This is an optimization exercise on Yosys and OpenROAD, whose aim is small area, a short achievable clock period and few clock cycles, not a production implementation. At most, simulation tests tie the RTL to the original design; equivalence was not proved. Not every run is shown, and edits may drop behaviour that the tests do not exercise. The RTL of runs 4 to 9 was laid out without a check of its function.

Figure 1. Signal metal coverage by tile (run 1).
Drawn at 2 px/um. The die is cut into 34 by 34 equal tiles; dark purple is low, yellow is high, scaled to the fullest tile. Values are wire area over tile area, all layers added.
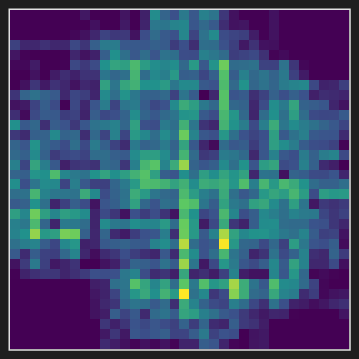
Figure 2. Routing congestion map (run 1).
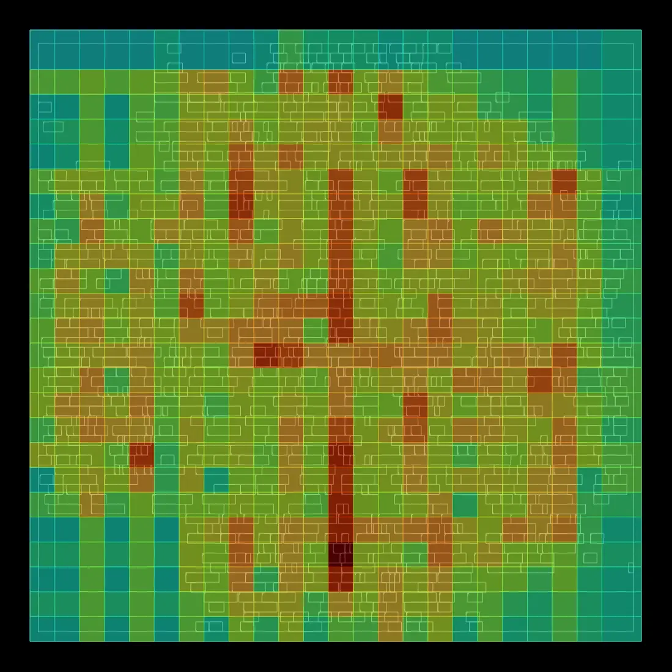
Figure 3. Cell classes on the final placement (run 1).
Drawn at 3 px/um. Fill, decap, tap and diode cells in grey.
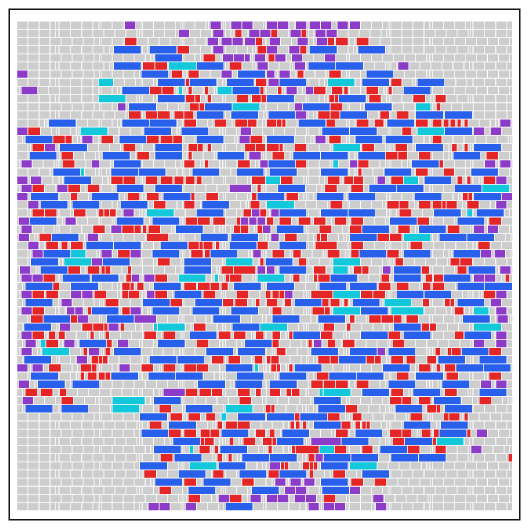
[design/flow/constraint.sdc]
create_clock -name core_clock -period 3.0 [get_ports {aclk}]
set_input_delay 0.6000 -clock core_clock [delete_from_list [all_inputs] [get_ports {aclk}]]
set_output_delay 0.6000 -clock core_clock [all_outputs]
set_load 0.01 [all_outputs]
[design/flow/run.sh]
#!/bin/bash
# synth_recipe.tcl (not shown) runs the flow's synth.tcl, then flattens the netlist and writes it again
# the make line also repeats each setting of config.mk as NAME=value (left out here)
make -C /OpenROAD-flow-scripts/flow DESIGN_CONFIG=/design/flow/config.mk WORK_HOME=/design/flow/orfs CLKGATE_MAP_FILE= SYNTH_SCRIPT=/design/flow/synth_recipe.tcl finish
[design/flow/design.v]
package axi_pkg;
  typedef enum logic [1:0] {
    RESP_OKAY   = 2'b00,
    RESP_EXOKAY = 2'b01,
    RESP_SLVERR = 2'b10,
    RESP_DECERR = 2'b11
  } axi_resp_t;
  localparam int NUM_REGS = 8;
  localparam logic [7:0] REG_CTRL_OFFSET     = 8'h00;
  localparam logic [7:0] REG_STATUS_OFFSET   = 8'h04;
  localparam logic [7:0] REG_DATA_TX_OFFSET  = 8'h08;
  localparam logic [7:0] REG_DATA_RX_OFFSET  = 8'h0C;
  localparam logic [7:0] REG_IRQ_EN_OFFSET   = 8'h10;
  localparam logic [7:0] REG_IRQ_STAT_OFFSET = 8'h14;
  localparam logic [7:0] REG_SCRATCH_OFFSET  = 8'h18;
  localparam logic [7:0] REG_VERSION_OFFSET  = 8'h1C;
  localparam int REG_CTRL     = 0;
  localparam int REG_STATUS   = 1;
  localparam int REG_DATA_TX  = 2;
  localparam int REG_DATA_RX  = 3;
  localparam int REG_IRQ_EN   = 4;
  localparam int REG_IRQ_STAT = 5;
  localparam int REG_SCRATCH  = 6;
  localparam int REG_VERSION  = 7;
  localparam logic [31:0] IP_VERSION = 32'h0001_0000;
endpackage
module axi4_lite_slave #(
  parameter int ADDR_WIDTH = 32,
  parameter int DATA_WIDTH = 32
)(
  input  logic                    aclk,
  input  logic                    aresetn,
  input  logic [ADDR_WIDTH-1:0]   awaddr,
  input  logic [2:0]              awprot,
  input  logic                    awvalid,
  output logic                    awready,
  input  logic [DATA_WIDTH-1:0]   wdata,
  input  logic [DATA_WIDTH/8-1:0] wstrb,
  input  logic                    wvalid,
  output logic                    wready,
  output logic [1:0]              bresp,
  output logic                    bvalid,
  input  logic                    bready,
  input  logic [ADDR_WIDTH-1:0]   araddr,
  input  logic [2:0]              arprot,
  input  logic                    arvalid,
  output logic                    arready,
  output logic [DATA_WIDTH-1:0]   rdata,
  output logic [1:0]              rresp,
  output logic                    rvalid,
  input  logic                    rready
);
  localparam int STRB_WIDTH = DATA_WIDTH / 8;
  logic [31:0] reg_ctrl;
  logic [31:0] reg_status;
  logic [31:0] reg_data_tx;
  logic [31:0] reg_data_rx;
  logic [31:0] reg_irq_en;
  logic [31:0] reg_irq_stat;
  logic [31:0] reg_scratch;
  logic [31:0] reg_version;
  typedef enum logic [2:0] {
    S_WR_IDLE=0, S_WR_GOT_AW=1, S_WR_GOT_W=2, S_WR_WRITE=3, S_WR_RESP=4
  } wr_state_e;
  wr_state_e wr_state_q;
  logic [ADDR_WIDTH-1:0] aw_addr_q;
  logic [DATA_WIDTH-1:0] w_data_q;
  logic [STRB_WIDTH-1:0] w_strb_q;
  typedef enum logic { S_RD_IDLE=0, S_RD_RESP=1 } rd_state_e;
  rd_state_e rd_state_q;
  wire aw_fire = awvalid & awready;
  wire w_fire  = wvalid  & wready;
  wire b_fire  = bvalid  & bready;
  wire ar_fire = arvalid & arready;
  wire r_fire  = rvalid  & rready;
  assign awready = (wr_state_q == S_WR_IDLE) || (wr_state_q == S_WR_GOT_W);
  assign wready  = (wr_state_q == S_WR_IDLE) || (wr_state_q == S_WR_GOT_AW);
  assign arready = (rd_state_q == S_RD_IDLE);
  wire [2:0] wr_idx = aw_addr_q[4:2];
  wire wr_ok = (aw_addr_q[31:5] == 27'd0);
  always_ff @(posedge aclk or negedge aresetn) begin
    if (!aresetn) begin
      wr_state_q <= S_WR_IDLE;
      rd_state_q <= S_RD_IDLE;
      aw_addr_q <= '0; w_data_q <= '0; w_strb_q <= '0;
      bvalid <= 0; bresp <= 0;
      rvalid <= 0; rdata <= 0; rresp <= 0;
      reg_ctrl <= 0; reg_status <= 0; reg_data_tx <= 0; reg_data_rx <= 0;
      reg_irq_en <= 0; reg_irq_stat <= 0; reg_scratch <= 0;
      reg_version <= axi_pkg::IP_VERSION;
    end else begin
      reg_version <= axi_pkg::IP_VERSION;
      reg_status  <= {31'd0, reg_ctrl[0]};
      reg_data_rx <= reg_data_tx;
      case (wr_state_q)
        S_WR_IDLE: begin
          bvalid <= 0;
          if (aw_fire && w_fire) begin
            aw_addr_q <= awaddr; w_data_q <= wdata; w_strb_q <= wstrb;
            wr_state_q <= S_WR_WRITE;
          end else if (aw_fire) begin
            aw_addr_q <= awaddr;
            wr_state_q <= S_WR_GOT_AW;
          end else if (w_fire) begin
            w_data_q <= wdata; w_strb_q <= wstrb;
            wr_state_q <= S_WR_GOT_W;
          end
        end
        S_WR_GOT_AW: begin
          if (w_fire) begin
            w_data_q <= wdata; w_strb_q <= wstrb;
            wr_state_q <= S_WR_WRITE;
          end
        end
        S_WR_GOT_W: begin
          if (aw_fire) begin
            aw_addr_q <= awaddr;
            wr_state_q <= S_WR_WRITE;
          end
        end
        S_WR_WRITE: begin
          if (wr_ok) begin
            case (wr_idx)
              3'd0: begin
                if (w_strb_q[0]) reg_ctrl[ 7: 0] <= w_data_q[ 7: 0];
                if (w_strb_q[1]) reg_ctrl[15: 8] <= w_data_q[15: 8];
                if (w_strb_q[2]) reg_ctrl[23:16] <= w_data_q[23:16];
                if (w_strb_q[3]) reg_ctrl[31:24] <= w_data_q[31:24];
              end
              3'd1: begin end  
              3'd2: begin
                if (w_strb_q[0]) reg_data_tx[ 7: 0] <= w_data_q[ 7: 0];
                if (w_strb_q[1]) reg_data_tx[15: 8] <= w_data_q[15: 8];
                if (w_strb_q[2]) reg_data_tx[23:16] <= w_data_q[23:16];
                if (w_strb_q[3]) reg_data_tx[31:24] <= w_data_q[31:24];
              end
              3'd3: begin end  
              3'd4: begin
                if (w_strb_q[0]) reg_irq_en[ 7: 0] <= w_data_q[ 7: 0];
                if (w_strb_q[1]) reg_irq_en[15: 8] <= w_data_q[15: 8];
                if (w_strb_q[2]) reg_irq_en[23:16] <= w_data_q[23:16];
                if (w_strb_q[3]) reg_irq_en[31:24] <= w_data_q[31:24];
              end
              3'd5: begin  
                if (w_strb_q[0]) begin
                  if (w_data_q[0]) reg_irq_stat[0] <= 0;
                  if (w_data_q[1]) reg_irq_stat[1] <= 0;
                  if (w_data_q[2]) reg_irq_stat[2] <= 0;
                  if (w_data_q[3]) reg_irq_stat[3] <= 0;
                  if (w_data_q[4]) reg_irq_stat[4] <= 0;
                  if (w_data_q[5]) reg_irq_stat[5] <= 0;
                  if (w_data_q[6]) reg_irq_stat[6] <= 0;
                  if (w_data_q[7]) reg_irq_stat[7] <= 0;
                end
              end
              3'd6: begin
                if (w_strb_q[0]) reg_scratch[ 7: 0] <= w_data_q[ 7: 0];
                if (w_strb_q[1]) reg_scratch[15: 8] <= w_data_q[15: 8];
                if (w_strb_q[2]) reg_scratch[23:16] <= w_data_q[23:16];
                if (w_strb_q[3]) reg_scratch[31:24] <= w_data_q[31:24];
              end
              3'd7: begin end  
              default: begin end
            endcase
          end
          bvalid <= 1;
          bresp  <= wr_ok ? axi_pkg::RESP_OKAY : axi_pkg::RESP_SLVERR;
          wr_state_q <= S_WR_RESP;
        end
        S_WR_RESP: begin
          if (b_fire) begin bvalid <= 0; bresp <= 0; wr_state_q <= S_WR_IDLE; end
        end
        default: begin wr_state_q <= S_WR_IDLE; bvalid <= 0; end
      endcase
      case (rd_state_q)
        S_RD_IDLE: begin
          if (ar_fire) begin
            rd_state_q <= S_RD_RESP;
            rvalid <= 1;
            if (araddr[31:5] == 27'd0) begin
              rresp <= axi_pkg::RESP_OKAY;
              case (araddr[4:2])
                3'd0: rdata <= reg_ctrl;
                3'd1: rdata <= reg_status;
                3'd2: rdata <= reg_data_tx;
                3'd3: rdata <= reg_data_rx;
                3'd4: rdata <= reg_irq_en;
                3'd5: rdata <= reg_irq_stat;
                3'd6: rdata <= reg_scratch;
                3'd7: rdata <= reg_version;
                default: rdata <= 32'hDEADBEEF;
              endcase
            end else begin
              rdata <= 32'hDEADBEEF;
              rresp <= axi_pkg::RESP_SLVERR;
            end
          end
        end
        S_RD_RESP: begin
          if (r_fire) begin
            rd_state_q <= S_RD_IDLE; rvalid <= 0; rdata <= 0; rresp <= 0;
          end
        end
        default: begin rd_state_q <= S_RD_IDLE; rvalid <= 0; end
      endcase
    end
  end
endmodule
module axi4_lite_slave_wrapper #(
  parameter int ADDR_WIDTH = 32,
  parameter int DATA_WIDTH = 32
)(
  input  logic                      aclk,
  input  logic                      aresetn,
  input  logic [ADDR_WIDTH-1:0]     s_axi_awaddr,
  input  logic [2:0]                s_axi_awprot,
  input  logic                      s_axi_awvalid,
  output logic                      s_axi_awready,
  input  logic [DATA_WIDTH-1:0]     s_axi_wdata,
  input  logic [DATA_WIDTH/8-1:0]   s_axi_wstrb,
  input  logic                      s_axi_wvalid,
  output logic                      s_axi_wready,
  output logic [1:0]                s_axi_bresp,
  output logic                      s_axi_bvalid,
  input  logic                      s_axi_bready,
  input  logic [ADDR_WIDTH-1:0]     s_axi_araddr,
  input  logic [2:0]                s_axi_arprot,
  input  logic                      s_axi_arvalid,
  output logic                      s_axi_arready,
  output logic [DATA_WIDTH-1:0]     s_axi_rdata,
  output logic [1:0]                s_axi_rresp,
  output logic                      s_axi_rvalid,
  input  logic                      s_axi_rready
);
  axi4_lite_slave #(
    .ADDR_WIDTH (ADDR_WIDTH),
    .DATA_WIDTH (DATA_WIDTH)
  ) u_slave (
    .aclk    (aclk),           .aresetn (aresetn),
    .awaddr  (s_axi_awaddr),   .awprot  (s_axi_awprot),
    .awvalid (s_axi_awvalid),  .awready (s_axi_awready),
    .wdata   (s_axi_wdata),    .wstrb   (s_axi_wstrb),
    .wvalid  (s_axi_wvalid),   .wready  (s_axi_wready),
    .bresp   (s_axi_bresp),    .bvalid  (s_axi_bvalid),
    .bready  (s_axi_bready),
    .araddr  (s_axi_araddr),   .arprot  (s_axi_arprot),
    .arvalid (s_axi_arvalid),  .arready (s_axi_arready),
    .rdata   (s_axi_rdata),    .rresp   (s_axi_rresp),
    .rvalid  (s_axi_rvalid),   .rready  (s_axi_rready)
  );
endmodule
[design/flow/config.mk]
export PLATFORM = sky130hd
export DESIGN_NAME = axi4_lite_slave_wrapper
export DESIGN_NICKNAME = axi4_lite_slave_wrapper
export VERILOG_FILES = /design/flow/design.v
export SDC_FILE = /design/flow/constraint.sdc
export NUM_CORES = 4
export LEC_CHECK = 0
export CAP_MARGIN = 20
export CORE_MARGIN = 2
export CORE_UTILIZATION = 40
export SLEW_MARGIN = 20
==> flow_metrics.env, run 1 <==
export IMPL_dr_pass1_iters=6
export IMPL_htreeDepth=1
export IMPL_whs_endpoint="u_slave.reg_data_rx[16]"
export IMPL_ys_top_cells_by_area="dfrtp_1 (61%), mux2_2 (20%), mux2i_1 (2.5%)"
export IMPL_slowest_stage="or3_1"
export IMPL_max_cap_violations=0
export IMPL_cts_buffer_depth=3
export IMPL_setup_worst_path_end_class="flip-flop"
export IMPL_grt_pass1_vias=7291
export IMPL_final_antenna_net_count=0
export IMPL_slew_viol_final=0
export IMPL_ys_warn_count=1
export IMPL_die_w_um=170
export IMPL_synthArstFlopShare=1.00
export IMPL_wl_um=24900
export IMPL_worstHoldStart="u_slave.reg_data_tx[16]"
export IMPL_worstReg2RegEnd="u_slave.reg_irq_en[15]"
export IMPL_post_cts_setup_buffer_count=0
export IMPL_stdcell_area_mm2=0.0139
export IMPL_final_common_cell="dfrtp_1"
export IMPL_finalCriticalPeriod_ns=2.54
export IMPL_seq_area_frac_synth=0.609
export IMPL_core_area_mm2=0.0270
export IMPL_cts_resized=0
export IMPL_min_path_type="reg2reg"
export IMPL_ys_ff_latch=267
export IMPL_cts_clk_slew_worst_paths_ns=0.06
export IMPL_start_util=0.407
export IMPL_hpwl_um=16600
export IMPL_avgSynthCellArea_um2=14.0
export IMPL_grt_pass1_wl_um=40300
export IMPL_r2r_slack_ns=0.46
export IMPL_setup_ws_ns=0.460
export IMPL_synth_top_cell_area_share=0.609
export IMPL_hold_depth=0
export IMPL_die_area_mm2=0.0288
export IMPL_stdcell_count=1313
export IMPL_reg2reg_depth=5
export IMPL_setup_violations=0
export IMPL_route_vias_total=6901
export IMPL_cts_tree="done"
export IMPL_path_class="reg2reg"
export IMPL_setup_tns_ns=0
export IMPL_arrival_ns=2.96
export IMPL_slew_headroom=0.352
export IMPL_final_cell_mix="dfrtp_1 (267), mux2_2 (194), clkdlybuf4s50_1 (139), nand2_1 (41), o21ai_0 (31)"
export IMPL_finClkSkew_ns=0.00657
export IMPL_clkLatencyLatePin_ns=0.53
export IMPL_cp_buffers_inverters=0
export IMPL_place_congestion=0.733
export IMPL_cp_max_fo=8
export IMPL_clockRootBuffer="clkbuf_16"
export IMPL_syn_inst=785
export IMPL_dp_cells=1259
export IMPL_rsz0062_at_grt="no"
export IMPL_num_fill_cells=2296
export IMPL_rows=60
export IMPL_portBuffers=141
export IMPL_synth_cell_types=43
export IMPL_yosysMostFrequentCell="dfrtp_1"
export IMPL_antenna_found_initial=0
export IMPL_drt_iter0_drc=256
export IMPL_routed_via_density=5.26
export IMPL_grt_overflow_total=0
export IMPL_grt_max_degree=59
export IMPL_placed_area_mm2=0.0129
export IMPL_path_cells="nor4_1, nand4_1, or3_1, nor2_4, mux2_2"
export IMPL_drive_gt1_frac=0.301
export IMPL_cp_data_required_time_ns=3.41
export IMPL_die_y_um=170
export IMPL_area_growth_pct=27.0
export IMPL_cp_endpoint="u_slave.reg_irq_en[15]"
export IMPL_cts_inserted_buffers=28
export IMPL_drc_errors=0
export IMPL_cp_top_family="simple AND/OR/NAND/NOR gates"
export IMPL_syn_area_mm2=0.0110
export IMPL_cts_sinks=267
export IMPL_synthFlopType="dfrtp_1"
export IMPL_diodes=0
export IMPL_critPathLaunchType="flip-flop"
export IMPL_finalHoldWorstSlack_ns=0.394
export IMPL_worst_slew_pin_slew_ns=0.967
export IMPL_crit_cells=5
export IMPL_hold_viol_final=0
export IMPL_period_share=0.847
export IMPL_io_pins=154
export IMPL_synth_enable_flop_cells=0
export IMPL_critical_path_max_stage_delay_ns=0.64
export IMPL_timing_fmax_mhz=394
export IMPL_synth_cells_most_frequent="dfrtp_1 (267), mux2_2 (194), nand2_1 (41)"
export IMPL_place_ws_ns=0.141
export IMPL_final_nets=1064
export IMPL_status="complete, no violations"
export IMPL_holdBufCountCts=1
export IMPL_yosysTopAreaCell="dfrtp_1"
Testbench counts for the RTL of run 1, summed over its fixed seeds: cycles 9,600.
About Figure 1:
The densest ninth of the die: centre. The fullest tile reaches 0.51. 14% of the tiles are over half the peak. The mean over all tiles is 0.14.

About Figure 2:
met3 GRT Util: 0.0427
WL/cell: 18.9 um
final core occ: 0.517
GRT Util Overall: 0.178

About Figure 3:
Key: flip-flops = blue [cells 267, share of their area 49%]; other buffers and delay cells = purple [cells 174, share of their area 13%]; clock drivers and dummy loads = cyan [cells 51, share of their area 7.1%]; all other logic = red [cells 480, share of their area 31%]

==> run 1: cell families (layout without fill, tap and decap cells) <==
group,after synthesis,count (layout),synth area share
DFF,267,267,0.609
buffers and inverters,45,231,0.0173
muxes,228,228,0.231
adders and majority gates,1,1,0.000912
AOI/OAI and AO/OA,112,112,0.0743
and+or+nand+nor,131,131,0.0674
other,1,2,0.000342
==> run 1: routing by layer <==
layer	track usage	vias to the layer above	share of wire
met5	0	-	0
met4	0.0368	0	0.017
met3	0.0427	30	0.065
met2	0.284	154	0.46
met1	0.248	3497	0.46
li1	-	3220	-
==> run 1: worst register-to-register path, stage by stage (launching register included) <==
cell and delay [ns]:
dfrtp_1 0.38, nor4_1 0.37, nand4_1 0.28, or3_1 0.64
nor2_4 0.37, mux2_2 0.38
==> run 1: cell type report <==
type	instances	area, um^2	area share
inverters	6	22.5	0.00162
clock inverters	6	80.1	0.00574
well taps	341	427	0.0306
multi-input cells	474	4130	0.296
clock buffers	45	876	0.0628
flip-flops and latches	267	6680	0.479
repair buffers	174	1720	0.124
## Run 2: files that changed since run 1, shown whole
==> design/flow/design.v <==
package axi_pkg;
  typedef enum logic [1:0] {
    RESP_OKAY   = 2'b00,
    RESP_EXOKAY = 2'b01,
    RESP_SLVERR = 2'b10,
    RESP_DECERR = 2'b11
  } axi_resp_t;
  localparam int NUM_REGS = 8;
  localparam logic [7:0] REG_CTRL_OFFSET     = 8'h00;
  localparam logic [7:0] REG_STATUS_OFFSET   = 8'h04;
  localparam logic [7:0] REG_DATA_TX_OFFSET  = 8'h08;
  localparam logic [7:0] REG_DATA_RX_OFFSET  = 8'h0C;
  localparam logic [7:0] REG_IRQ_EN_OFFSET   = 8'h10;
  localparam logic [7:0] REG_IRQ_STAT_OFFSET = 8'h14;
  localparam logic [7:0] REG_SCRATCH_OFFSET  = 8'h18;
  localparam logic [7:0] REG_VERSION_OFFSET  = 8'h1C;
  localparam int REG_CTRL     = 0;
  localparam int REG_STATUS   = 1;
  localparam int REG_DATA_TX  = 2;
  localparam int REG_DATA_RX  = 3;
  localparam int REG_IRQ_EN   = 4;
  localparam int REG_IRQ_STAT = 5;
  localparam int REG_SCRATCH  = 6;
  localparam int REG_VERSION  = 7;
  localparam logic [31:0] IP_VERSION = 32'h0001_0000;
endpackage
module axi4_lite_slave #(
  parameter int ADDR_WIDTH = 32,
  parameter int DATA_WIDTH = 32
)(
  input  logic                    aclk,
  input  logic                    aresetn,
  input  logic [ADDR_WIDTH-1:0]   awaddr,
  input  logic [2:0]              awprot,
  input  logic                    awvalid,
  output logic                    awready,
  input  logic [DATA_WIDTH-1:0]   wdata,
  input  logic [DATA_WIDTH/8-1:0] wstrb,
  input  logic                    wvalid,
  output logic                    wready,
  output logic [1:0]              bresp,
  output logic                    bvalid,
  input  logic                    bready,
  input  logic [ADDR_WIDTH-1:0]   araddr,
  input  logic [2:0]              arprot,
  input  logic                    arvalid,
  output logic                    arready,
  output logic [DATA_WIDTH-1:0]   rdata,
  output logic [1:0]              rresp,
  output logic                    rvalid,
  input  logic                    rready
);
  logic [31:0] reg_ctrl;
  logic [31:0] reg_data_tx;
  logic [31:0] reg_irq_en;
  logic [31:0] reg_scratch;
  function automatic logic [31:0] rd_mux(input logic ok, input logic [2:0] idx,
                                         input logic [31:0] c, input logic [31:0] t,
                                         input logic [31:0] e, input logic [31:0] s);
    if (!ok) rd_mux = 32'hDEADBEEF;
    else begin
      case (idx)
        3'd0:    rd_mux = c;
        3'd1:    rd_mux = {31'd0, c[0]};
        3'd2:    rd_mux = t;
        3'd3:    rd_mux = t;
        3'd4:    rd_mux = e;
        3'd5:    rd_mux = 32'd0;
        3'd6:    rd_mux = s;
        default: rd_mux = axi_pkg::IP_VERSION;
      endcase
    end
  endfunction
  logic       aw_v0, aw_v1;           
  logic       aw_ok0, aw_ok1;
  logic [2:0] aw_idx0, aw_idx1;
  logic       b_v, b_err;             
  logic       bs_v, bs_err;           
  assign awready = ~aw_v1;
  assign wready  = aw_v0 & ~bs_v;
  wire aw_fire = awvalid & awready;
  wire w_fire  = wvalid & wready;
  wire b_fire  = b_v & bready;
  wire aw_ok_in = (awaddr[31:5] == 27'd0);
  always_ff @(posedge aclk or negedge aresetn) begin
    if (!aresetn) begin
      aw_v0 <= 1'b0;
      aw_v1 <= 1'b0;
    end else begin
      if (w_fire) begin
        aw_v0 <= aw_v1 | aw_fire;
        aw_v1 <= 1'b0;
      end else if (aw_fire) begin
        aw_v0 <= 1'b1;
        aw_v1 <= aw_v0;
      end
    end
  end
  always_ff @(posedge aclk) begin
    if (w_fire | ~aw_v0) begin
      aw_ok0  <= aw_v1 ? aw_ok1  : aw_ok_in;
      aw_idx0 <= aw_v1 ? aw_idx1 : awaddr[4:2];
    end
    if (~aw_v1) begin
      aw_ok1  <= aw_ok_in;
      aw_idx1 <= awaddr[4:2];
    end
  end
  always_ff @(posedge aclk or negedge aresetn) begin
    if (!aresetn) begin
      b_v <= 1'b0; b_err <= 1'b0;
      bs_v <= 1'b0; bs_err <= 1'b0;
    end else begin
      if (~b_v | bready) begin
        b_v   <= bs_v | w_fire;
        b_err <= bs_v ? bs_err : ~aw_ok0;
        bs_v  <= 1'b0;
      end else if (w_fire) begin
        bs_v   <= 1'b1;
        bs_err <= ~aw_ok0;
      end
    end
  end
  assign bvalid = b_v;
  assign bresp  = {b_err, 1'b0};
  wire wr_en = w_fire & aw_ok0;
  always_ff @(posedge aclk or negedge aresetn) begin
    if (!aresetn) begin
      reg_ctrl    <= '0;
      reg_data_tx <= '0;
      reg_irq_en  <= '0;
      reg_scratch <= '0;
    end else begin
      for (int b = 0; b < 4; b++) begin
        if (wr_en && wstrb[b]) begin
          if (aw_idx0 == 3'd0) reg_ctrl[b*8 +: 8]    <= wdata[b*8 +: 8];
          if (aw_idx0 == 3'd2) reg_data_tx[b*8 +: 8] <= wdata[b*8 +: 8];
          if (aw_idx0 == 3'd4) reg_irq_en[b*8 +: 8]  <= wdata[b*8 +: 8];
          if (aw_idx0 == 3'd6) reg_scratch[b*8 +: 8] <= wdata[b*8 +: 8];
        end
      end
    end
  end
  logic        r_v, r_err;            
  logic [31:0] r_data;
  logic        rs_v, rs_ok;           
  logic [2:0]  rs_idx;
  assign arready = ~rs_v;
  wire ar_fire = arvalid & arready;
  wire r_load  = ~r_v | rready;
  wire ar_ok_in = (araddr[31:5] == 27'd0);
  wire       sel_ok  = rs_v ? rs_ok  : ar_ok_in;
  wire [2:0] sel_idx = rs_v ? rs_idx : araddr[4:2];
  always_ff @(posedge aclk or negedge aresetn) begin
    if (!aresetn) begin
      r_v <= 1'b0; r_err <= 1'b0;
      rs_v <= 1'b0;
    end else begin
      if (r_load) begin
        r_v   <= rs_v | ar_fire;
        r_err <= ~sel_ok;
        rs_v  <= 1'b0;
      end else if (ar_fire) begin
        rs_v <= 1'b1;
      end
    end
  end
  always_ff @(posedge aclk) begin
    if (r_load) r_data <= rd_mux(sel_ok, sel_idx, reg_ctrl, reg_data_tx, reg_irq_en, reg_scratch);
    if (~rs_v) begin
      rs_ok  <= ar_ok_in;
      rs_idx <= araddr[4:2];
    end
  end
  assign rvalid = r_v;
  assign rdata  = r_data;
  assign rresp  = {r_err, 1'b0};
endmodule
module axi4_lite_slave_wrapper #(
  parameter int ADDR_WIDTH = 32,
  parameter int DATA_WIDTH = 32
)(
  input  logic                      aclk,
  input  logic                      aresetn,
  input  logic [ADDR_WIDTH-1:0]     s_axi_awaddr,
  input  logic [2:0]                s_axi_awprot,
  input  logic                      s_axi_awvalid,
  output logic                      s_axi_awready,
  input  logic [DATA_WIDTH-1:0]     s_axi_wdata,
  input  logic [DATA_WIDTH/8-1:0]   s_axi_wstrb,
  input  logic                      s_axi_wvalid,
  output logic                      s_axi_wready,
  output logic [1:0]                s_axi_bresp,
  output logic                      s_axi_bvalid,
  input  logic                      s_axi_bready,
  input  logic [ADDR_WIDTH-1:0]     s_axi_araddr,
  input  logic [2:0]                s_axi_arprot,
  input  logic                      s_axi_arvalid,
  output logic                      s_axi_arready,
  output logic [DATA_WIDTH-1:0]     s_axi_rdata,
  output logic [1:0]                s_axi_rresp,
  output logic                      s_axi_rvalid,
  input  logic                      s_axi_rready
);
  axi4_lite_slave #(
    .ADDR_WIDTH (ADDR_WIDTH),
    .DATA_WIDTH (DATA_WIDTH)
  ) u_slave (
    .aclk    (aclk),           .aresetn (aresetn),
    .awaddr  (s_axi_awaddr),   .awprot  (s_axi_awprot),
    .awvalid (s_axi_awvalid),  .awready (s_axi_awready),
    .wdata   (s_axi_wdata),    .wstrb   (s_axi_wstrb),
    .wvalid  (s_axi_wvalid),   .wready  (s_axi_wready),
    .bresp   (s_axi_bresp),    .bvalid  (s_axi_bvalid),
    .bready  (s_axi_bready),
    .araddr  (s_axi_araddr),   .arprot  (s_axi_arprot),
    .arvalid (s_axi_arvalid),  .arready (s_axi_arready),
    .rdata   (s_axi_rdata),    .rresp   (s_axi_rresp),
    .rvalid  (s_axi_rvalid),   .rready  (s_axi_rready)
  );
endmodule
==> design/flow/config.mk <==
export PLATFORM = sky130hd
export DESIGN_NAME = axi4_lite_slave_wrapper
export DESIGN_NICKNAME = axi4_lite_slave_wrapper
export VERILOG_FILES = /design/flow/design.v
export SDC_FILE = /design/flow/constraint.sdc
export NUM_CORES = 4
export LEC_CHECK = 0
export CAP_MARGIN = 20
export CORE_MARGIN = 2
export CORE_UTILIZATION = 40
export SETUP_SLACK_MARGIN = 1.5
export SLEW_MARGIN = 20
==> run 2 against run 1 <==
  * Hold slack worse by 0.19 ns
  * Sequential cell count is 86 lower
  * Register-to-register slack better by 0.57 ns
  * Count of clock-buffer cells in the layout is 26 lower
  * Global-route usage is 4.2 points higher
  * Critical path depth is 3 higher
  * First-iteration DRC count is 40% higher
  * Core utilization is 8.7 points higher
  * Still clean on timing, DRC and antenna
  * Area after synthesis is 30% lower
  * Wire length is 14% lower
==> flow_metrics.env, run 2 <==
export IMPL_period_share=0.658
export IMPL_holdBufCountCts=0
export IMPL_setup_worst_path_end_class="flip-flop"
export IMPL_cp_data_required_time_ns=3.22
export IMPL_setup_worst_path_start="u_slave.rs_v"
export IMPL_seq_area_frac_synth=0.612
export IMPL_slowest_stage="dfrtp_2"
export IMPL_hpwl_um=13100
export IMPL_finClkSkew_ns=0.00765
export IMPL_status="complete, no violations"
export IMPL_cp_max_fo=5
export IMPL_worstReg2RegEnd="u_slave.r_data[31]"
export IMPL_crit_cells=8
export IMPL_final_antenna_net_count=0
export IMPL_cts_sinks=181
export IMPL_core_area_mm2=0.0187
export IMPL_place_congestion=0.727
export IMPL_die_area_mm2=0.0202
export IMPL_cts_tree="done"
export IMPL_synth_top_cell_area_share=0.449
export IMPL_num_fill_cells=1407
export IMPL_setup_ws_ns=1.03
export IMPL_die_y_um=142
export IMPL_diodes=0
export IMPL_setup_violations=0
export IMPL_grt_max_degree=51
export IMPL_path_cells="buf_4, or3_4, a21oi_4, buf_6, buf_12, buf_16, a22oi_2, o211ai_1"
export IMPL_placed_area_mm2=0.0101
export IMPL_stdcell_area_mm2=0.0113
export IMPL_avgSynthCellArea_um2=14.0
export IMPL_cts_resized=225
export IMPL_ys_warn_count=1
export IMPL_place_ws_ns=0.429
export IMPL_drt_iter0_drc=359
export IMPL_grt_overflow_total=0
export IMPL_clockRootBuffer="clkbuf_16"
export IMPL_antenna_found_initial=0
export IMPL_synth_cells_most_frequent="dfrtp_1 (137), mux2_2 (130), a22oi_1 (53)"
export IMPL_worstReg2RegStart="u_slave.rs_v"
export IMPL_cp_buffers_inverters=4
export IMPL_drive_gt1_frac=0.431
export IMPL_yosysTopAreaCell="dfrtp_1"
export IMPL_routed_via_density=5.57
export IMPL_setup_tns_ns=0
export IMPL_dr_pass1_iters=5
export IMPL_max_cap_violations=0
export IMPL_synthAdderAreaFrac=0
export IMPL_synthSimpleGateAreaFrac=0.0531
export IMPL_synthArstFlopShare=0.757
export IMPL_final_nets=845
export IMPL_cts_clk_slew_worst_paths_ns=0.07
export IMPL_grt_pass1_vias=5818
export IMPL_slew_viol_final=0
export IMPL_cts_inserted_buffers=17
export IMPL_synth_top_family_by_area="multiplexers"
export IMPL_drc_errors=0
export IMPL_htreeDepth=4
export IMPL_arrival_ns=2.20
export IMPL_hold_viol_final=0
export IMPL_synth_cell_types=45
export IMPL_path_class="reg2reg"
export IMPL_multi_input_area_mm2=0.00369
export IMPL_synth_xor_area_frac=0
export IMPL_final_common_cell="dfrtp_1"
export IMPL_final_cell_mix="dfrtp_1 (135), mux2_4 (100), clkdlybuf4s50_1 (72), a22oi_1 (47)"
export IMPL_synth_enable_flop_cells=36
export IMPL_worst_slew_pin_slew_ns=0.692
export IMPL_timing_fmax_mhz=507
export IMPL_grt_pass1_wl_um=33300
export IMPL_critPathLaunchType="flip-flop"
export IMPL_syn_inst=545
export IMPL_r2r_slack_ns=1.03
export IMPL_critical_path_max_stage_delay_ns=0.44
export IMPL_synth_compound_area_frac=0.111
export IMPL_cp_endpoint="u_slave.r_data[31]"
export IMPL_reg2reg_depth=8
export IMPL_start_util=0.408
export IMPL_area_growth_pct=48.1
export IMPL_rsz0062_at_grt="yes"
export IMPL_register_area_mm2=0.00467
export IMPL_post_cts_setup_buffer_count=23
export IMPL_synth_area_mux_share=0.202
export IMPL_min_path_type="in2async"
export IMPL_clkLatencyLatePin_ns=0.43
export IMPL_syn_area_mm2=0.00763
export IMPL_finalCriticalPeriod_ns=1.97
export IMPL_io_pins=154
export IMPL_slew_headroom=0.538
export IMPL_ys_top_cells_by_area="dfrtp_1 (45%), mux2_2 (19%), edfxtp_1 (14%)"
export IMPL_yosysMostFrequentCell="dfrtp_1"
export IMPL_ys_ff_latch=181
export IMPL_synthFlopType="dfrtp_1"
export IMPL_die_w_um=142
export IMPL_cp_top_family="buffers and inverters"
export IMPL_portBuffers=141
export IMPL_rows=50
export IMPL_cts_buffer_depth=2
Testbench counts for the RTL of run 2, summed over its fixed seeds: cycles 3,216.
==> run 2: changes by cell type after synthesis, moves of 26 or more <==
cell,previous run,this run
a22o_1,28,1
mux2_2,194,130
edfxtp_1,0,36
mux2i_1,27,1
dfrtp_1,267,137
o21ai_0,31,5
a22oi_1,16,53
==> run 2: area by class of cell <==
type	instances	area share
sequential	181	0.413
multi-input combinational	332	0.326
inverter	5	0.00310
tap	234	0.0259
clock buffer	19	0.0402
timing repair buffer	193	0.177
timing repair inverter	2	0.00288
clock inverter	13	0.0106
==> run 2: routing by layer <==
metal	vias up	share of wire	global-route usage
met2	183	0.50	0.356
met4	0	0.013	0.0668
met5	-	0	0
met3	19	0.054	0.0397
met1	2798	0.44	0.302
li1	2452	-	-
==> run 2: cell families (layout without fill, tap and decap cells) <==
kind of cell / Yosys count / after routing
DFF: 181 / 181
and+or+nand+nor: 77 / 77
muxes: 136 / 136
other: 1 / 2
buffers and inverters: 33 / 232
AOI/OAI and AO/OA: 117 / 117
==> run 2: metrics by stage <==
step                      hold slack, ns   util  std cells
after global placement             0.456  0.539        910
after CTS                          0.222  0.592        971
after detailed placement           0.464  0.539        910
after global routing               0.252  0.604        979
after floorplan                    0.304      -        546
final                              0.202  0.604        979
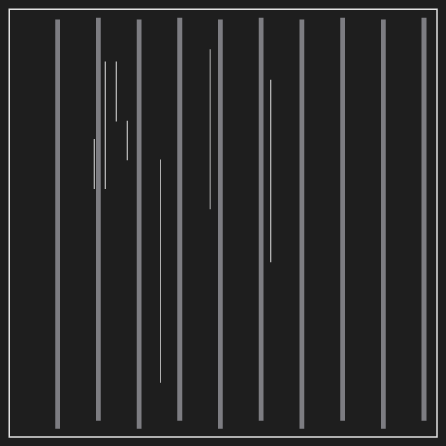
Figure 4: run 2, signal wires on met4.
Drawn at 3 px/um. Supply wires on this layer in grey.
The layer carries 279 um of wire. The layer holds 1.3% of the routed length. The wires run mostly vertical. 4 nets have wire on it.

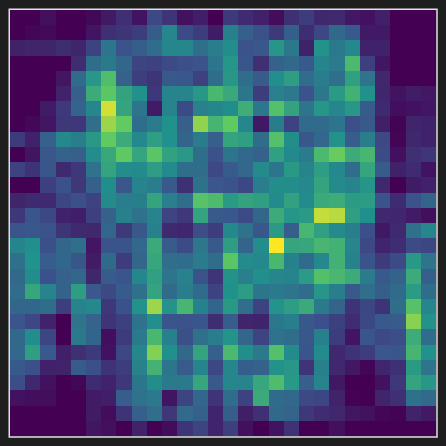
Figure 5: run 2, signal metal coverage by tile.
Drawn at 3 px/um. The die is cut into 28 by 28 equal tiles; dark purple is low, yellow is high, scaled to the fullest tile. Values are wire area over tile area, all layers added.
9.8% of the tiles are nearly empty. The mean over all tiles is 0.17. The fullest tile reaches 0.55.
WL final: 21400 um
GRT Util Overall: 0.220
vias post-DR: 5452
WL/cell: 21.9 um

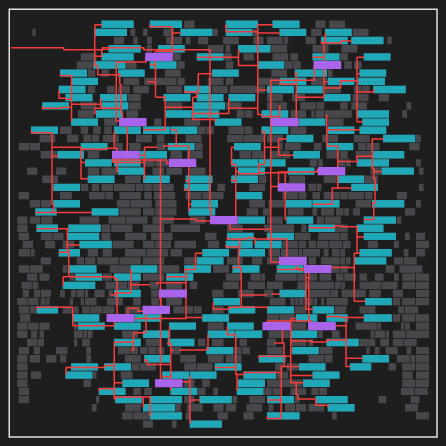
Figure 6: run 2, routed clock nets over the placement.
Drawn at 3 px/um.
Key: cells driving clock nets = purple [count 17]; flip-flops = cyan [count 181]; clock wires = red [length 2160 um]
There are 18 routed clock nets.

==> run 3, diff against run 2 <==
--- a/design/flow/config.mk
+++ b/design/flow/config.mk
@@ -10,3 +10,2 @@
 export CORE_UTILIZATION = 40
-export SETUP_SLACK_MARGIN = 1.5
 export SLEW_MARGIN = 20
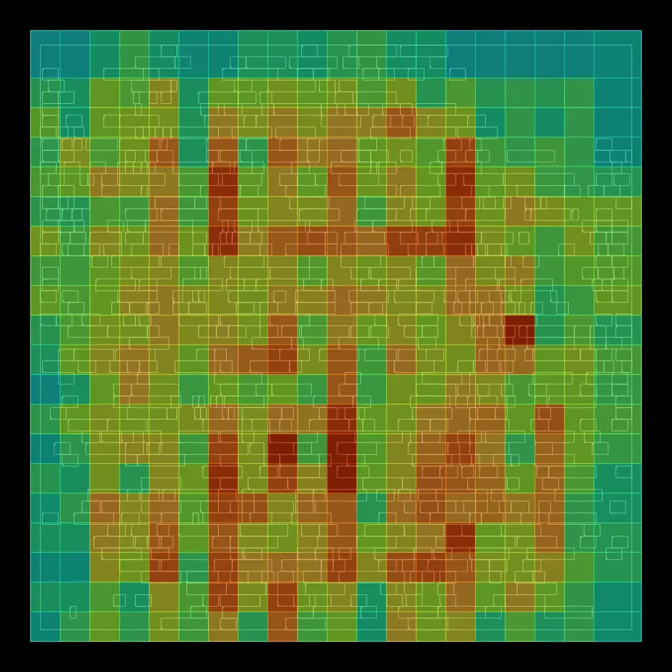
Figure 7: run 3, routing congestion map.
met2 usage: 0.327
grt met1 use: 0.245
WL/cell: 20.2 um
GRT Util Overall: 0.194
Most Crowded Layer GR: met2

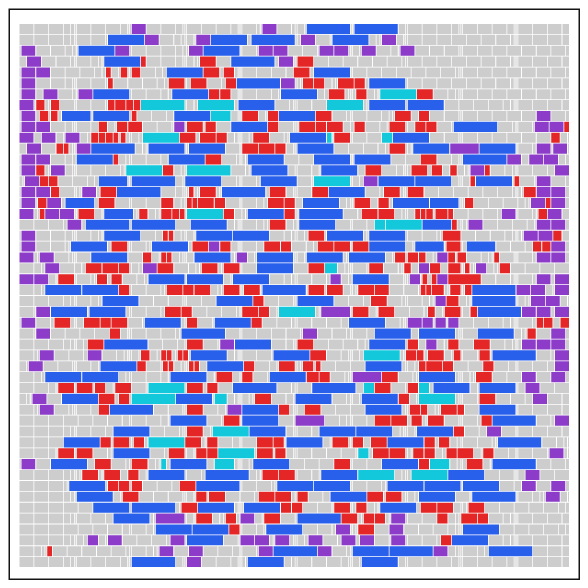
Figure 8: run 3, cell classes on the final placement.
Drawn at 4 px/um. Fill, decap, tap and diode cells in grey.
Key: other buffers and delay cells = purple [cells 160, share of their area 17%]; clock drivers and dummy loads = cyan [cells 32, share of their area 6.4%]; all other logic = red [cells 337, share of their area 29%]; flip-flops = blue [cells 181, share of their area 48%]

==> run 3 against run 2 <==
  * Count of clock-buffer cells in the layout increased by 1
  * Die area unchanged
  * Sequential share of layout area increased by 5.2 points
  * Setup slack got worse by 0.26 ns
  * Wire length decreased by 11%
==> flow_metrics.env, run 3 <==
export IMPL_status="complete, no violations"
export IMPL_portBuffers=141
export IMPL_worstReg2RegStart="u_slave.rs_v"
export IMPL_path_class="reg2out"
export IMPL_die_w_um=142
export IMPL_r2r_slack_ns=0.80
export IMPL_yosysTopAreaCell="dfrtp_1"
export IMPL_grt_overflow_total=0
export IMPL_yosysMostFrequentCell="dfrtp_1"
export IMPL_place_ws_ns=0.304
export IMPL_rsz0062_at_grt="no"
export IMPL_setup_ws_ns=0.769
export IMPL_final_nets=810
export IMPL_cp_max_fo=6
export IMPL_die_area_mm2=0.0202
export IMPL_routed_via_density=5.54
export IMPL_crit_cells=2
export IMPL_min_path_type="in2async"
export IMPL_io_pins=154
export IMPL_diodes=0
export IMPL_stdcell_area_mm2=0.0100
export IMPL_hpwl_um=13400
export IMPL_setup_violations=0
export IMPL_reg2reg_depth=5
export IMPL_cts_sinks=181
export IMPL_core_area_mm2=0.0187
export IMPL_setup_worst_path_end_class="primary output"
export IMPL_path_cells="nor2b_1, clkdlybuf4s50_1"
export IMPL_slowest_stage="clkdlybuf4s50_1"
export IMPL_critical_path_max_stage_delay_ns=0.58
export IMPL_finClkSkew_ns=0.00750
export IMPL_final_cell_mix="clkdlybuf4s50_1 (140), dfrtp_1 (137), mux2_2 (130), a22oi_1 (53), edfxtp_1 (36)"
export IMPL_cp_top_family="buffers and inverters"
export IMPL_clockRootBuffer="clkbuf_16"
export IMPL_post_cts_setup_buffer_count=0
export IMPL_cts_resized=0
export IMPL_finalHoldWorstSlack_ns=0.176
export IMPL_num_fill_cells=1556
export IMPL_cp_data_required_time_ns=2.40
export IMPL_rows=50
export IMPL_hold_viol_final=0
export IMPL_final_common_cell="clkdlybuf4s50_1"
export IMPL_synth_enable_flop_cells=36
export IMPL_place_congestion=0.741
export IMPL_cts_clk_slew_worst_paths_ns=0.06
export IMPL_drc_errors=0
export IMPL_seq_area_frac_synth=0.612
export IMPL_avgSynthCellArea_um2=14.0
export IMPL_dr_pass1_iters=4
export IMPL_htreeDepth=4
export IMPL_drive_gt1_frac=0.262
export IMPL_antenna_found_initial=0
export IMPL_clkLatencyLatePin_ns=0.42
export IMPL_synth_cell_types=45
export IMPL_cp_endpoint="s_axi_wready"
export IMPL_area_growth_pct=31.4
export IMPL_synth_cells_most_frequent="dfrtp_1 (137), mux2_2 (130), a22oi_1 (53)"
export IMPL_synthArstFlopShare=0.757
export IMPL_holdBufCountCts=0
export IMPL_cts_tree="done"
export IMPL_cts_inserted_buffers=17
export IMPL_critPathLaunchType="flip-flop"
export IMPL_drt_iter0_drc=357
export IMPL_wl_um=19100
export IMPL_finalCriticalPeriod_ns=2.23
export IMPL_arrival_ns=1.63
export IMPL_die_y_um=142
export IMPL_syn_area_mm2=0.00763
export IMPL_ys_top_cells_by_area="dfrtp_1 (45%), mux2_2 (19%), edfxtp_1 (14%)"
export IMPL_timing_fmax_mhz=448
export IMPL_grt_max_degree=54
export IMPL_multi_input_area_mm2=0.00281
export IMPL_ys_warn_count=1
export IMPL_dp_cells=912
export IMPL_period_share=0.744
export IMPL_final_antenna_net_count=0
export IMPL_worstReg2RegEnd="u_slave.r_data[3]"
export IMPL_start_util=0.408
export IMPL_grt_pass1_wl_um=29400
export IMPL_cts_buffer_depth=2
export IMPL_ys_ff_latch=181
export IMPL_fin_util=0.536
export IMPL_register_area_mm2=0.00467
export IMPL_max_cap_violations=0
export IMPL_synthFlopType="dfrtp_1"
export IMPL_stdcell_count=944
export IMPL_cp_buffers_inverters=1
export IMPL_grt_pass1_vias=5439
export IMPL_setup_worst_path_start="u_slave.aw_v0"
export IMPL_synth_top_cell_area_share=0.449
export IMPL_worst_slew_pin_slew_ns=0.619
export IMPL_grt_use_met3=0.0474
export IMPL_slew_viol_final=0
export IMPL_placed_area_mm2=0.00940
export IMPL_slew_headroom=0.587
export IMPL_route_vias_total=5229
export IMPL_setup_tns_ns=0
export IMPL_syn_inst=545
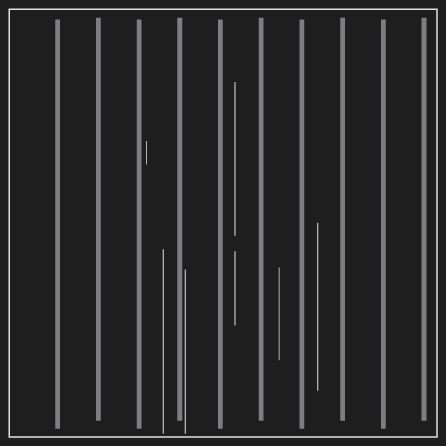
Figure 9: run 3, signal wires on met4.
Drawn at 3 px/um. Supply wires on this layer in grey.
4 nets have wire on it. The wires run mostly vertical. The layer carries 285 um of wire. The longest straight run is 61.2 um. The layer holds 1.5% of the routed length.

-- run 3: cell counts after synthesis --
No cell type changed its count.
-- run 3: cell type report --
class / instances / area share
Clock inverter: 12 / 0.0152
Clock buffer: 20 / 0.0466
Tap cell: 234 / 0.0292
Inverter: 5 / 0.00187
Sequential cell: 181 / 0.466
Timing Repair Buffer: 160 / 0.161
Multi-Input combinational cell: 332 / 0.280
-- run 3: cell families (layout without fill, tap and decap cells) --
logic type,after synthesis,in the layout,share of synthesized area
compound gates,117,117,0.111
buf+inv,33,197,0.0213
flops,181,181,0.612
simple gates,77,77,0.0531
other cells,1,2,0.000492
mux,136,136,0.202
-- run 3: layer usage --
metal	vias to the layer above	wire length, um
met5	-	0
met4	0	284
met3	18	1230
met2	180	9460
met1	2656	8090
li1	2375	-
Figure 10. Routed clock nets over the placement (run 3).
Drawn at 3 px/um.
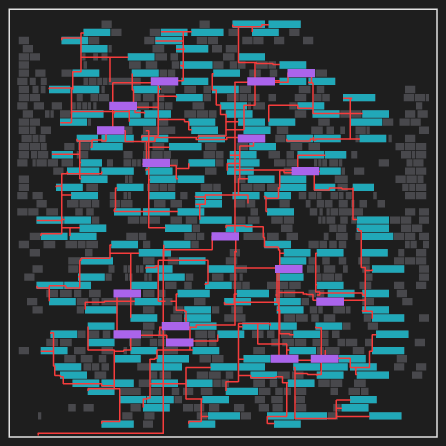

==> run 4, diff against run 3 <==
--- a/design/flow/design.v
+++ b/design/flow/design.v
@@ -73,3 +73,5 @@
   endfunction
-  logic       aw_v0, aw_v1;           
+  logic       aw_v0;                  
+  logic       awready_q, wready_q;    
+  wire        aw_v1 = ~awready_q;     
   logic       aw_ok0, aw_ok1;
@@ -78,4 +80,4 @@
   logic       bs_v, bs_err;           
-  assign awready = ~aw_v1;
-  assign wready  = aw_v0 & ~bs_v;
+  assign awready = awready_q;
+  assign wready  = wready_q;
   wire aw_fire = awvalid & awready;
@@ -84,2 +86,14 @@
   wire aw_ok_in = (awaddr[31:5] == 27'd0);
+  logic aw_v0_d, aw_v1_d, bs_v_d;
+  always_comb begin
+    aw_v0_d = aw_v0;
+    aw_v1_d = aw_v1;
+    if (w_fire) begin
+      aw_v0_d = aw_v1 | aw_fire;
+      aw_v1_d = 1'b0;
+    end else if (aw_fire) begin
+      aw_v0_d = 1'b1;
+      aw_v1_d = aw_v0;
+    end
+  end
   always_ff @(posedge aclk or negedge aresetn) begin
@@ -87,11 +101,8 @@
       aw_v0 <= 1'b0;
-      aw_v1 <= 1'b0;
-    end else begin
-      if (w_fire) begin
-        aw_v0 <= aw_v1 | aw_fire;
-        aw_v1 <= 1'b0;
-      end else if (aw_fire) begin
-        aw_v0 <= 1'b1;
-        aw_v1 <= aw_v0;
-      end
+      awready_q <= 1'b1;
+      wready_q  <= 1'b0;
+    end else begin
+      aw_v0 <= aw_v0_d;
+      awready_q <= ~aw_v1_d;
+      wready_q  <= aw_v0_d & ~bs_v_d;
     end
@@ -108,2 +119,3 @@
   end
+  assign bs_v_d = (~b_v | bready) ? 1'b0 : (bs_v | w_fire);
   always_ff @(posedge aclk or negedge aresetn) begin
@@ -113,2 +125,3 @@
     end else begin
+      bs_v <= bs_v_d;
       if (~b_v | bready) begin
@@ -116,5 +129,3 @@
         b_err <= bs_v ? bs_err : ~aw_ok0;
-        bs_v  <= 1'b0;
       end else if (w_fire) begin
-        bs_v   <= 1'b1;
         bs_err <= ~aw_ok0;
@@ -145,5 +156,7 @@
   logic [31:0] r_data;
-  logic        rs_v, rs_ok;           
+  logic        rs_ok;                 
   logic [2:0]  rs_idx;
-  assign arready = ~rs_v;
+  logic        arready_q;             
+  wire         rs_v = ~arready_q;
+  assign arready = arready_q;
   wire ar_fire = arvalid & arready;
@@ -156,3 +169,3 @@
       r_v <= 1'b0; r_err <= 1'b0;
-      rs_v <= 1'b0;
+      arready_q <= 1'b1;
     end else begin
@@ -161,5 +174,5 @@
         r_err <= ~sel_ok;
-        rs_v  <= 1'b0;
+        arready_q <= 1'b1;
       end else if (ar_fire) begin
-        rs_v <= 1'b1;
+        arready_q <= 1'b0;
       end
==> design/flow/flow/run.sh (new file) <==
#!/bin/bash
# Standard ORFS layout, with buf_1 port buffers and resizing not tied to cell footprints.
set -euo pipefail
cd "$(dirname "$0")/.."
bash standard.sh \
  "BUFFER_PORTS_ARGS=-buffer_cell sky130_fd_sc_hd__buf_1" \
  MATCH_CELL_FOOTPRINT=0 \
  finish > flow_orfs.log 2>&1
==> design/flow/standard.sh (new file) <==
#!/bin/bash
# synth_recipe.tcl (not shown) runs the flow's synth.tcl, then flattens the netlist and writes it again
# the make line also repeats each setting of config.mk as NAME=value (left out here)
make -C /OpenROAD-flow-scripts/flow DESIGN_CONFIG=/design/flow/config.mk WORK_HOME=/design/flow/orfs CLKGATE_MAP_FILE= SYNTH_SCRIPT=/design/flow/synth_recipe.tcl "${@:-finish}"
removed: design/flow/run.sh
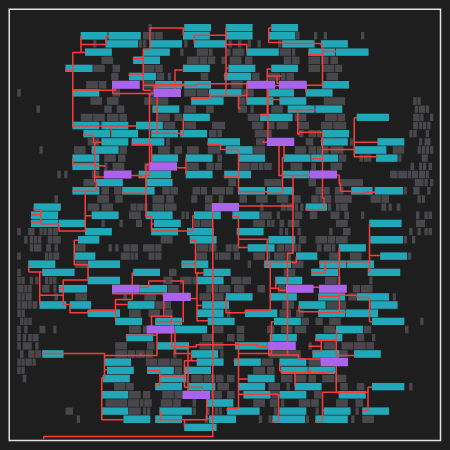
Figure 11: run 4, routed clock nets over the placement.
Drawn at 3 px/um.
Key: cells driving clock nets = purple [count 17]; flip-flops = cyan [count 182]; clock wires = red [length 2070 um]
There are 18 routed clock nets.
Clk Latency, worst-skew pair: 0.43 ns
Layout Skew: 0.00520 ns

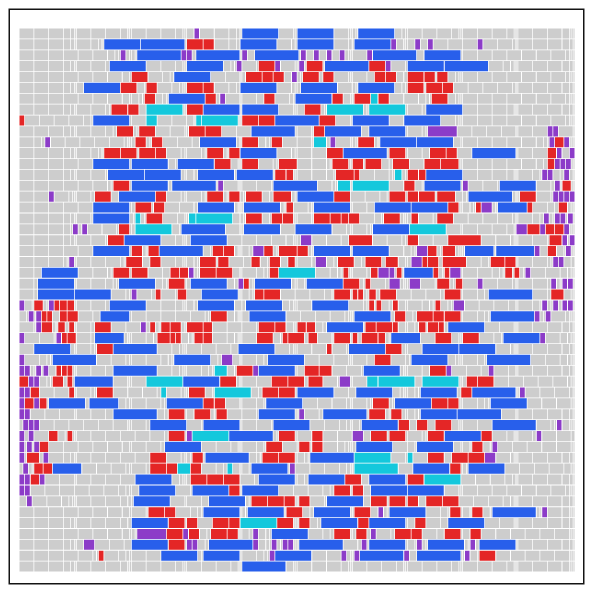
Figure 12: run 4, cell classes on the final placement.
Drawn at 4 px/um. Fill, decap, tap and diode cells in grey.
Key: clock drivers and dummy loads = cyan [cells 32, share of their area 6.1%]; other buffers and delay cells = purple [cells 159, share of their area 7.8%]; flip-flops = blue [cells 182, share of their area 53%]; all other logic = red [cells 342, share of their area 33%]
final core occ: 0.487
Rows: 50
Seq/total area: 0.511

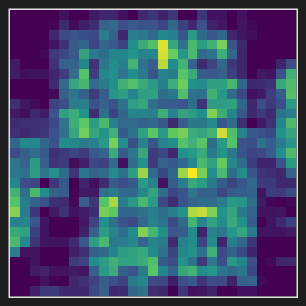
Figure 13: run 4, signal metal coverage by tile.
Drawn at 2 px/um. The die is cut into 29 by 29 equal tiles; dark purple is low, yellow is high, scaled to the fullest tile. Values are wire area over tile area, all layers added.
The mean over all tiles is 0.15. The fullest tile reaches 0.51. The emptiest ninth of the die: upper left. 20% of the tiles are over half the peak. 14% of the tiles are nearly empty.
GRT Util Overall: 0.197
vias post-DR: 5214

==> run 4 against run 3 <==
  * Still clean
  * Final area fell by 8.3%
  * Hold slack got worse by 0.023 ns
  * Wire length rose by 0.47%
  * Clock skew fell by 0.0023 ns
  * Count of clock-buffer cells in the layout fell by 3
  * Area after synthesis rose by 1.6%
  * Maximum frequency fell by 9.8%
  * Core utilization fell by 4.9 points
  * Largest cell class unchanged
==> flow_metrics.env, run 4 <==
export IMPL_yosysTopAreaCell="dfrtp_1"
export IMPL_grt_overflow_total=0
export IMPL_dr_pass1_iters=4
export IMPL_finalHoldWorstSlack_ns=0.152
export IMPL_multi_input_area_mm2=0.00291
export IMPL_area_growth_pct=18.6
export IMPL_htreeDepth=4
export IMPL_final_cell_mix="buf_1 (140), dfrtp_1 (136), mux2_2 (134), a22oi_1 (50), edfxtp_1 (36)"
export IMPL_routed_via_density=5.34
export IMPL_synth_cell_types=47
export IMPL_cp_endpoint="u_slave.r_data[24]"
export IMPL_grt_pass1_wl_um=29900
export IMPL_setup_worst_path_start="u_slave.arready_q"
export IMPL_drive_gt1_frac=0.297
export IMPL_finalCriticalPeriod_ns=2.47
export IMPL_place_ws_ns=0.517
export IMPL_critical_path_max_stage_delay_ns=0.70
export IMPL_synth_enable_flop_cells=36
export IMPL_avgSynthCellArea_um2=14.2
export IMPL_post_cts_setup_buffer_count=0
export IMPL_cts_inserted_buffers=17
export IMPL_die_y_um=143
export IMPL_worst_slew_pin_slew_ns=0.677
export IMPL_reg2reg_depth=6
export IMPL_num_fill_cells=1702
export IMPL_die_w_um=143
export IMPL_cts_resized=0
export IMPL_slew_viol_final=0
export IMPL_cts_clk_slew_worst_paths_ns=0.07
export IMPL_synthArstFlopShare=0.758
export IMPL_portBuffers=141
export IMPL_syn_inst=547
export IMPL_path_cells="mux2i_1, inv_2, nor3_4, buf_4, a22oi_1, a211oi_2"
export IMPL_die_area_mm2=0.0205
export IMPL_r2r_slack_ns=0.53
export IMPL_clockRootBuffer="clkbuf_16"
export IMPL_io_pins=154
export IMPL_grt_pass1_vias=5579
export IMPL_cts_sinks=182
export IMPL_ys_warn_count=1
export IMPL_path_class="reg2reg"
export IMPL_setup_tns_ns=0
export IMPL_timing_fmax_mhz=404
export IMPL_slew_headroom=0.549
export IMPL_period_share=0.825
export IMPL_ys_top_cells_by_area="dfrtp_1 (44%), mux2_2 (19%), edfxtp_1 (14%)"
export IMPL_cts_buffer_depth=2
export IMPL_cp_max_fo=15
export IMPL_register_area_mm2=0.00470
export IMPL_hpwl_um=12800
export IMPL_stdcell_area_mm2=0.00919
export IMPL_synth_cells_most_frequent="dfrtp_1 (136), mux2_2 (134), a22oi_1 (50)"
export IMPL_cp_data_required_time_ns=3.27
export IMPL_ys_ff_latch=182
export IMPL_setup_ws_ns=0.525
export IMPL_rsz0062_at_grt="no"
export IMPL_synth_top_cell_area_share=0.439
export IMPL_hold_viol_final=0
export IMPL_start_util=0.410
export IMPL_setup_violations=0
export IMPL_final_nets=815
export IMPL_holdBufCountCts=0
export IMPL_wl_um=19200
export IMPL_drt_iter0_drc=327
export IMPL_worstReg2RegEnd="u_slave.r_data[24]"
export IMPL_stdcell_count=976
export IMPL_syn_area_mm2=0.00775
export IMPL_core_area_mm2=0.0189
export IMPL_max_cap_violations=0
export IMPL_grt_max_degree=72
export IMPL_status="complete, no violations"
export IMPL_min_path_type="in2async"
export IMPL_setup_worst_path_end_class="flip-flop"
export IMPL_slowest_stage="dfstp_2"
export IMPL_arrival_ns=2.74
export IMPL_critPathLaunchType="flip-flop"
export IMPL_worstReg2RegStart="u_slave.arready_q"
export IMPL_cts_tree="done"
export IMPL_final_antenna_net_count=0
export IMPL_final_common_cell="buf_1"
export IMPL_synthFlopType="dfrtp_1"
[run 4: area by class of cell]
class / instances / share of cell area
flip-flops and latches: 182 / 0.511
multi-input cells: 334 / 0.316
repair buffers: 159 / 0.0754
clock buffers: 17 / 0.0463
well taps: 260 / 0.0354
clock inverters: 15 / 0.0124
inverters: 8 / 0.00327
diodes: 1 / 0.000272
[run 4: critical path: cells and delay by family (launching register included)]
kind	cells	cell delay (ns)
AND/OR/NAND/NOR	1	0.40
AO/OA/AOI/OAI	2	0.38
buffers and inverters	2	0.45
flip-flops	1	0.70
multiplexers	1	0.37
[run 4: cells by family after synthesis]
group | synth area share
other | 0.000484
AO/OA/AOI/OAI | 0.115
buffers and inverters | 0.0203
flip-flops | 0.606
AND/OR/NAND/NOR | 0.0573
multiplexers | 0.201
[run 4: per-layer routing]
metal	track usage	part of all wire	up-vias
li1	-	-	2379
met1	0.244	0.42	2616
met2	0.334	0.49	192
met3	0.0510	0.072	27
met4	0.0691	0.019	0
met5	0	0	-
==> run 5, diff against run 4 <==
--- a/design/flow/config.mk
+++ b/design/flow/config.mk
@@ -10,2 +10,3 @@
 export CORE_UTILIZATION = 40
+export SETUP_SLACK_MARGIN = 1.0
 export SLEW_MARGIN = 20
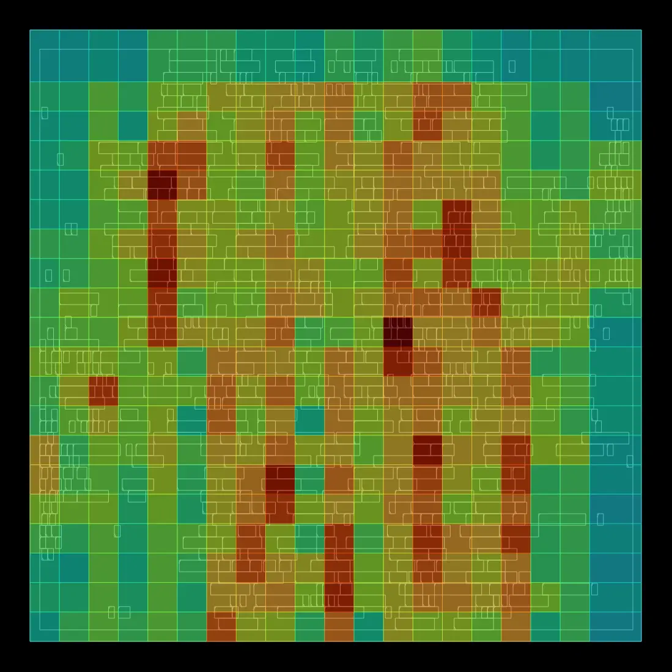
Figure 14: run 5, routing congestion map.
grt met1 use: 0.239
met2 usage: 0.332

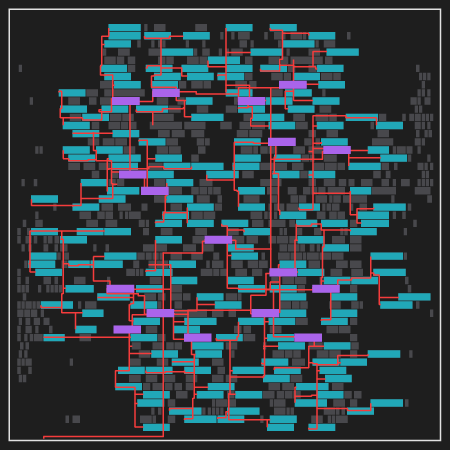
Figure 15: run 5, routed clock nets over the placement.
Drawn at 3 px/um.
Key: clock wires = red [length 2060 um]; flip-flops = cyan [count 182]; cells driving clock nets = purple [count 17]
Position of the flops: widely spread. There are 18 routed clock nets.

==> run 5 against run 4 <==
  * Die area is the same
  * Wire length grew 1.5%
  * Area after synthesis is the same
  * Still clean on timing, DRC and antenna
==> flow_metrics.env, run 5 <==
export IMPL_status="complete, no violations"
export IMPL_cts_inserted_buffers=17
export IMPL_cp_data_required_time_ns=3.26
export IMPL_drc_errors=0
export IMPL_syn_inst=547
export IMPL_grt_pass1_vias=5538
export IMPL_slew_viol_final=0
export IMPL_num_fill_cells=1655
export IMPL_yosysTopAreaCell="dfrtp_1"
export IMPL_register_area_mm2=0.00470
export IMPL_period_share=0.675
export IMPL_final_nets=825
export IMPL_seq_area_frac_synth=0.606
export IMPL_max_cap_violations=0
export IMPL_synth_cell_types=47
export IMPL_largest_cell_class="registers"
export IMPL_synthArstFlopShare=0.758
export IMPL_num_multi_input_gates=334
export IMPL_finalHoldWorstSlack_ns=0.177
export IMPL_htreeDepth=4
export IMPL_nFlopsAndLatches=182
export IMPL_stdcell_area_mm2=0.00955
export IMPL_min_path_type="in2async"
export IMPL_r2r_slack_ns=0.97
export IMPL_core_area_mm2=0.0189
export IMPL_clkLatencyLatePin_ns=0.43
export IMPL_placed_area_mm2=0.00866
export IMPL_routed_via_density=5.36
export IMPL_dr_pass1_iters=4
export IMPL_reg2reg_depth=7
export IMPL_dp_cells=942
export IMPL_hold_viol_final=0
export IMPL_area_growth_pct=23.1
export IMPL_worstReg2RegEnd="u_slave.r_data[4]"
export IMPL_ys_warn_count=1
export IMPL_multi_input_area_mm2=0.00301
export IMPL_rows=50
export IMPL_met3_length_um=1040
export IMPL_synth_cells_most_frequent="dfrtp_1 (136), mux2_2 (134), a22oi_1 (50)"
export IMPL_wl_met1_um=8380
export IMPL_multi_input_area_share=0.316
export IMPL_worstReg2RegStart="u_slave.arready_q"
export IMPL_final_common_cell="buf_1"
export IMPL_critPathLaunchType="flip-flop"
export IMPL_post_drt_wl_per_cell_um=19.7
export IMPL_start_util=0.410
export IMPL_place_congestion=0.772
export IMPL_yosysMostFrequentCell="dfrtp_1"
export IMPL_clockNetworkAreaShare=0.0672
export IMPL_seq_share=0.492
export IMPL_setup_violations=0
export IMPL_path_class="reg2reg"
export IMPL_drt_iter0_drc=308
export IMPL_setup_tns_ns=0
export IMPL_holdBufCountCts=0
export IMPL_wl_um=19400
export IMPL_hpwl_um=12900
export IMPL_layout_nonclk_buf_frac=0.0870
export IMPL_worst_slew_pin_slew_ns=0.622
export IMPL_cts_resized=18
export IMPL_cp_max_fo=13
export IMPL_grt_max_degree=60
export IMPL_die_area_mm2=0.0205
export IMPL_timing_fmax_mhz=494
export IMPL_die_w_um=143
export IMPL_top_layer="met4"
export IMPL_drive_gt1_frac=0.335
export IMPL_antenna_found_initial=1
export IMPL_post_cts_setup_buffer_count=7
export IMPL_stdcell_count=986
export IMPL_grt_overflow_total=0
export IMPL_ys_top_cells_by_area="dfrtp_1 (44%), mux2_2 (19%), edfxtp_1 (14%)"
export IMPL_track_usage=0.193
export IMPL_cp_endpoint="u_slave.r_data[4]"
export IMPL_setup_worst_path_start="u_slave.arready_q"
export IMPL_n_tap_cell=260
export IMPL_final_cell_mix="buf_1 (139), dfrtp_1 (136), mux2_2 (134), a22oi_1 (43), edfxtp_1 (36)"
export IMPL_ys_ff_latch=182
export IMPL_buffers=169
export IMPL_setup_worst_path_end_class="flip-flop"
export IMPL_rsz0062_at_grt="yes"
export IMPL_slew_headroom=0.586
export IMPL_cts_tree="done"
export IMPL_grt_pass1_wl_um=29700
export IMPL_place_ws_ns=0.683
export IMPL_portBuffers=141
export IMPL_num_nonclk_inverters=8
export IMPL_clockRootBuffer="clkbuf_16"
export IMPL_grt_use_met3=0.0466
export IMPL_fin_util=0.505
export IMPL_cts_sinks=182
export IMPL_finalCriticalPeriod_ns=2.03
export IMPL_finClkSkew_ns=0.0116
export IMPL_syn_area_mm2=0.00775
export IMPL_cts_buffer_depth=2
export IMPL_io_pins=154
export IMPL_synth_enable_flop_cells=36
export IMPL_dr_wl_met2_um=9640
export IMPL_die_y_um=143
export IMPL_cts_clk_slew_worst_paths_ns=0.07
export IMPL_final_antenna_net_count=0
export IMPL_diodes=1
export IMPL_setup_ws_ns=0.974
export IMPL_synthFlopType="dfrtp_1"
export IMPL_avgSynthCellArea_um2=14.2
export IMPL_arrival_ns=2.28
export IMPL_synth_top_cell_area_share=0.439
export IMPL_busiest_layer="met2"
export IMPL_clkbuf_count=21
export IMPL_route_vias_total=5285
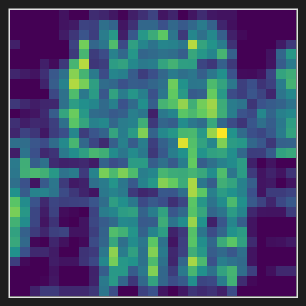
Figure 16: run 5, signal metal coverage by tile.
Drawn at 2 px/um. The die is cut into 29 by 29 equal tiles; dark purple is low, yellow is high, scaled to the fullest tile. Values are wire area over tile area, all layers added.
16% of the tiles are nearly empty. 21% of the tiles are over half the peak. The fullest tile reaches 0.49. The mean over all tiles is 0.15.

[run 5: cell counts after synthesis]
Identical to the previous run, type by type.
[run 5: worst min path at each step]
| stage | startpoint | to | slack [ns] | depth (start not counted) |
|---|---|---|---|---|
| 3_3_place_gp | u_slave.aw_idx1[2] | u_slave.aw_idx1[2] | 0.46 | 1 |
| 2_1_floorplan | aresetn | u_slave.aw_v0 | 0.30 | 0 |
| 5_1_grt | aresetn | u_slave.reg_ctrl[28] | 0.21 | 1 |
| 3_5_place_dp | u_slave.aw_idx1[1] | u_slave.aw_idx1[1] | 0.46 | 1 |
| 6_report | aresetn | u_slave.aw_v0 | 0.18 | 1 |
| 4_1_cts | aresetn | u_slave.aw_v0 | 0.18 | 1 |
[run 5: worst max-delay path: stages, from the launching register on]
cell	delay, ns
dfstp_2	0.63
buf_4	0.15
o21a_2	0.19
inv_4	0.07
nor3_4	0.23
buf_6	0.23
a22oi_2	0.11
a211oi_2	0.23
[run 5: logic make-up (layout without fill, tap and decap cells)]
family,after synthesis,in the layout,synth area share
AO/OA/AOI/OAI,116,116,0.115
buffers and inverters,32,209,0.0203
flip-flops,182,182,0.606
multiplexers,138,138,0.201
other,1,3,0.000484
AND/OR/NAND/NOR,78,78,0.0573
Figure 17. Cell classes on the final placement (run 5).
Drawn at 4 px/um. Fill, decap, tap and diode cells in grey.
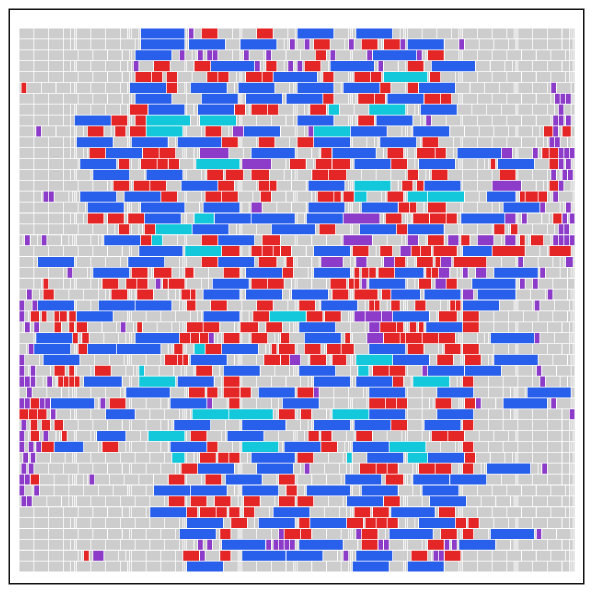

==> run 6, diff against run 5 <==
--- a/design/flow/config.mk
+++ b/design/flow/config.mk
@@ -10,3 +10,3 @@
 export CORE_UTILIZATION = 40
-export SETUP_SLACK_MARGIN = 1.0
+export SETUP_SLACK_MARGIN = 1.5
 export SLEW_MARGIN = 20
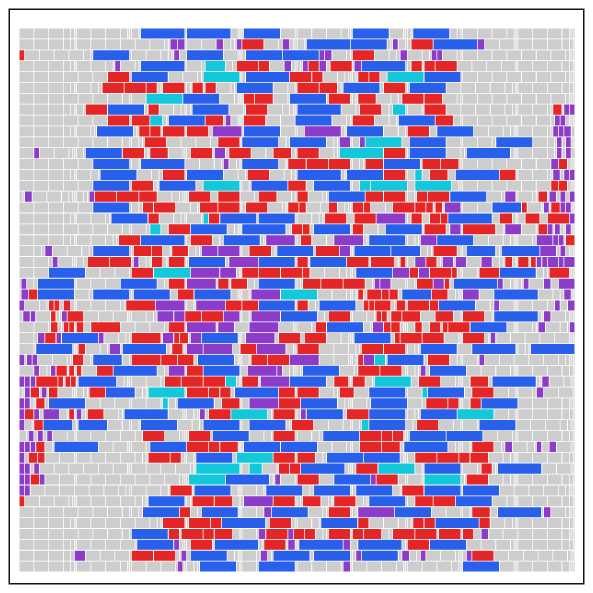
Figure 18: run 6, cell classes on the final placement.
Drawn at 4 px/um. Fill, decap, tap and diode cells in grey.
Key: all other logic = red [cells 342, share of their area 36%]; other buffers and delay cells = purple [cells 199, share of their area 13%]; flip-flops = blue [cells 182, share of their area 45%]; clock drivers and dummy loads = cyan [cells 32, share of their area 5.5%]
Core ar.: 0.0189 mm^2
Seq/total area: 0.436
Final Cell Area: 0.0108 mm^2
final core occ: 0.570

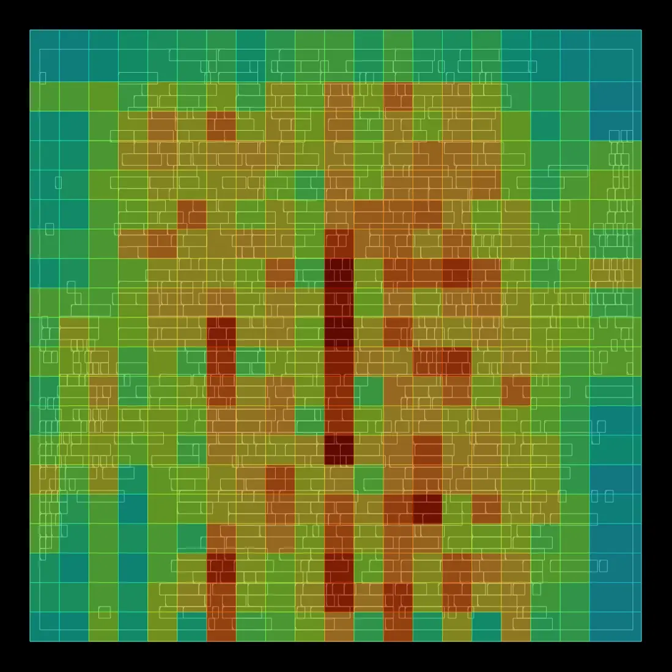
Figure 19: run 6, routing congestion map.
GRT Util Overall: 0.209
met3 GRT Util: 0.0469
met2 usage: 0.334
WL/cell: 20.2 um

==> run 6 against run 5 <==
  * Final cell count grew 2.9%
  * Register-to-register slack improved by 0.02 ns
  * Sequential share of layout area shrank 5.6 points
  * Non-clock buffer count grew 30
  * First-iteration DRC count down 23%
  * Critical endpoint is now u_slave.r_data[24]
==> flow_metrics.env, run 6 <==
export IMPL_cp_top_family="flip-flops"
export IMPL_wl_met1_um=9370
export IMPL_r2r_slack_ns=0.99
export IMPL_cts_clk_slew_worst_paths_ns=0.07
export IMPL_worstReg2RegEnd="u_slave.r_data[24]"
export IMPL_arrival_ns=2.17
export IMPL_grt_max_degree=60
export IMPL_diodes=0
export IMPL_period_share=0.669
export IMPL_route_vias_total=5464
export IMPL_cp_data_required_time_ns=3.17
export IMPL_seq_area_frac_synth=0.606
export IMPL_routed_via_density=5.38
export IMPL_final_nets=855
export IMPL_path_class="reg2reg"
export IMPL_clkLatencyLatePin_ns=0.43
export IMPL_cts_inserted_buffers=17
export IMPL_synthFlopType="dfrtp_1"
export IMPL_drive_gt1_frac=0.456
export IMPL_finalHoldWorstSlack_ns=0.210
export IMPL_slowest_stage="dfstp_2"
export IMPL_slew_viol_final=0
export IMPL_cts_buffer_depth=2
export IMPL_die_w_um=143
export IMPL_grt_pass1_vias=5830
export IMPL_synth_top_family_by_area="multiplexers"
export IMPL_path_cells="buf_6, mux2i_4, nor3_4, buf_12, clkbuf_16, a22oi_2, a211oi_2"
export IMPL_status="complete, no violations"
export IMPL_syn_area_mm2=0.00775
export IMPL_max_cap_violations=0
export IMPL_rsz0062_at_grt="yes"
export IMPL_area_growth_pct=38.9
export IMPL_wl_um=20500
export IMPL_yosysMostFrequentCell="dfrtp_1"
export IMPL_synth_top_cell_area_share=0.439
export IMPL_setup_worst_path_end_class="flip-flop"
export IMPL_rows=50
export IMPL_final_antenna_net_count=0
export IMPL_portBuffers=141
export IMPL_synth_cells_most_frequent="dfrtp_1 (136), mux2_2 (134), a22oi_1 (50)"
export IMPL_die_area_mm2=0.0205
export IMPL_die_y_um=143
export IMPL_hpwl_um=12900
export IMPL_place_congestion=0.779
export IMPL_min_path_type="in2async"
export IMPL_cp_max_fo=6
export IMPL_synthSimpleGateAreaFrac=0.0573
export IMPL_worst_slew_pin_slew_ns=0.628
export IMPL_drt_iter0_drc=238
export IMPL_synth_area_mux_share=0.201
export IMPL_synthAdderAreaFrac=0
export IMPL_dr_wl_met2_um=9950
export IMPL_cp_endpoint="u_slave.r_data[24]"
export IMPL_crit_cells=7
export IMPL_setup_tns_ns=0
export IMPL_slew_headroom=0.582
export IMPL_io_pins=154
export IMPL_busiest_layer="met2"
export IMPL_finalCriticalPeriod_ns=2.01
export IMPL_final_cell_mix="dfrtp_1 (136), mux2_4 (130), buf_1 (101), edfxtp_1 (36), clkbuf_2 (34)"
export IMPL_setup_worst_path_start="u_slave.arready_q"
export IMPL_cp_buffers_inverters=3
export IMPL_grt_overflow_total=0
export IMPL_cts_sinks=182
export IMPL_ys_ff_latch=182
export IMPL_worstReg2RegStart="u_slave.arready_q"
export IMPL_synth_enable_flop_cells=36
export IMPL_ys_warn_count=1
export IMPL_top_layer="met4"
export IMPL_synthArstFlopShare=0.758
export IMPL_reg2reg_depth=7
export IMPL_grtUsageMet1=0.289
export IMPL_htreeDepth=4
export IMPL_hold_viol_final=0
export IMPL_ys_top_cells_by_area="dfrtp_1 (44%), mux2_2 (19%), edfxtp_1 (14%)"
export IMPL_grt_pass1_wl_um=32400
export IMPL_setup_violations=0
export IMPL_drc_errors=0
export IMPL_critPathLaunchType="flip-flop"
export IMPL_avgSynthCellArea_um2=14.2
export IMPL_clockRootBuffer="clkbuf_16"
export IMPL_synth_cell_types=47
export IMPL_start_util=0.410
export IMPL_antenna_found_initial=0
export IMPL_dr_pass1_iters=6
export IMPL_stdcell_count=1015
export IMPL_critical_path_max_stage_delay_ns=0.58
export IMPL_synth_compound_area_frac=0.115
export IMPL_timing_fmax_mhz=499
export IMPL_placed_area_mm2=0.00930
export IMPL_final_common_cell="dfrtp_1"
export IMPL_setup_ws_ns=0.994
export IMPL_met3_length_um=921
export IMPL_yosysTopAreaCell="dfrtp_1"
export IMPL_dp_cells=942
export IMPL_place_ws_ns=0.575
export IMPL_synth_xor_area_frac=0
export IMPL_cts_tree="done"
export IMPL_syn_inst=547
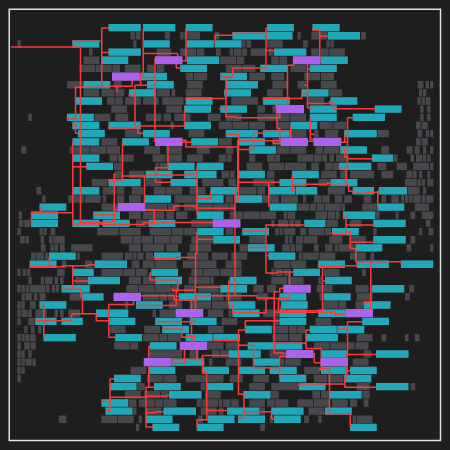
Figure 20: run 6, routed clock nets over the placement.
Drawn at 3 px/um.
Key: cells driving clock nets = purple [count 17]; flip-flops = cyan [count 182]; clock wires = red [length 2190 um]
There are 18 routed clock nets. Position of the flops: widely spread.
Layout Skew: 0.00572 ns

## run 6: changes by cell type in the layout (fill, tap and decap cells not counted), moves of 7 or more
| cell | previous run | this run |
|---|---|---|
| mux2_4 | 0 | 130 |
| a22oi_1 | 43 | 23 |
| nor2_4 | 9 | 16 |
| mux2_2 | 134 | 4 |
| nand2_1 | 22 | 15 |
| nor2_2 | 8 | 1 |
| a22oi_2 | 7 | 27 |
| buf_1 | 139 | 101 |
| buf_6 | 3 | 16 |
| clkbuf_2 | 1 | 34 |
| buf_12 | 4 | 21 |
## run 6: final cells by class
type                       instances  area, um^2
clock buffer                      20         447
clock inverter                    12         130
fill                            1506        8120
inverter                           8        37.5
multi-input combinational        334        3740
sequential                       182        4700
tap                              260         325
timing repair buffer             199        1390
## run 6: what timing repair did
action	in CTS	in global routing
hold buffers	0	0
endpoints found under the setup margin	216	216
gates cloned	2	0
pin swaps	49	28
buffers inserted	38	1
resized for setup	91	31
Figure 21. Signal metal coverage by tile (run 6).
Drawn at 2 px/um. The die is cut into 29 by 29 equal tiles; dark purple is low, yellow is high, scaled to the fullest tile. Values are wire area over tile area, all layers added.
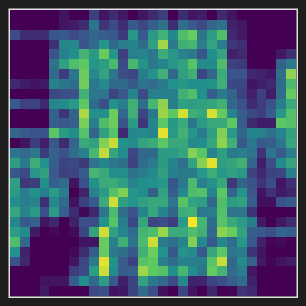

--- run 7 (changed files replaced; the others as in run 6) ---
==> design/flow/design.v <==
package axi_pkg;
  typedef enum logic [1:0] {
    RESP_OKAY   = 2'b00,
    RESP_EXOKAY = 2'b01,
    RESP_SLVERR = 2'b10,
    RESP_DECERR = 2'b11
  } axi_resp_t;
  localparam int NUM_REGS = 8;
  localparam logic [7:0] REG_CTRL_OFFSET     = 8'h00;
  localparam logic [7:0] REG_STATUS_OFFSET   = 8'h04;
  localparam logic [7:0] REG_DATA_TX_OFFSET  = 8'h08;
  localparam logic [7:0] REG_DATA_RX_OFFSET  = 8'h0C;
  localparam logic [7:0] REG_IRQ_EN_OFFSET   = 8'h10;
  localparam logic [7:0] REG_IRQ_STAT_OFFSET = 8'h14;
  localparam logic [7:0] REG_SCRATCH_OFFSET  = 8'h18;
  localparam logic [7:0] REG_VERSION_OFFSET  = 8'h1C;
  localparam int REG_CTRL     = 0;
  localparam int REG_STATUS   = 1;
  localparam int REG_DATA_TX  = 2;
  localparam int REG_DATA_RX  = 3;
  localparam int REG_IRQ_EN   = 4;
  localparam int REG_IRQ_STAT = 5;
  localparam int REG_SCRATCH  = 6;
  localparam int REG_VERSION  = 7;
  localparam logic [31:0] IP_VERSION = 32'h0001_0000;
endpackage
module axi4_lite_slave #(
  parameter int ADDR_WIDTH = 32,
  parameter int DATA_WIDTH = 32
)(
  input  logic                    aclk,
  input  logic                    aresetn,
  input  logic [ADDR_WIDTH-1:0]   awaddr,
  input  logic [2:0]              awprot,
  input  logic                    awvalid,
  output logic                    awready,
  input  logic [DATA_WIDTH-1:0]   wdata,
  input  logic [DATA_WIDTH/8-1:0] wstrb,
  input  logic                    wvalid,
  output logic                    wready,
  output logic [1:0]              bresp,
  output logic                    bvalid,
  input  logic                    bready,
  input  logic [ADDR_WIDTH-1:0]   araddr,
  input  logic [2:0]              arprot,
  input  logic                    arvalid,
  output logic                    arready,
  output logic [DATA_WIDTH-1:0]   rdata,
  output logic [1:0]              rresp,
  output logic                    rvalid,
  input  logic                    rready
);
  logic [31:0] reg_ctrl;
  logic [31:0] reg_data_tx;
  logic [31:0] reg_irq_en;
  logic [31:0] reg_scratch;
  logic       aw_v0;                  
  logic       awready_q;              
  logic       wready_q;               
  logic [4:0] aw_e0, aw_e1;
  logic       b_v, b_err;             
  logic       bs_v, bs_err;           
  wire aw_v1 = ~awready_q;
  assign awready = awready_q;
  assign wready  = wready_q;
  wire aw_fire = awvalid & awready_q;
  wire w_fire  = wvalid & wready_q;
  wire       aw_ok_in = (awaddr[31:5] == 27'd0);
  wire [4:0] aw_e_in  = {~aw_ok_in,
                         aw_ok_in & (awaddr[4:2] == 3'd6),
                         aw_ok_in & (awaddr[4:2] == 3'd4),
                         aw_ok_in & (awaddr[4:2] == 3'd2),
                         aw_ok_in & (awaddr[4:2] == 3'd0)};
  logic aw_v0_d, aw_v1_d, bs_v_d;
  always_comb begin
    aw_v0_d = aw_v0;
    aw_v1_d = aw_v1;
    if (w_fire) begin
      aw_v0_d = aw_v1 | aw_fire;
      aw_v1_d = 1'b0;
    end else if (aw_fire) begin
      aw_v0_d = 1'b1;
      aw_v1_d = aw_v0;
    end
  end
  assign bs_v_d = (~b_v | bready) ? 1'b0 : (bs_v | w_fire);
  always_ff @(posedge aclk or negedge aresetn) begin
    if (!aresetn) begin
      aw_v0     <= 1'b0;
      awready_q <= 1'b1;
      wready_q  <= 1'b0;
      b_v  <= 1'b0; b_err  <= 1'b0;
      bs_v <= 1'b0; bs_err <= 1'b0;
    end else begin
      aw_v0     <= aw_v0_d;
      awready_q <= ~aw_v1_d;
      wready_q  <= aw_v0_d & ~bs_v_d;
      bs_v      <= bs_v_d;
      if (~b_v | bready) begin
        b_v   <= bs_v | w_fire;
        b_err <= bs_v ? bs_err : aw_e0[4];
      end else if (w_fire) begin
        bs_err <= aw_e0[4];
      end
    end
  end
  always_ff @(posedge aclk) begin
    if (w_fire | ~aw_v0) aw_e0 <= aw_v1 ? aw_e1 : aw_e_in;
    if (~aw_v1)          aw_e1 <= aw_e_in;
  end
  assign bvalid = b_v;
  assign bresp  = {b_err, 1'b0};
  always_ff @(posedge aclk or negedge aresetn) begin
    if (!aresetn) begin
      reg_ctrl    <= '0;
      reg_data_tx <= '0;
      reg_irq_en  <= '0;
      reg_scratch <= '0;
    end else begin
      for (int b = 0; b < 4; b++) begin
        if (w_fire && wstrb[b]) begin
          if (aw_e0[0]) reg_ctrl[b*8 +: 8]    <= wdata[b*8 +: 8];
          if (aw_e0[1]) reg_data_tx[b*8 +: 8] <= wdata[b*8 +: 8];
          if (aw_e0[2]) reg_irq_en[b*8 +: 8]  <= wdata[b*8 +: 8];
          if (aw_e0[3]) reg_scratch[b*8 +: 8] <= wdata[b*8 +: 8];
        end
      end
    end
  end
  logic        ar_v0;                 
  logic        arready_q;             
  logic [6:0]  ar_s0;
  logic        ar_ok1;
  logic [2:0]  ar_idx1;
  logic        r_v, r_err;            
  logic [31:0] r_data;
  wire ar_v1 = ~arready_q;
  assign arready = arready_q;
  function automatic logic [6:0] rd_sel(input logic ok, input logic [2:0] idx);
    rd_sel = {~ok,
              ok & (idx == 3'd7),
              ok & (idx == 3'd6),
              ok & (idx == 3'd4),
              ok & (idx[2:1] == 2'd1),
              ok & (idx == 3'd1),
              ok & (idx == 3'd0)};
  endfunction
  wire ar_fire = arvalid & arready_q;
  wire r_load  = ~r_v | rready;
  wire ar_pop  = r_load & ar_v0;
  wire ar_ok_in = (araddr[31:5] == 27'd0);
  always_ff @(posedge aclk or negedge aresetn) begin
    if (!aresetn) begin
      ar_v0     <= 1'b0;
      arready_q <= 1'b1;
      r_v       <= 1'b0;
      r_err     <= 1'b0;
    end else begin
      if (ar_pop) begin
        ar_v0     <= ar_v1 | ar_fire;
        arready_q <= 1'b1;
      end else if (ar_fire) begin
        ar_v0     <= 1'b1;
        arready_q <= ~ar_v0;
      end
      if (r_load) begin
        r_v   <= ar_v0;
        r_err <= ar_s0[6];
      end
    end
  end
  always_ff @(posedge aclk) begin
    if (ar_pop | ~ar_v0) ar_s0 <= ar_v1 ? rd_sel(ar_ok1, ar_idx1) : rd_sel(ar_ok_in, araddr[4:2]);
    if (~ar_v1) begin
      ar_ok1  <= ar_ok_in;
      ar_idx1 <= araddr[4:2];
    end
    if (r_load)
      r_data <= ({32{ar_s0[0]}} & reg_ctrl)
              | ({32{ar_s0[1]}} & {31'd0, reg_ctrl[0]})
              | ({32{ar_s0[2]}} & reg_data_tx)
              | ({32{ar_s0[3]}} & reg_irq_en)
              | ({32{ar_s0[4]}} & reg_scratch)
              | ({32{ar_s0[5]}} & axi_pkg::IP_VERSION)
              | ({32{ar_s0[6]}} & 32'hDEADBEEF);
  end
  assign rvalid = r_v;
  assign rdata  = r_data;
  assign rresp  = {r_err, 1'b0};
endmodule
module axi4_lite_slave_wrapper #(
  parameter int ADDR_WIDTH = 32,
  parameter int DATA_WIDTH = 32
)(
  input  logic                      aclk,
  input  logic                      aresetn,
  input  logic [ADDR_WIDTH-1:0]     s_axi_awaddr,
  input  logic [2:0]                s_axi_awprot,
  input  logic                      s_axi_awvalid,
  output logic                      s_axi_awready,
  input  logic [DATA_WIDTH-1:0]     s_axi_wdata,
  input  logic [DATA_WIDTH/8-1:0]   s_axi_wstrb,
  input  logic                      s_axi_wvalid,
  output logic                      s_axi_wready,
  output logic [1:0]                s_axi_bresp,
  output logic                      s_axi_bvalid,
  input  logic                      s_axi_bready,
  input  logic [ADDR_WIDTH-1:0]     s_axi_araddr,
  input  logic [2:0]                s_axi_arprot,
  input  logic                      s_axi_arvalid,
  output logic                      s_axi_arready,
  output logic [DATA_WIDTH-1:0]     s_axi_rdata,
  output logic [1:0]                s_axi_rresp,
  output logic                      s_axi_rvalid,
  input  logic                      s_axi_rready
);
  axi4_lite_slave #(
    .ADDR_WIDTH (ADDR_WIDTH),
    .DATA_WIDTH (DATA_WIDTH)
  ) u_slave (
    .aclk    (aclk),           .aresetn (aresetn),
    .awaddr  (s_axi_awaddr),   .awprot  (s_axi_awprot),
    .awvalid (s_axi_awvalid),  .awready (s_axi_awready),
    .wdata   (s_axi_wdata),    .wstrb   (s_axi_wstrb),
    .wvalid  (s_axi_wvalid),   .wready  (s_axi_wready),
    .bresp   (s_axi_bresp),    .bvalid  (s_axi_bvalid),
    .bready  (s_axi_bready),
    .araddr  (s_axi_araddr),   .arprot  (s_axi_arprot),
    .arvalid (s_axi_arvalid),  .arready (s_axi_arready),
    .rdata   (s_axi_rdata),    .rresp   (s_axi_rresp),
    .rvalid  (s_axi_rvalid),   .rready  (s_axi_rready)
  );
endmodule
==> design/flow/config.mk <==
export PLATFORM = sky130hd
export DESIGN_NAME = axi4_lite_slave_wrapper
export DESIGN_NICKNAME = axi4_lite_slave_wrapper
export VERILOG_FILES = /design/flow/design.v
export SDC_FILE = /design/flow/constraint.sdc
export NUM_CORES = 4
export LEC_CHECK = 0
export CAP_MARGIN = 20
export CORE_MARGIN = 2
export CORE_UTILIZATION = 40
export SETUP_SLACK_MARGIN = 0
export SLEW_MARGIN = 20
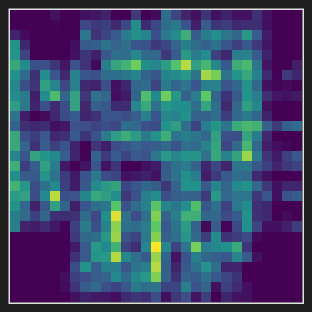
Figure 22: run 7, signal metal coverage by tile.
Drawn at 2 px/um. The die is cut into 29 by 29 equal tiles; dark purple is low, yellow is high, scaled to the fullest tile. Values are wire area over tile area, all layers added.
The mean over all tiles is 0.14. The fullest tile reaches 0.52. The densest ninth of the die: bottom centre. 18% of the tiles are nearly empty. The emptiest ninth of the die: lower right.

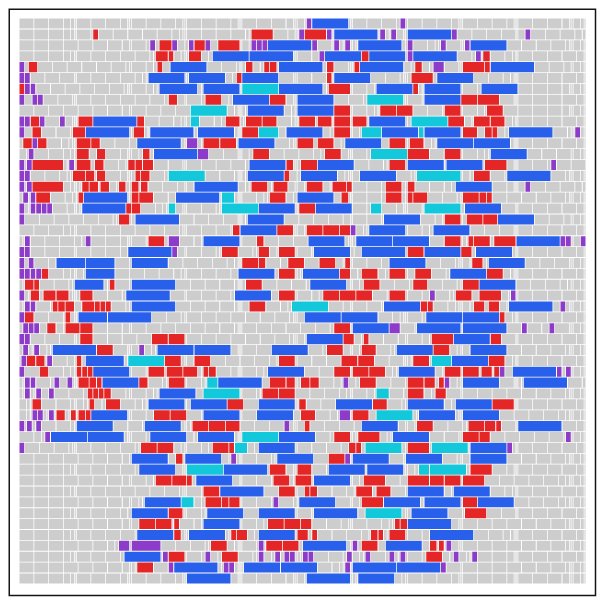
Figure 23: run 7, cell classes on the final placement.
Drawn at 4 px/um. Fill, decap, tap and diode cells in grey.
Key: all other logic = red [cells 337, share of their area 32%]; other buffers and delay cells = purple [cells 148, share of their area 6.5%]; clock drivers and dummy loads = cyan [cells 32, share of their area 6.5%]; flip-flops = blue [cells 192, share of their area 55%]

==> run 7 against run 6 <==
  * Area after synthesis up 4.3%
  * Sequential share of layout area increased by 9.3 points
  * Register-to-register slack gained 0.19 ns
  * Final cell count down 3.4%
  * Core utilization down 9.7 points
  * Non-clock buffer count is 51 lower
  * Sequential cell count up 10
  * Final area is 12% lower
  * Global-route usage down 3.2 points
  * Via count shrank 4.0%
  * Largest cell class unchanged
==> flow_metrics.env, run 7 <==
export IMPL_slew_viol_final=0
export IMPL_cts_resized=0
export IMPL_cts_clk_slew_worst_paths_ns=0.06
export IMPL_synth_top_family_by_area="multiplexers"
export IMPL_synth_cell_types=45
export IMPL_setup_worst_path_end_class="primary output"
export IMPL_drive_gt1_frac=0.247
export IMPL_setup_worst_path_start="u_slave.arready_q"
export IMPL_stdcell_area_mm2=0.00949
export IMPL_synth_compound_area_frac=0.0755
export IMPL_clkbuf_count=22
export IMPL_num_fill_cells=1810
export IMPL_slew_headroom=0.381
export IMPL_drt_iter0_drc=340
export IMPL_slowest_stage="dfstp_2"
export IMPL_cp_endpoint="s_axi_arready"
export IMPL_core_area_mm2=0.0200
export IMPL_wl_um=18300
export IMPL_drc_errors=0
export IMPL_ys_top_cells_by_area="dfrtp_1 (42%), edfxtp_1 (18%), mux2_2 (13%)"
export IMPL_period_share=0.634
export IMPL_final_cell_mix="buf_1 (140), dfrtp_1 (137), mux2_2 (93), edfxtp_1 (48), nand2_1 (44)"
export IMPL_grt_pass1_wl_um=29500
export IMPL_critPathLaunchType="flip-flop"
export IMPL_critical_path_max_stage_delay_ns=0.69
export IMPL_crit_cells=1
export IMPL_antenna_found_initial=0
export IMPL_final_nets=809
export IMPL_synthArstFlopShare=0.724
export IMPL_holdBufCountCts=0
export IMPL_synth_area_mux_share=0.192
export IMPL_yosysMostFrequentCell="dfrtp_1"
export IMPL_synthFlopType="dfrtp_1"
export IMPL_worstReg2RegStart="u_slave.ar_s0[4]"
export IMPL_hold_viol_final=0
export IMPL_cts_tree="done"
export IMPL_finalCriticalPeriod_ns=1.90
export IMPL_die_y_um=146
export IMPL_routed_via_density=5.36
export IMPL_start_util=0.404
export IMPL_cts_inserted_buffers=17
export IMPL_max_cap_violations=0
export IMPL_nFlopsAndLatches=192
export IMPL_area_growth_pct=17.3
export IMPL_worst_slew_pin_slew_ns=0.929
export IMPL_register_area_mm2=0.00502
export IMPL_cts_buffer_depth=2
export IMPL_status="complete, no violations"
export IMPL_grt_pass1_vias=5677
export IMPL_synthSimpleGateAreaFrac=0.0917
export IMPL_cp_buffers_inverters=1
export IMPL_clockNetworkAreaShare=0.0627
export IMPL_buffers=148
export IMPL_synth_cells_most_frequent="dfrtp_1 (137), mux2_2 (93), edfxtp_1 (48)"
export IMPL_cp_data_required_time_ns=2.40
export IMPL_multi_input_area_mm2=0.00292
export IMPL_path_class="reg2out"
export IMPL_hpwl_um=12200
export IMPL_ys_ff_latch=192
export IMPL_timing_fmax_mhz=526
export IMPL_seq_share=0.529
export IMPL_portBuffers=141
export IMPL_yosysTopAreaCell="dfrtp_1"
export IMPL_cts_sinks=192
export IMPL_rsz0062_at_grt="no"
export IMPL_die_area_mm2=0.0214
export IMPL_grt_overflow_total=0
export IMPL_r2r_slack_ns=1.18
export IMPL_post_drt_wl_per_cell_um=18.6
export IMPL_final_common_cell="buf_1"
export IMPL_syn_inst=553
export IMPL_cp_max_fo=17
export IMPL_n_tap_cell=270
export IMPL_setup_violations=0
export IMPL_finClkSkew_ns=0.00847
export IMPL_die_w_um=146
export IMPL_route_vias_total=5248
export IMPL_avgSynthCellArea_um2=14.6
export IMPL_synthAdderAreaFrac=0
export IMPL_clockRootBuffer="clkbuf_16"
export IMPL_setup_tns_ns=0
export IMPL_largest_cell_class="registers"
export IMPL_synth_xor_area_frac=0
export IMPL_final_antenna_net_count=0
export IMPL_diodes=1
export IMPL_layout_nonclk_buf_frac=0.0631
export IMPL_worstReg2RegEnd="u_slave.r_data[2]"
export IMPL_io_pins=154
export IMPL_post_cts_setup_buffer_count=0
export IMPL_rows=52
export IMPL_clkLatencyLatePin_ns=0.43
export IMPL_synth_enable_flop_cells=48
export IMPL_num_multi_input_gates=333
export IMPL_place_congestion=0.723
export IMPL_placed_area_mm2=0.00889
export IMPL_min_path_type="in2async"
export IMPL_htreeDepth=4
export IMPL_arrival_ns=1.30
export IMPL_synth_top_cell_area_share=0.424
export IMPL_cp_top_family="flip-flops"
export IMPL_syn_area_mm2=0.00809
export IMPL_reg2reg_depth=3
export IMPL_path_cells="buf_1"
export IMPL_seq_area_frac_synth=0.621
export IMPL_dr_pass1_iters=5
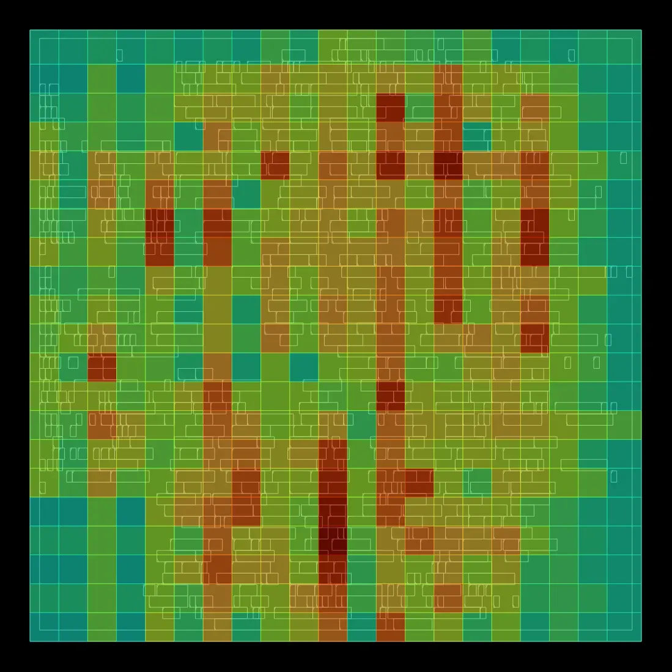
Figure 24: run 7, routing congestion map.
met2 usage: 0.314
grt met1 use: 0.210
met3 GRT Util: 0.0388
GRT Util Overall: 0.177

[run 7: changes by cell type in the layout (fill, tap and decap cells not counted), moves of 20 or more]
cell	previous run	this run
a222oi_1	0	23
a22oi_2	27	0
clkbuf_2	34	0
o211ai_1	23	0
mux2_4	130	21
buf_12	21	1
a21oi_1	4	26
nand2_1	15	44
mux2_2	4	93
buf_1	101	140
[run 7: metal layers]
layer  wire, um  track usage  up-vias
li1           -            -     2392
met1       7540        0.210     2647
met2       9420        0.314      182
met3        982       0.0388       27
met4        333       0.0714        0
met5          0            0        -
[run 7: through the flow]
stage / cells / hold WS, ns / utilization / setup WS, ns
5_1_grt: 979 / 0.381 / 0.473 / 1.02
4_1_cts: 979 / 0.353 / 0.473 / 1.06
6_report: 980 / 0.282 / 0.473 / 1.10
2_1_floorplan: 554 / 0.304 / - / 0.968
3_5_place_dp: 947 / 0.455 / 0.444 / 0.981
3_3_place_gp: 947 / 0.466 / 0.444 / 1.02
==> run 8, diff against run 7 <==
--- a/design/flow/config.mk
+++ b/design/flow/config.mk
@@ -10,3 +10,3 @@
 export CORE_UTILIZATION = 40
-export SETUP_SLACK_MARGIN = 0
+export SETUP_SLACK_MARGIN = 1.0
 export SLEW_MARGIN = 20
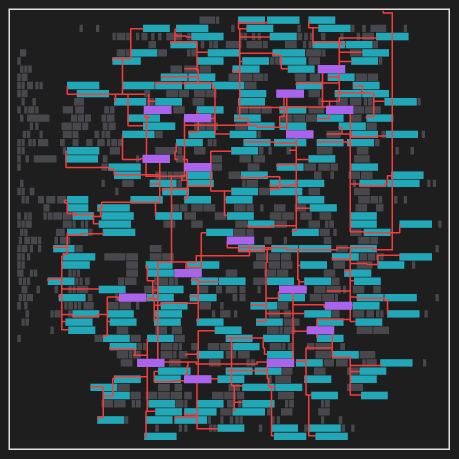
Figure 25: run 8, routed clock nets over the placement.
Drawn at 3 px/um.
Key: clock wires = red [length 2190 um]; cells driving clock nets = purple [count 17]; flip-flops = cyan [count 192]
There are 18 routed clock nets.
Layout Skew: 0.00933 ns

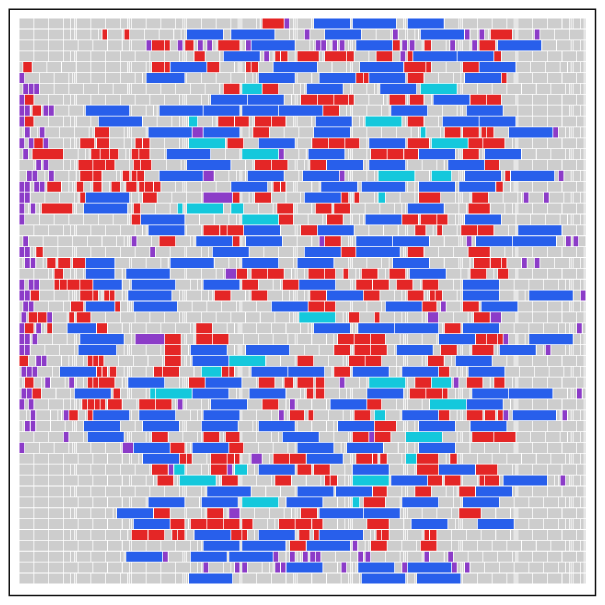
Figure 26: run 8, cell classes on the final placement.
Drawn at 4 px/um. Fill, decap, tap and diode cells in grey.
Key: all other logic = red [cells 337, share of their area 32%]; other buffers and delay cells = purple [cells 150, share of their area 6.9%]; flip-flops = blue [cells 192, share of their area 55%]; clock drivers and dummy loads = cyan [cells 32, share of their area 6.0%]

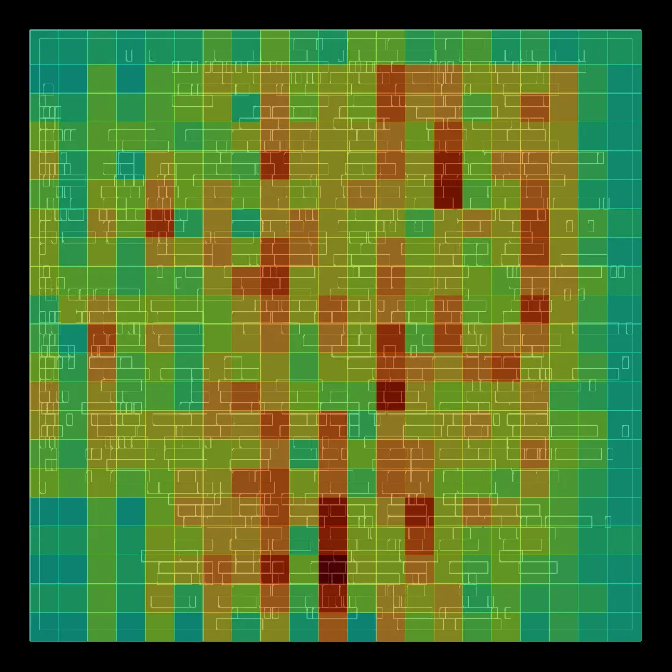
Figure 27: run 8, routing congestion map.
WL/cell: 19.1 um
met3 GRT Util: 0.0438
met2 usage: 0.318
grt met1 use: 0.222
GRT Util Overall: 0.182

==> run 8 against run 7 <==
  * Global-route usage up 0.45 points
  * Setup slack got worse by 0.0027 ns
  * Still clean
  * Critical endpoint unchanged
  * Critical path depth unchanged
  * Core utilization fell by 0.11 points
  * Register-to-register slack got worse by 0.08 ns
==> flow_metrics.env, run 8 <==
export IMPL_path_cells="buf_1"
export IMPL_dr_pass1_iters=7
export IMPL_clkLatencyLatePin_ns=0.43
export IMPL_clockNetworkAreaShare=0.0579
export IMPL_io_pins=154
export IMPL_seq_share=0.531
export IMPL_syn_area_mm2=0.00809
export IMPL_post_cts_setup_buffer_count=0
export IMPL_setup_worst_path_start="u_slave.arready_q"
export IMPL_drt_iter0_drc=303
export IMPL_timing_fmax_mhz=525
export IMPL_place_congestion=0.745
export IMPL_register_area_mm2=0.00502
export IMPL_cts_tree="done"
export IMPL_routed_via_density=5.30
export IMPL_drive_gt1_frac=0.246
export IMPL_synth_cells_most_frequent="dfrtp_1 (137), mux2_2 (93), edfxtp_1 (48)"
export IMPL_synth_top_cell_area_share=0.424
export IMPL_yosysMostFrequentCell="dfrtp_1"
export IMPL_cts_buffer_depth=2
export IMPL_cp_endpoint="s_axi_arready"
export IMPL_portBuffers=141
export IMPL_synthArstFlopShare=0.724
export IMPL_r2r_slack_ns=1.10
export IMPL_core_area_mm2=0.0200
export IMPL_stdcell_area_mm2=0.00946
export IMPL_num_nonclk_inverters=4
export IMPL_ys_warn_count=1
export IMPL_synth_enable_flop_cells=48
export IMPL_hold_viol_final=0
export IMPL_arrival_ns=1.31
export IMPL_syn_inst=553
export IMPL_final_nets=811
export IMPL_buffers=150
export IMPL_nFlopsAndLatches=192
export IMPL_worstReg2RegEnd="u_slave.r_data[18]"
export IMPL_die_w_um=146
export IMPL_worstReg2RegStart="u_slave.ar_s0[4]"
export IMPL_grt_overflow_total=0
export IMPL_rows=52
export IMPL_status="complete, no violations"
export IMPL_cp_top_family="flip-flops"
export IMPL_die_y_um=146
export IMPL_clkbuf_count=24
export IMPL_placed_area_mm2=0.00892
export IMPL_cts_clk_slew_worst_paths_ns=0.07
export IMPL_cts_sinks=192
export IMPL_n_tap_cell=270
export IMPL_cp_max_fo=17
export IMPL_ys_top_cells_by_area="dfrtp_1 (42%), edfxtp_1 (18%), mux2_2 (13%)"
export IMPL_num_fill_cells=1833
export IMPL_grt_pass1_wl_um=29800
export IMPL_slew_headroom=0.304
export IMPL_finalHoldWorstSlack_ns=0.210
export IMPL_multi_input_area_mm2=0.00292
export IMPL_clockRootBuffer="clkbuf_16"
export IMPL_critical_path_max_stage_delay_ns=0.69
export IMPL_wl_um=18800
export IMPL_multi_input_area_share=0.308
export IMPL_path_class="reg2out"
export IMPL_layout_nonclk_buf_frac=0.0661
export IMPL_setup_worst_path_end_class="primary output"
export IMPL_cp_data_required_time_ns=2.40
export IMPL_period_share=0.635
export IMPL_largest_cell_class="registers"
export IMPL_num_multi_input_gates=333
export IMPL_slowest_stage="dfstp_2"
export IMPL_setup_violations=0
export IMPL_rsz0062_at_grt="no"
export IMPL_diodes=0
export IMPL_final_common_cell="buf_1"
export IMPL_min_path_type="in2async"
export IMPL_ys_ff_latch=192
export IMPL_route_vias_total=5199
export IMPL_setup_tns_ns=0
export IMPL_grt_max_degree=51
export IMPL_synth_cell_types=45
export IMPL_crit_cells=1
export IMPL_cp_buffers_inverters=1
export IMPL_antenna_found_initial=0
export IMPL_holdBufCountCts=0
export IMPL_avgSynthCellArea_um2=14.6
export IMPL_synthFlopType="dfrtp_1"
export IMPL_cts_inserted_buffers=17
export IMPL_cts_resized=0
export IMPL_yosysTopAreaCell="dfrtp_1"
export IMPL_finalCriticalPeriod_ns=1.91
export IMPL_reg2reg_depth=3
export IMPL_seq_area_frac_synth=0.621
export IMPL_final_cell_mix="buf_1 (140), dfrtp_1 (137), mux2_2 (93), edfxtp_1 (48), nand2_1 (44)"
export IMPL_critPathLaunchType="flip-flop"
export IMPL_max_cap_violations=0
export IMPL_htreeDepth=4
export IMPL_final_antenna_net_count=0
export IMPL_die_area_mm2=0.0214
export IMPL_slew_viol_final=0
export IMPL_worst_slew_pin_slew_ns=1.04
export IMPL_grt_pass1_vias=5564
export IMPL_area_growth_pct=17.0
export IMPL_hpwl_um=12500
export IMPL_drc_errors=0
export IMPL_start_util=0.404
run 8: cell types whose count changed in the layout (fill, tap and decap cells not counted), sizes merged:
cell,previous run,this run
clkinv,3,4
clkbuf,23,25
buf,147,149
inv,7,5
diode,1,0
bufinv,1,0
run 8: kinds of logic after synthesis:
logic type | synth area share
flip-flops | 0.621
multiplexers | 0.192
other | 0.000464
AND/OR/NAND/NOR | 0.0917
buffers and inverters | 0.0193
AO/OA/AOI/OAI | 0.0755
run 8: per-layer routing:
layer,share of wire,global-route usage,vias to the layer above
met2,0.51,0.318,164
met1,0.42,0.222,2621
met3,0.047,0.0438,25
met5,0,0,-
li1,-,-,2389
met4,0.019,0.0592,0
run 8: per-stage QoR:
| step | util | std cells | setup WS (ns) |
|---|---|---|---|
| 2_1_floorplan | - | 554 | 1.32 |
| 3_3_place_gp | 0.445 | 949 | 1.02 |
| 3_5_place_dp | 0.445 | 949 | 0.964 |
| 4_1_cts | 0.472 | 981 | 1.06 |
| 5_1_grt | 0.472 | 981 | 1.01 |
| 6_report | 0.472 | 981 | 1.09 |
==> run 9, diff against run 8 <==
--- a/design/flow/design.v
+++ b/design/flow/design.v
@@ -57,4 +57,6 @@
   logic       aw_v0;                  
-  logic       awready_q;              
-  logic       wready_q;               
+  logic       aw_v1;                  
+  logic       w_blk;                  
+  logic       b_idle;                 
+  logic       awready_q, wready_q;    
   logic [4:0] aw_e0, aw_e1;
@@ -62,7 +64,6 @@
   logic       bs_v, bs_err;           
-  wire aw_v1 = ~awready_q;
   assign awready = awready_q;
   assign wready  = wready_q;
-  wire aw_fire = awvalid & awready_q;
-  wire w_fire  = wvalid & wready_q;
+  wire aw_fire = awvalid & ~aw_v1;
+  wire w_fire  = wvalid & ~w_blk;
   wire       aw_ok_in = (awaddr[31:5] == 27'd0);
@@ -85,3 +86,4 @@
   end
-  assign bs_v_d = (~b_v | bready) ? 1'b0 : (bs_v | w_fire);
+  wire b_free = b_idle | bready;      
+  assign bs_v_d = b_free ? 1'b0 : (bs_v | w_fire);
   always_ff @(posedge aclk or negedge aresetn) begin
@@ -89,5 +91,7 @@
       aw_v0     <= 1'b0;
+      aw_v1     <= 1'b0;
+      w_blk     <= 1'b1;
       awready_q <= 1'b1;
       wready_q  <= 1'b0;
-      b_v  <= 1'b0; b_err  <= 1'b0;
+      b_v  <= 1'b0; b_idle <= 1'b1; b_err <= 1'b0;
       bs_v <= 1'b0; bs_err <= 1'b0;
@@ -95,2 +99,4 @@
       aw_v0     <= aw_v0_d;
+      aw_v1     <= aw_v1_d;
+      w_blk     <= ~(aw_v0_d & ~bs_v_d);
       awready_q <= ~aw_v1_d;
@@ -98,4 +104,5 @@
       bs_v      <= bs_v_d;
-      if (~b_v | bready) begin
-        b_v   <= bs_v | w_fire;
+      if (b_free) begin
+        b_v    <= bs_v | w_fire;
+        b_idle <= ~(bs_v | w_fire);
         b_err <= bs_v ? bs_err : aw_e0[4];
@@ -130,3 +137,5 @@
   logic        ar_v0;                 
+  logic        ar_v1;                 
   logic        arready_q;             
+  logic        r_idle;                
   logic [6:0]  ar_s0;
@@ -136,3 +145,2 @@
   logic [31:0] r_data;
-  wire ar_v1 = ~arready_q;
   assign arready = arready_q;
@@ -147,4 +155,4 @@
   endfunction
-  wire ar_fire = arvalid & arready_q;
-  wire r_load  = ~r_v | rready;
+  wire ar_fire = arvalid & ~ar_v1;
+  wire r_load  = r_idle | rready;
   wire ar_pop  = r_load & ar_v0;
@@ -154,4 +162,6 @@
       ar_v0     <= 1'b0;
+      ar_v1     <= 1'b0;
       arready_q <= 1'b1;
       r_v       <= 1'b0;
+      r_idle    <= 1'b1;
       r_err     <= 1'b0;
@@ -160,2 +170,3 @@
         ar_v0     <= ar_v1 | ar_fire;
+        ar_v1     <= 1'b0;
         arready_q <= 1'b1;
@@ -163,2 +174,3 @@
         ar_v0     <= 1'b1;
+        ar_v1     <= ar_v0;
         arready_q <= ~ar_v0;
@@ -166,3 +178,4 @@
       if (r_load) begin
-        r_v   <= ar_v0;
+        r_v    <= ar_v0;
+        r_idle <= ~ar_v0;
         r_err <= ar_s0[6];
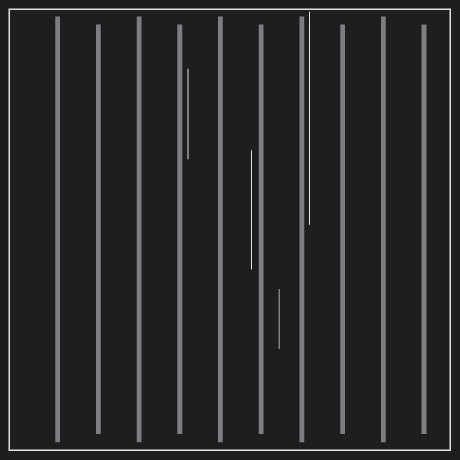
Figure 28: run 9, signal wires on met4.
Drawn at 3 px/um. Supply wires on this layer in grey.
The layer holds 0.86% of the routed length. The layer carries 160 um of wire. The wires run mostly vertical. The longest straight run is 70.7 um. 2 nets have wire on it.

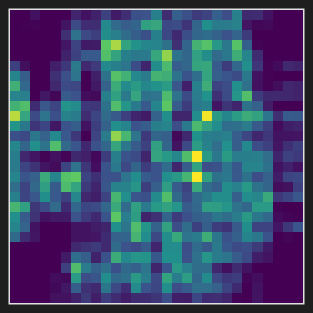
Figure 29: run 9, signal metal coverage by tile.
Drawn at 2 px/um. The die is cut into 29 by 29 equal tiles; dark purple is low, yellow is high, scaled to the fullest tile. Values are wire area over tile area, all layers added.
The fullest tile reaches 0.50. 16% of the tiles are nearly empty. The emptiest ninth of the die: lower left.

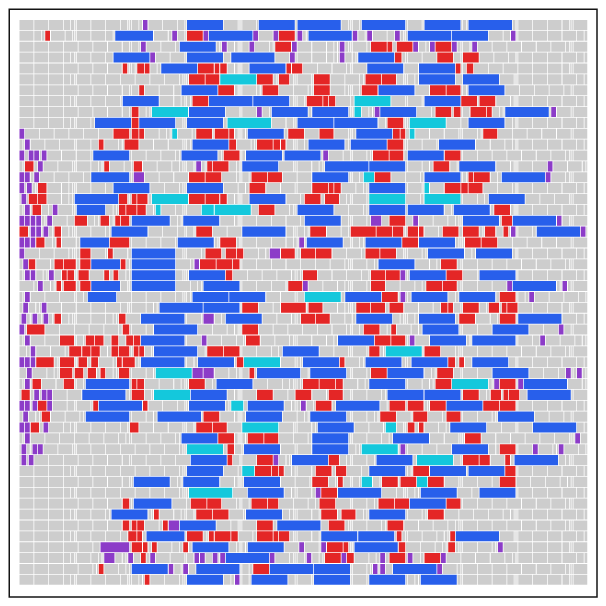
Figure 30: run 9, cell classes on the final placement.
Drawn at 4 px/um. Fill, decap, tap and diode cells in grey.
Key: flip-flops = blue [cells 197, share of their area 56%]; other buffers and delay cells = purple [cells 149, share of their area 6.6%]; all other logic = red [cells 346, share of their area 31%]; clock drivers and dummy loads = cyan [cells 32, share of their area 6.4%]

==> run 9 against run 8 <==
  * Still clean on timing, DRC and antenna
  * Sequential cell count increased by 5
  * First-iteration DRC count rose by 30%
  * Die area is 0.47% higher
  * Via count increased by 2.3%
  * Final cell count up 1.3%
  * Synthesized cell count up 2.4%
  * Register-to-register slack better by 0.02 ns
  * Critical path depth rose by 2
==> flow_metrics.env, run 9 <==
export IMPL_cp_buffers_inverters=0
export IMPL_final_cell_mix="buf_1 (140), dfrtp_1 (139), mux2_2 (130), nand2_1 (49), edfxtp_1 (48)"
export IMPL_min_path_type="in2async"
export IMPL_r2r_slack_ns=1.12
export IMPL_cts_inserted_buffers=17
export IMPL_period_share=0.626
export IMPL_hold_viol_final=0
export IMPL_yosysTopAreaCell="dfrtp_1"
export IMPL_worstReg2RegEnd="u_slave.reg_ctrl[4]"
export IMPL_final_common_cell="buf_1"
export IMPL_drc_errors=0
export IMPL_routed_via_density=5.35
export IMPL_setup_ws_ns=1.12
export IMPL_antenna_found_initial=0
export IMPL_ys_top_cells_by_area="dfrtp_1 (43%), mux2_2 (18%), edfxtp_1 (18%)"
export IMPL_finalHoldWorstSlack_ns=0.274
export IMPL_final_nets=824
export IMPL_cp_top_family="simple AND/OR/NAND/NOR gates"
export IMPL_setup_violations=0
export IMPL_slew_viol_final=0
export IMPL_grtUsageMet2=0.328
export IMPL_htreeDepth=4
export IMPL_status="complete, no violations"
export IMPL_critPathLaunchType="flip-flop"
export IMPL_core_area_mm2=0.0201
export IMPL_cts_sinks=197
export IMPL_rsz0062_at_grt="no"
export IMPL_finClkSkew_ns=0.00781
export IMPL_placed_area_mm2=0.00894
export IMPL_clkLatencyLatePin_ns=0.43
export IMPL_route_vias_total=5318
export IMPL_synth_area_mux_share=0.181
export IMPL_met3_length_um=960
export IMPL_clockRootBuffer="clkbuf_16"
export IMPL_fin_util=0.474
export IMPL_multi_input_area_mm2=0.00283
export IMPL_die_y_um=147
export IMPL_synth_cells_most_frequent="dfrtp_1 (139), mux2_2 (130), nand2_1 (49)"
export IMPL_diodes=0
export IMPL_hpwl_um=12100
export IMPL_post_cts_setup_buffer_count=0
export IMPL_top_layer="met4"
export IMPL_cts_tree="done"
export IMPL_grt_max_degree=145
export IMPL_synth_compound_area_frac=0.0748
export IMPL_dr_wl_met2_um=9800
export IMPL_final_antenna_net_count=0
export IMPL_seq_area_frac_synth=0.634
export IMPL_holdBufCountCts=0
export IMPL_stdcell_area_mm2=0.00953
export IMPL_place_ws_ns=0.699
export IMPL_path_class="reg2reg"
export IMPL_synthSimpleGateAreaFrac=0.0905
export IMPL_wl_um=18500
export IMPL_synthArstFlopShare=0.731
export IMPL_slew_headroom=0.445
export IMPL_finalCriticalPeriod_ns=1.88
export IMPL_worst_slew_pin_slew_ns=0.833
export IMPL_busiest_layer="met2"
export IMPL_cts_resized=0
export IMPL_synth_cell_types=41
export IMPL_num_multi_input_gates=341
export IMPL_ys_ff_latch=197
export IMPL_max_cap_violations=0
export IMPL_rows=52
export IMPL_dr_pass1_iters=5
export IMPL_track_usage=0.181
export IMPL_wl_met1_um=7600
export IMPL_setup_worst_path_end_class="flip-flop"
export IMPL_synth_top_cell_area_share=0.428
export IMPL_seq_share=0.541
export IMPL_setup_tns_ns=0
export IMPL_area_growth_pct=17.2
export IMPL_multi_input_area_share=0.297
export IMPL_largest_cell_class="registers"
export IMPL_grt_pass1_wl_um=30000
export IMPL_grt_overflow_total=0
export IMPL_avgSynthCellArea_um2=14.4
export IMPL_n_tap_cell=270
export IMPL_layout_nonclk_buf_frac=0.0636
export IMPL_num_nonclk_inverters=5
export IMPL_start_util=0.404
export IMPL_place_congestion=0.764
export IMPL_register_area_mm2=0.00515
export IMPL_clkbuf_count=21
export IMPL_nFlopsAndLatches=197
export IMPL_grt_pass1_vias=5757
export IMPL_arrival_ns=2.19
export IMPL_drive_gt1_frac=0.265
export IMPL_portBuffers=141
export IMPL_post_drt_wl_per_cell_um=18.6
export IMPL_synth_top_family_by_area="multiplexers"
export IMPL_cp_data_required_time_ns=3.31
export IMPL_cts_clk_slew_worst_paths_ns=0.07
export IMPL_stdcell_count=994
export IMPL_cp_max_fo=20
export IMPL_drt_iter0_drc=393
export IMPL_yosysMostFrequentCell="dfrtp_1"
export IMPL_synth_enable_flop_cells=48
export IMPL_num_fill_cells=1814
run 9: changes by cell type after synthesis, moves of 6 or more:
cell	change
mux2_1	-16
nand2_4	-16
mux2_2	+37
nand3_2	+14
o21ai_1	-6
mux2_4	-21
o21ai_0	+9
run 9: worst max-delay path by stage:
| stage | slack (ns) | from | end | cells past startpoint |
|---|---|---|---|---|
| 3_3_place_gp | 0.77 | s_axi_wvalid | u_slave.reg_ctrl[16] | 4 |
| 4_1_cts | 1.11 | u_slave.w_blk | u_slave.reg_ctrl[4] | 3 |
| 6_report | 1.12 | u_slave.w_blk | u_slave.reg_ctrl[4] | 3 |
| 3_5_place_dp | 0.70 | s_axi_wvalid | u_slave.reg_ctrl[4] | 4 |
| 5_1_grt | 1.02 | u_slave.w_blk | u_slave.reg_ctrl[4] | 3 |
| 2_1_floorplan | 1.27 | s_axi_rready | u_slave.r_data[0] | 2 |
run 9: logic make-up (layout without fill, tap and decap cells):
family	after synthesis	count (layout)
AOI/OAI and AO/OA	85	85
and+or+nand+nor	123	123
muxes	131	131
DFF	197	197
buffers and inverters	29	186
other	1	2

==> afterwards: timing with drivers on the ports <==
Ports are ideal in the flow. The routed layouts listed here were re-timed in OpenROAD. Step 1 (the two cells are an assumption about what drives the block):
set clk [get_ports {aclk}]
set_driving_cell -lib_cell sky130_fd_sc_hd__clkbuf_16 $clk
set_driving_cell -lib_cell sky130_fd_sc_hd__buf_2 [delete_from_list [all_inputs] $clk]
Step 2 moves the port delays by t, midway between the first and last clock arrival at a register: inputs arrive t later, outputs are due t later. That takes back most of the time a late clock gives input paths. Three values: ideal ports, drivers, drivers and shift; two values: the first two.
run	t, ns	setup WS [ns]	cell pins on the clock port's net
run 1	0.577	0.460 / 0.460 / 0.208	1
run 2	0.470	1.026 / 1.026 / 0.655	1
run 3	0.460	0.769 / 0.728 / 0.330	1
run 4	0.469	0.525 / 0.525 / 0.513	1
run 5	0.465	0.974 / 0.974 / 0.713	1
run 6	0.475	0.994 / 0.994 / 0.758	1
run 7	0.469	1.097 / 1.051 / 1.007	1
run 8	0.471	1.094 / 1.049 / 0.968	1
run 9	0.474	1.121 / 1.121 / 0.692	1
After both steps every run listed still meets setup and hold. For run 3, which loses most, drivers alone change the setup slack by -0.041 ns; drivers and shift together by -0.439 ns.
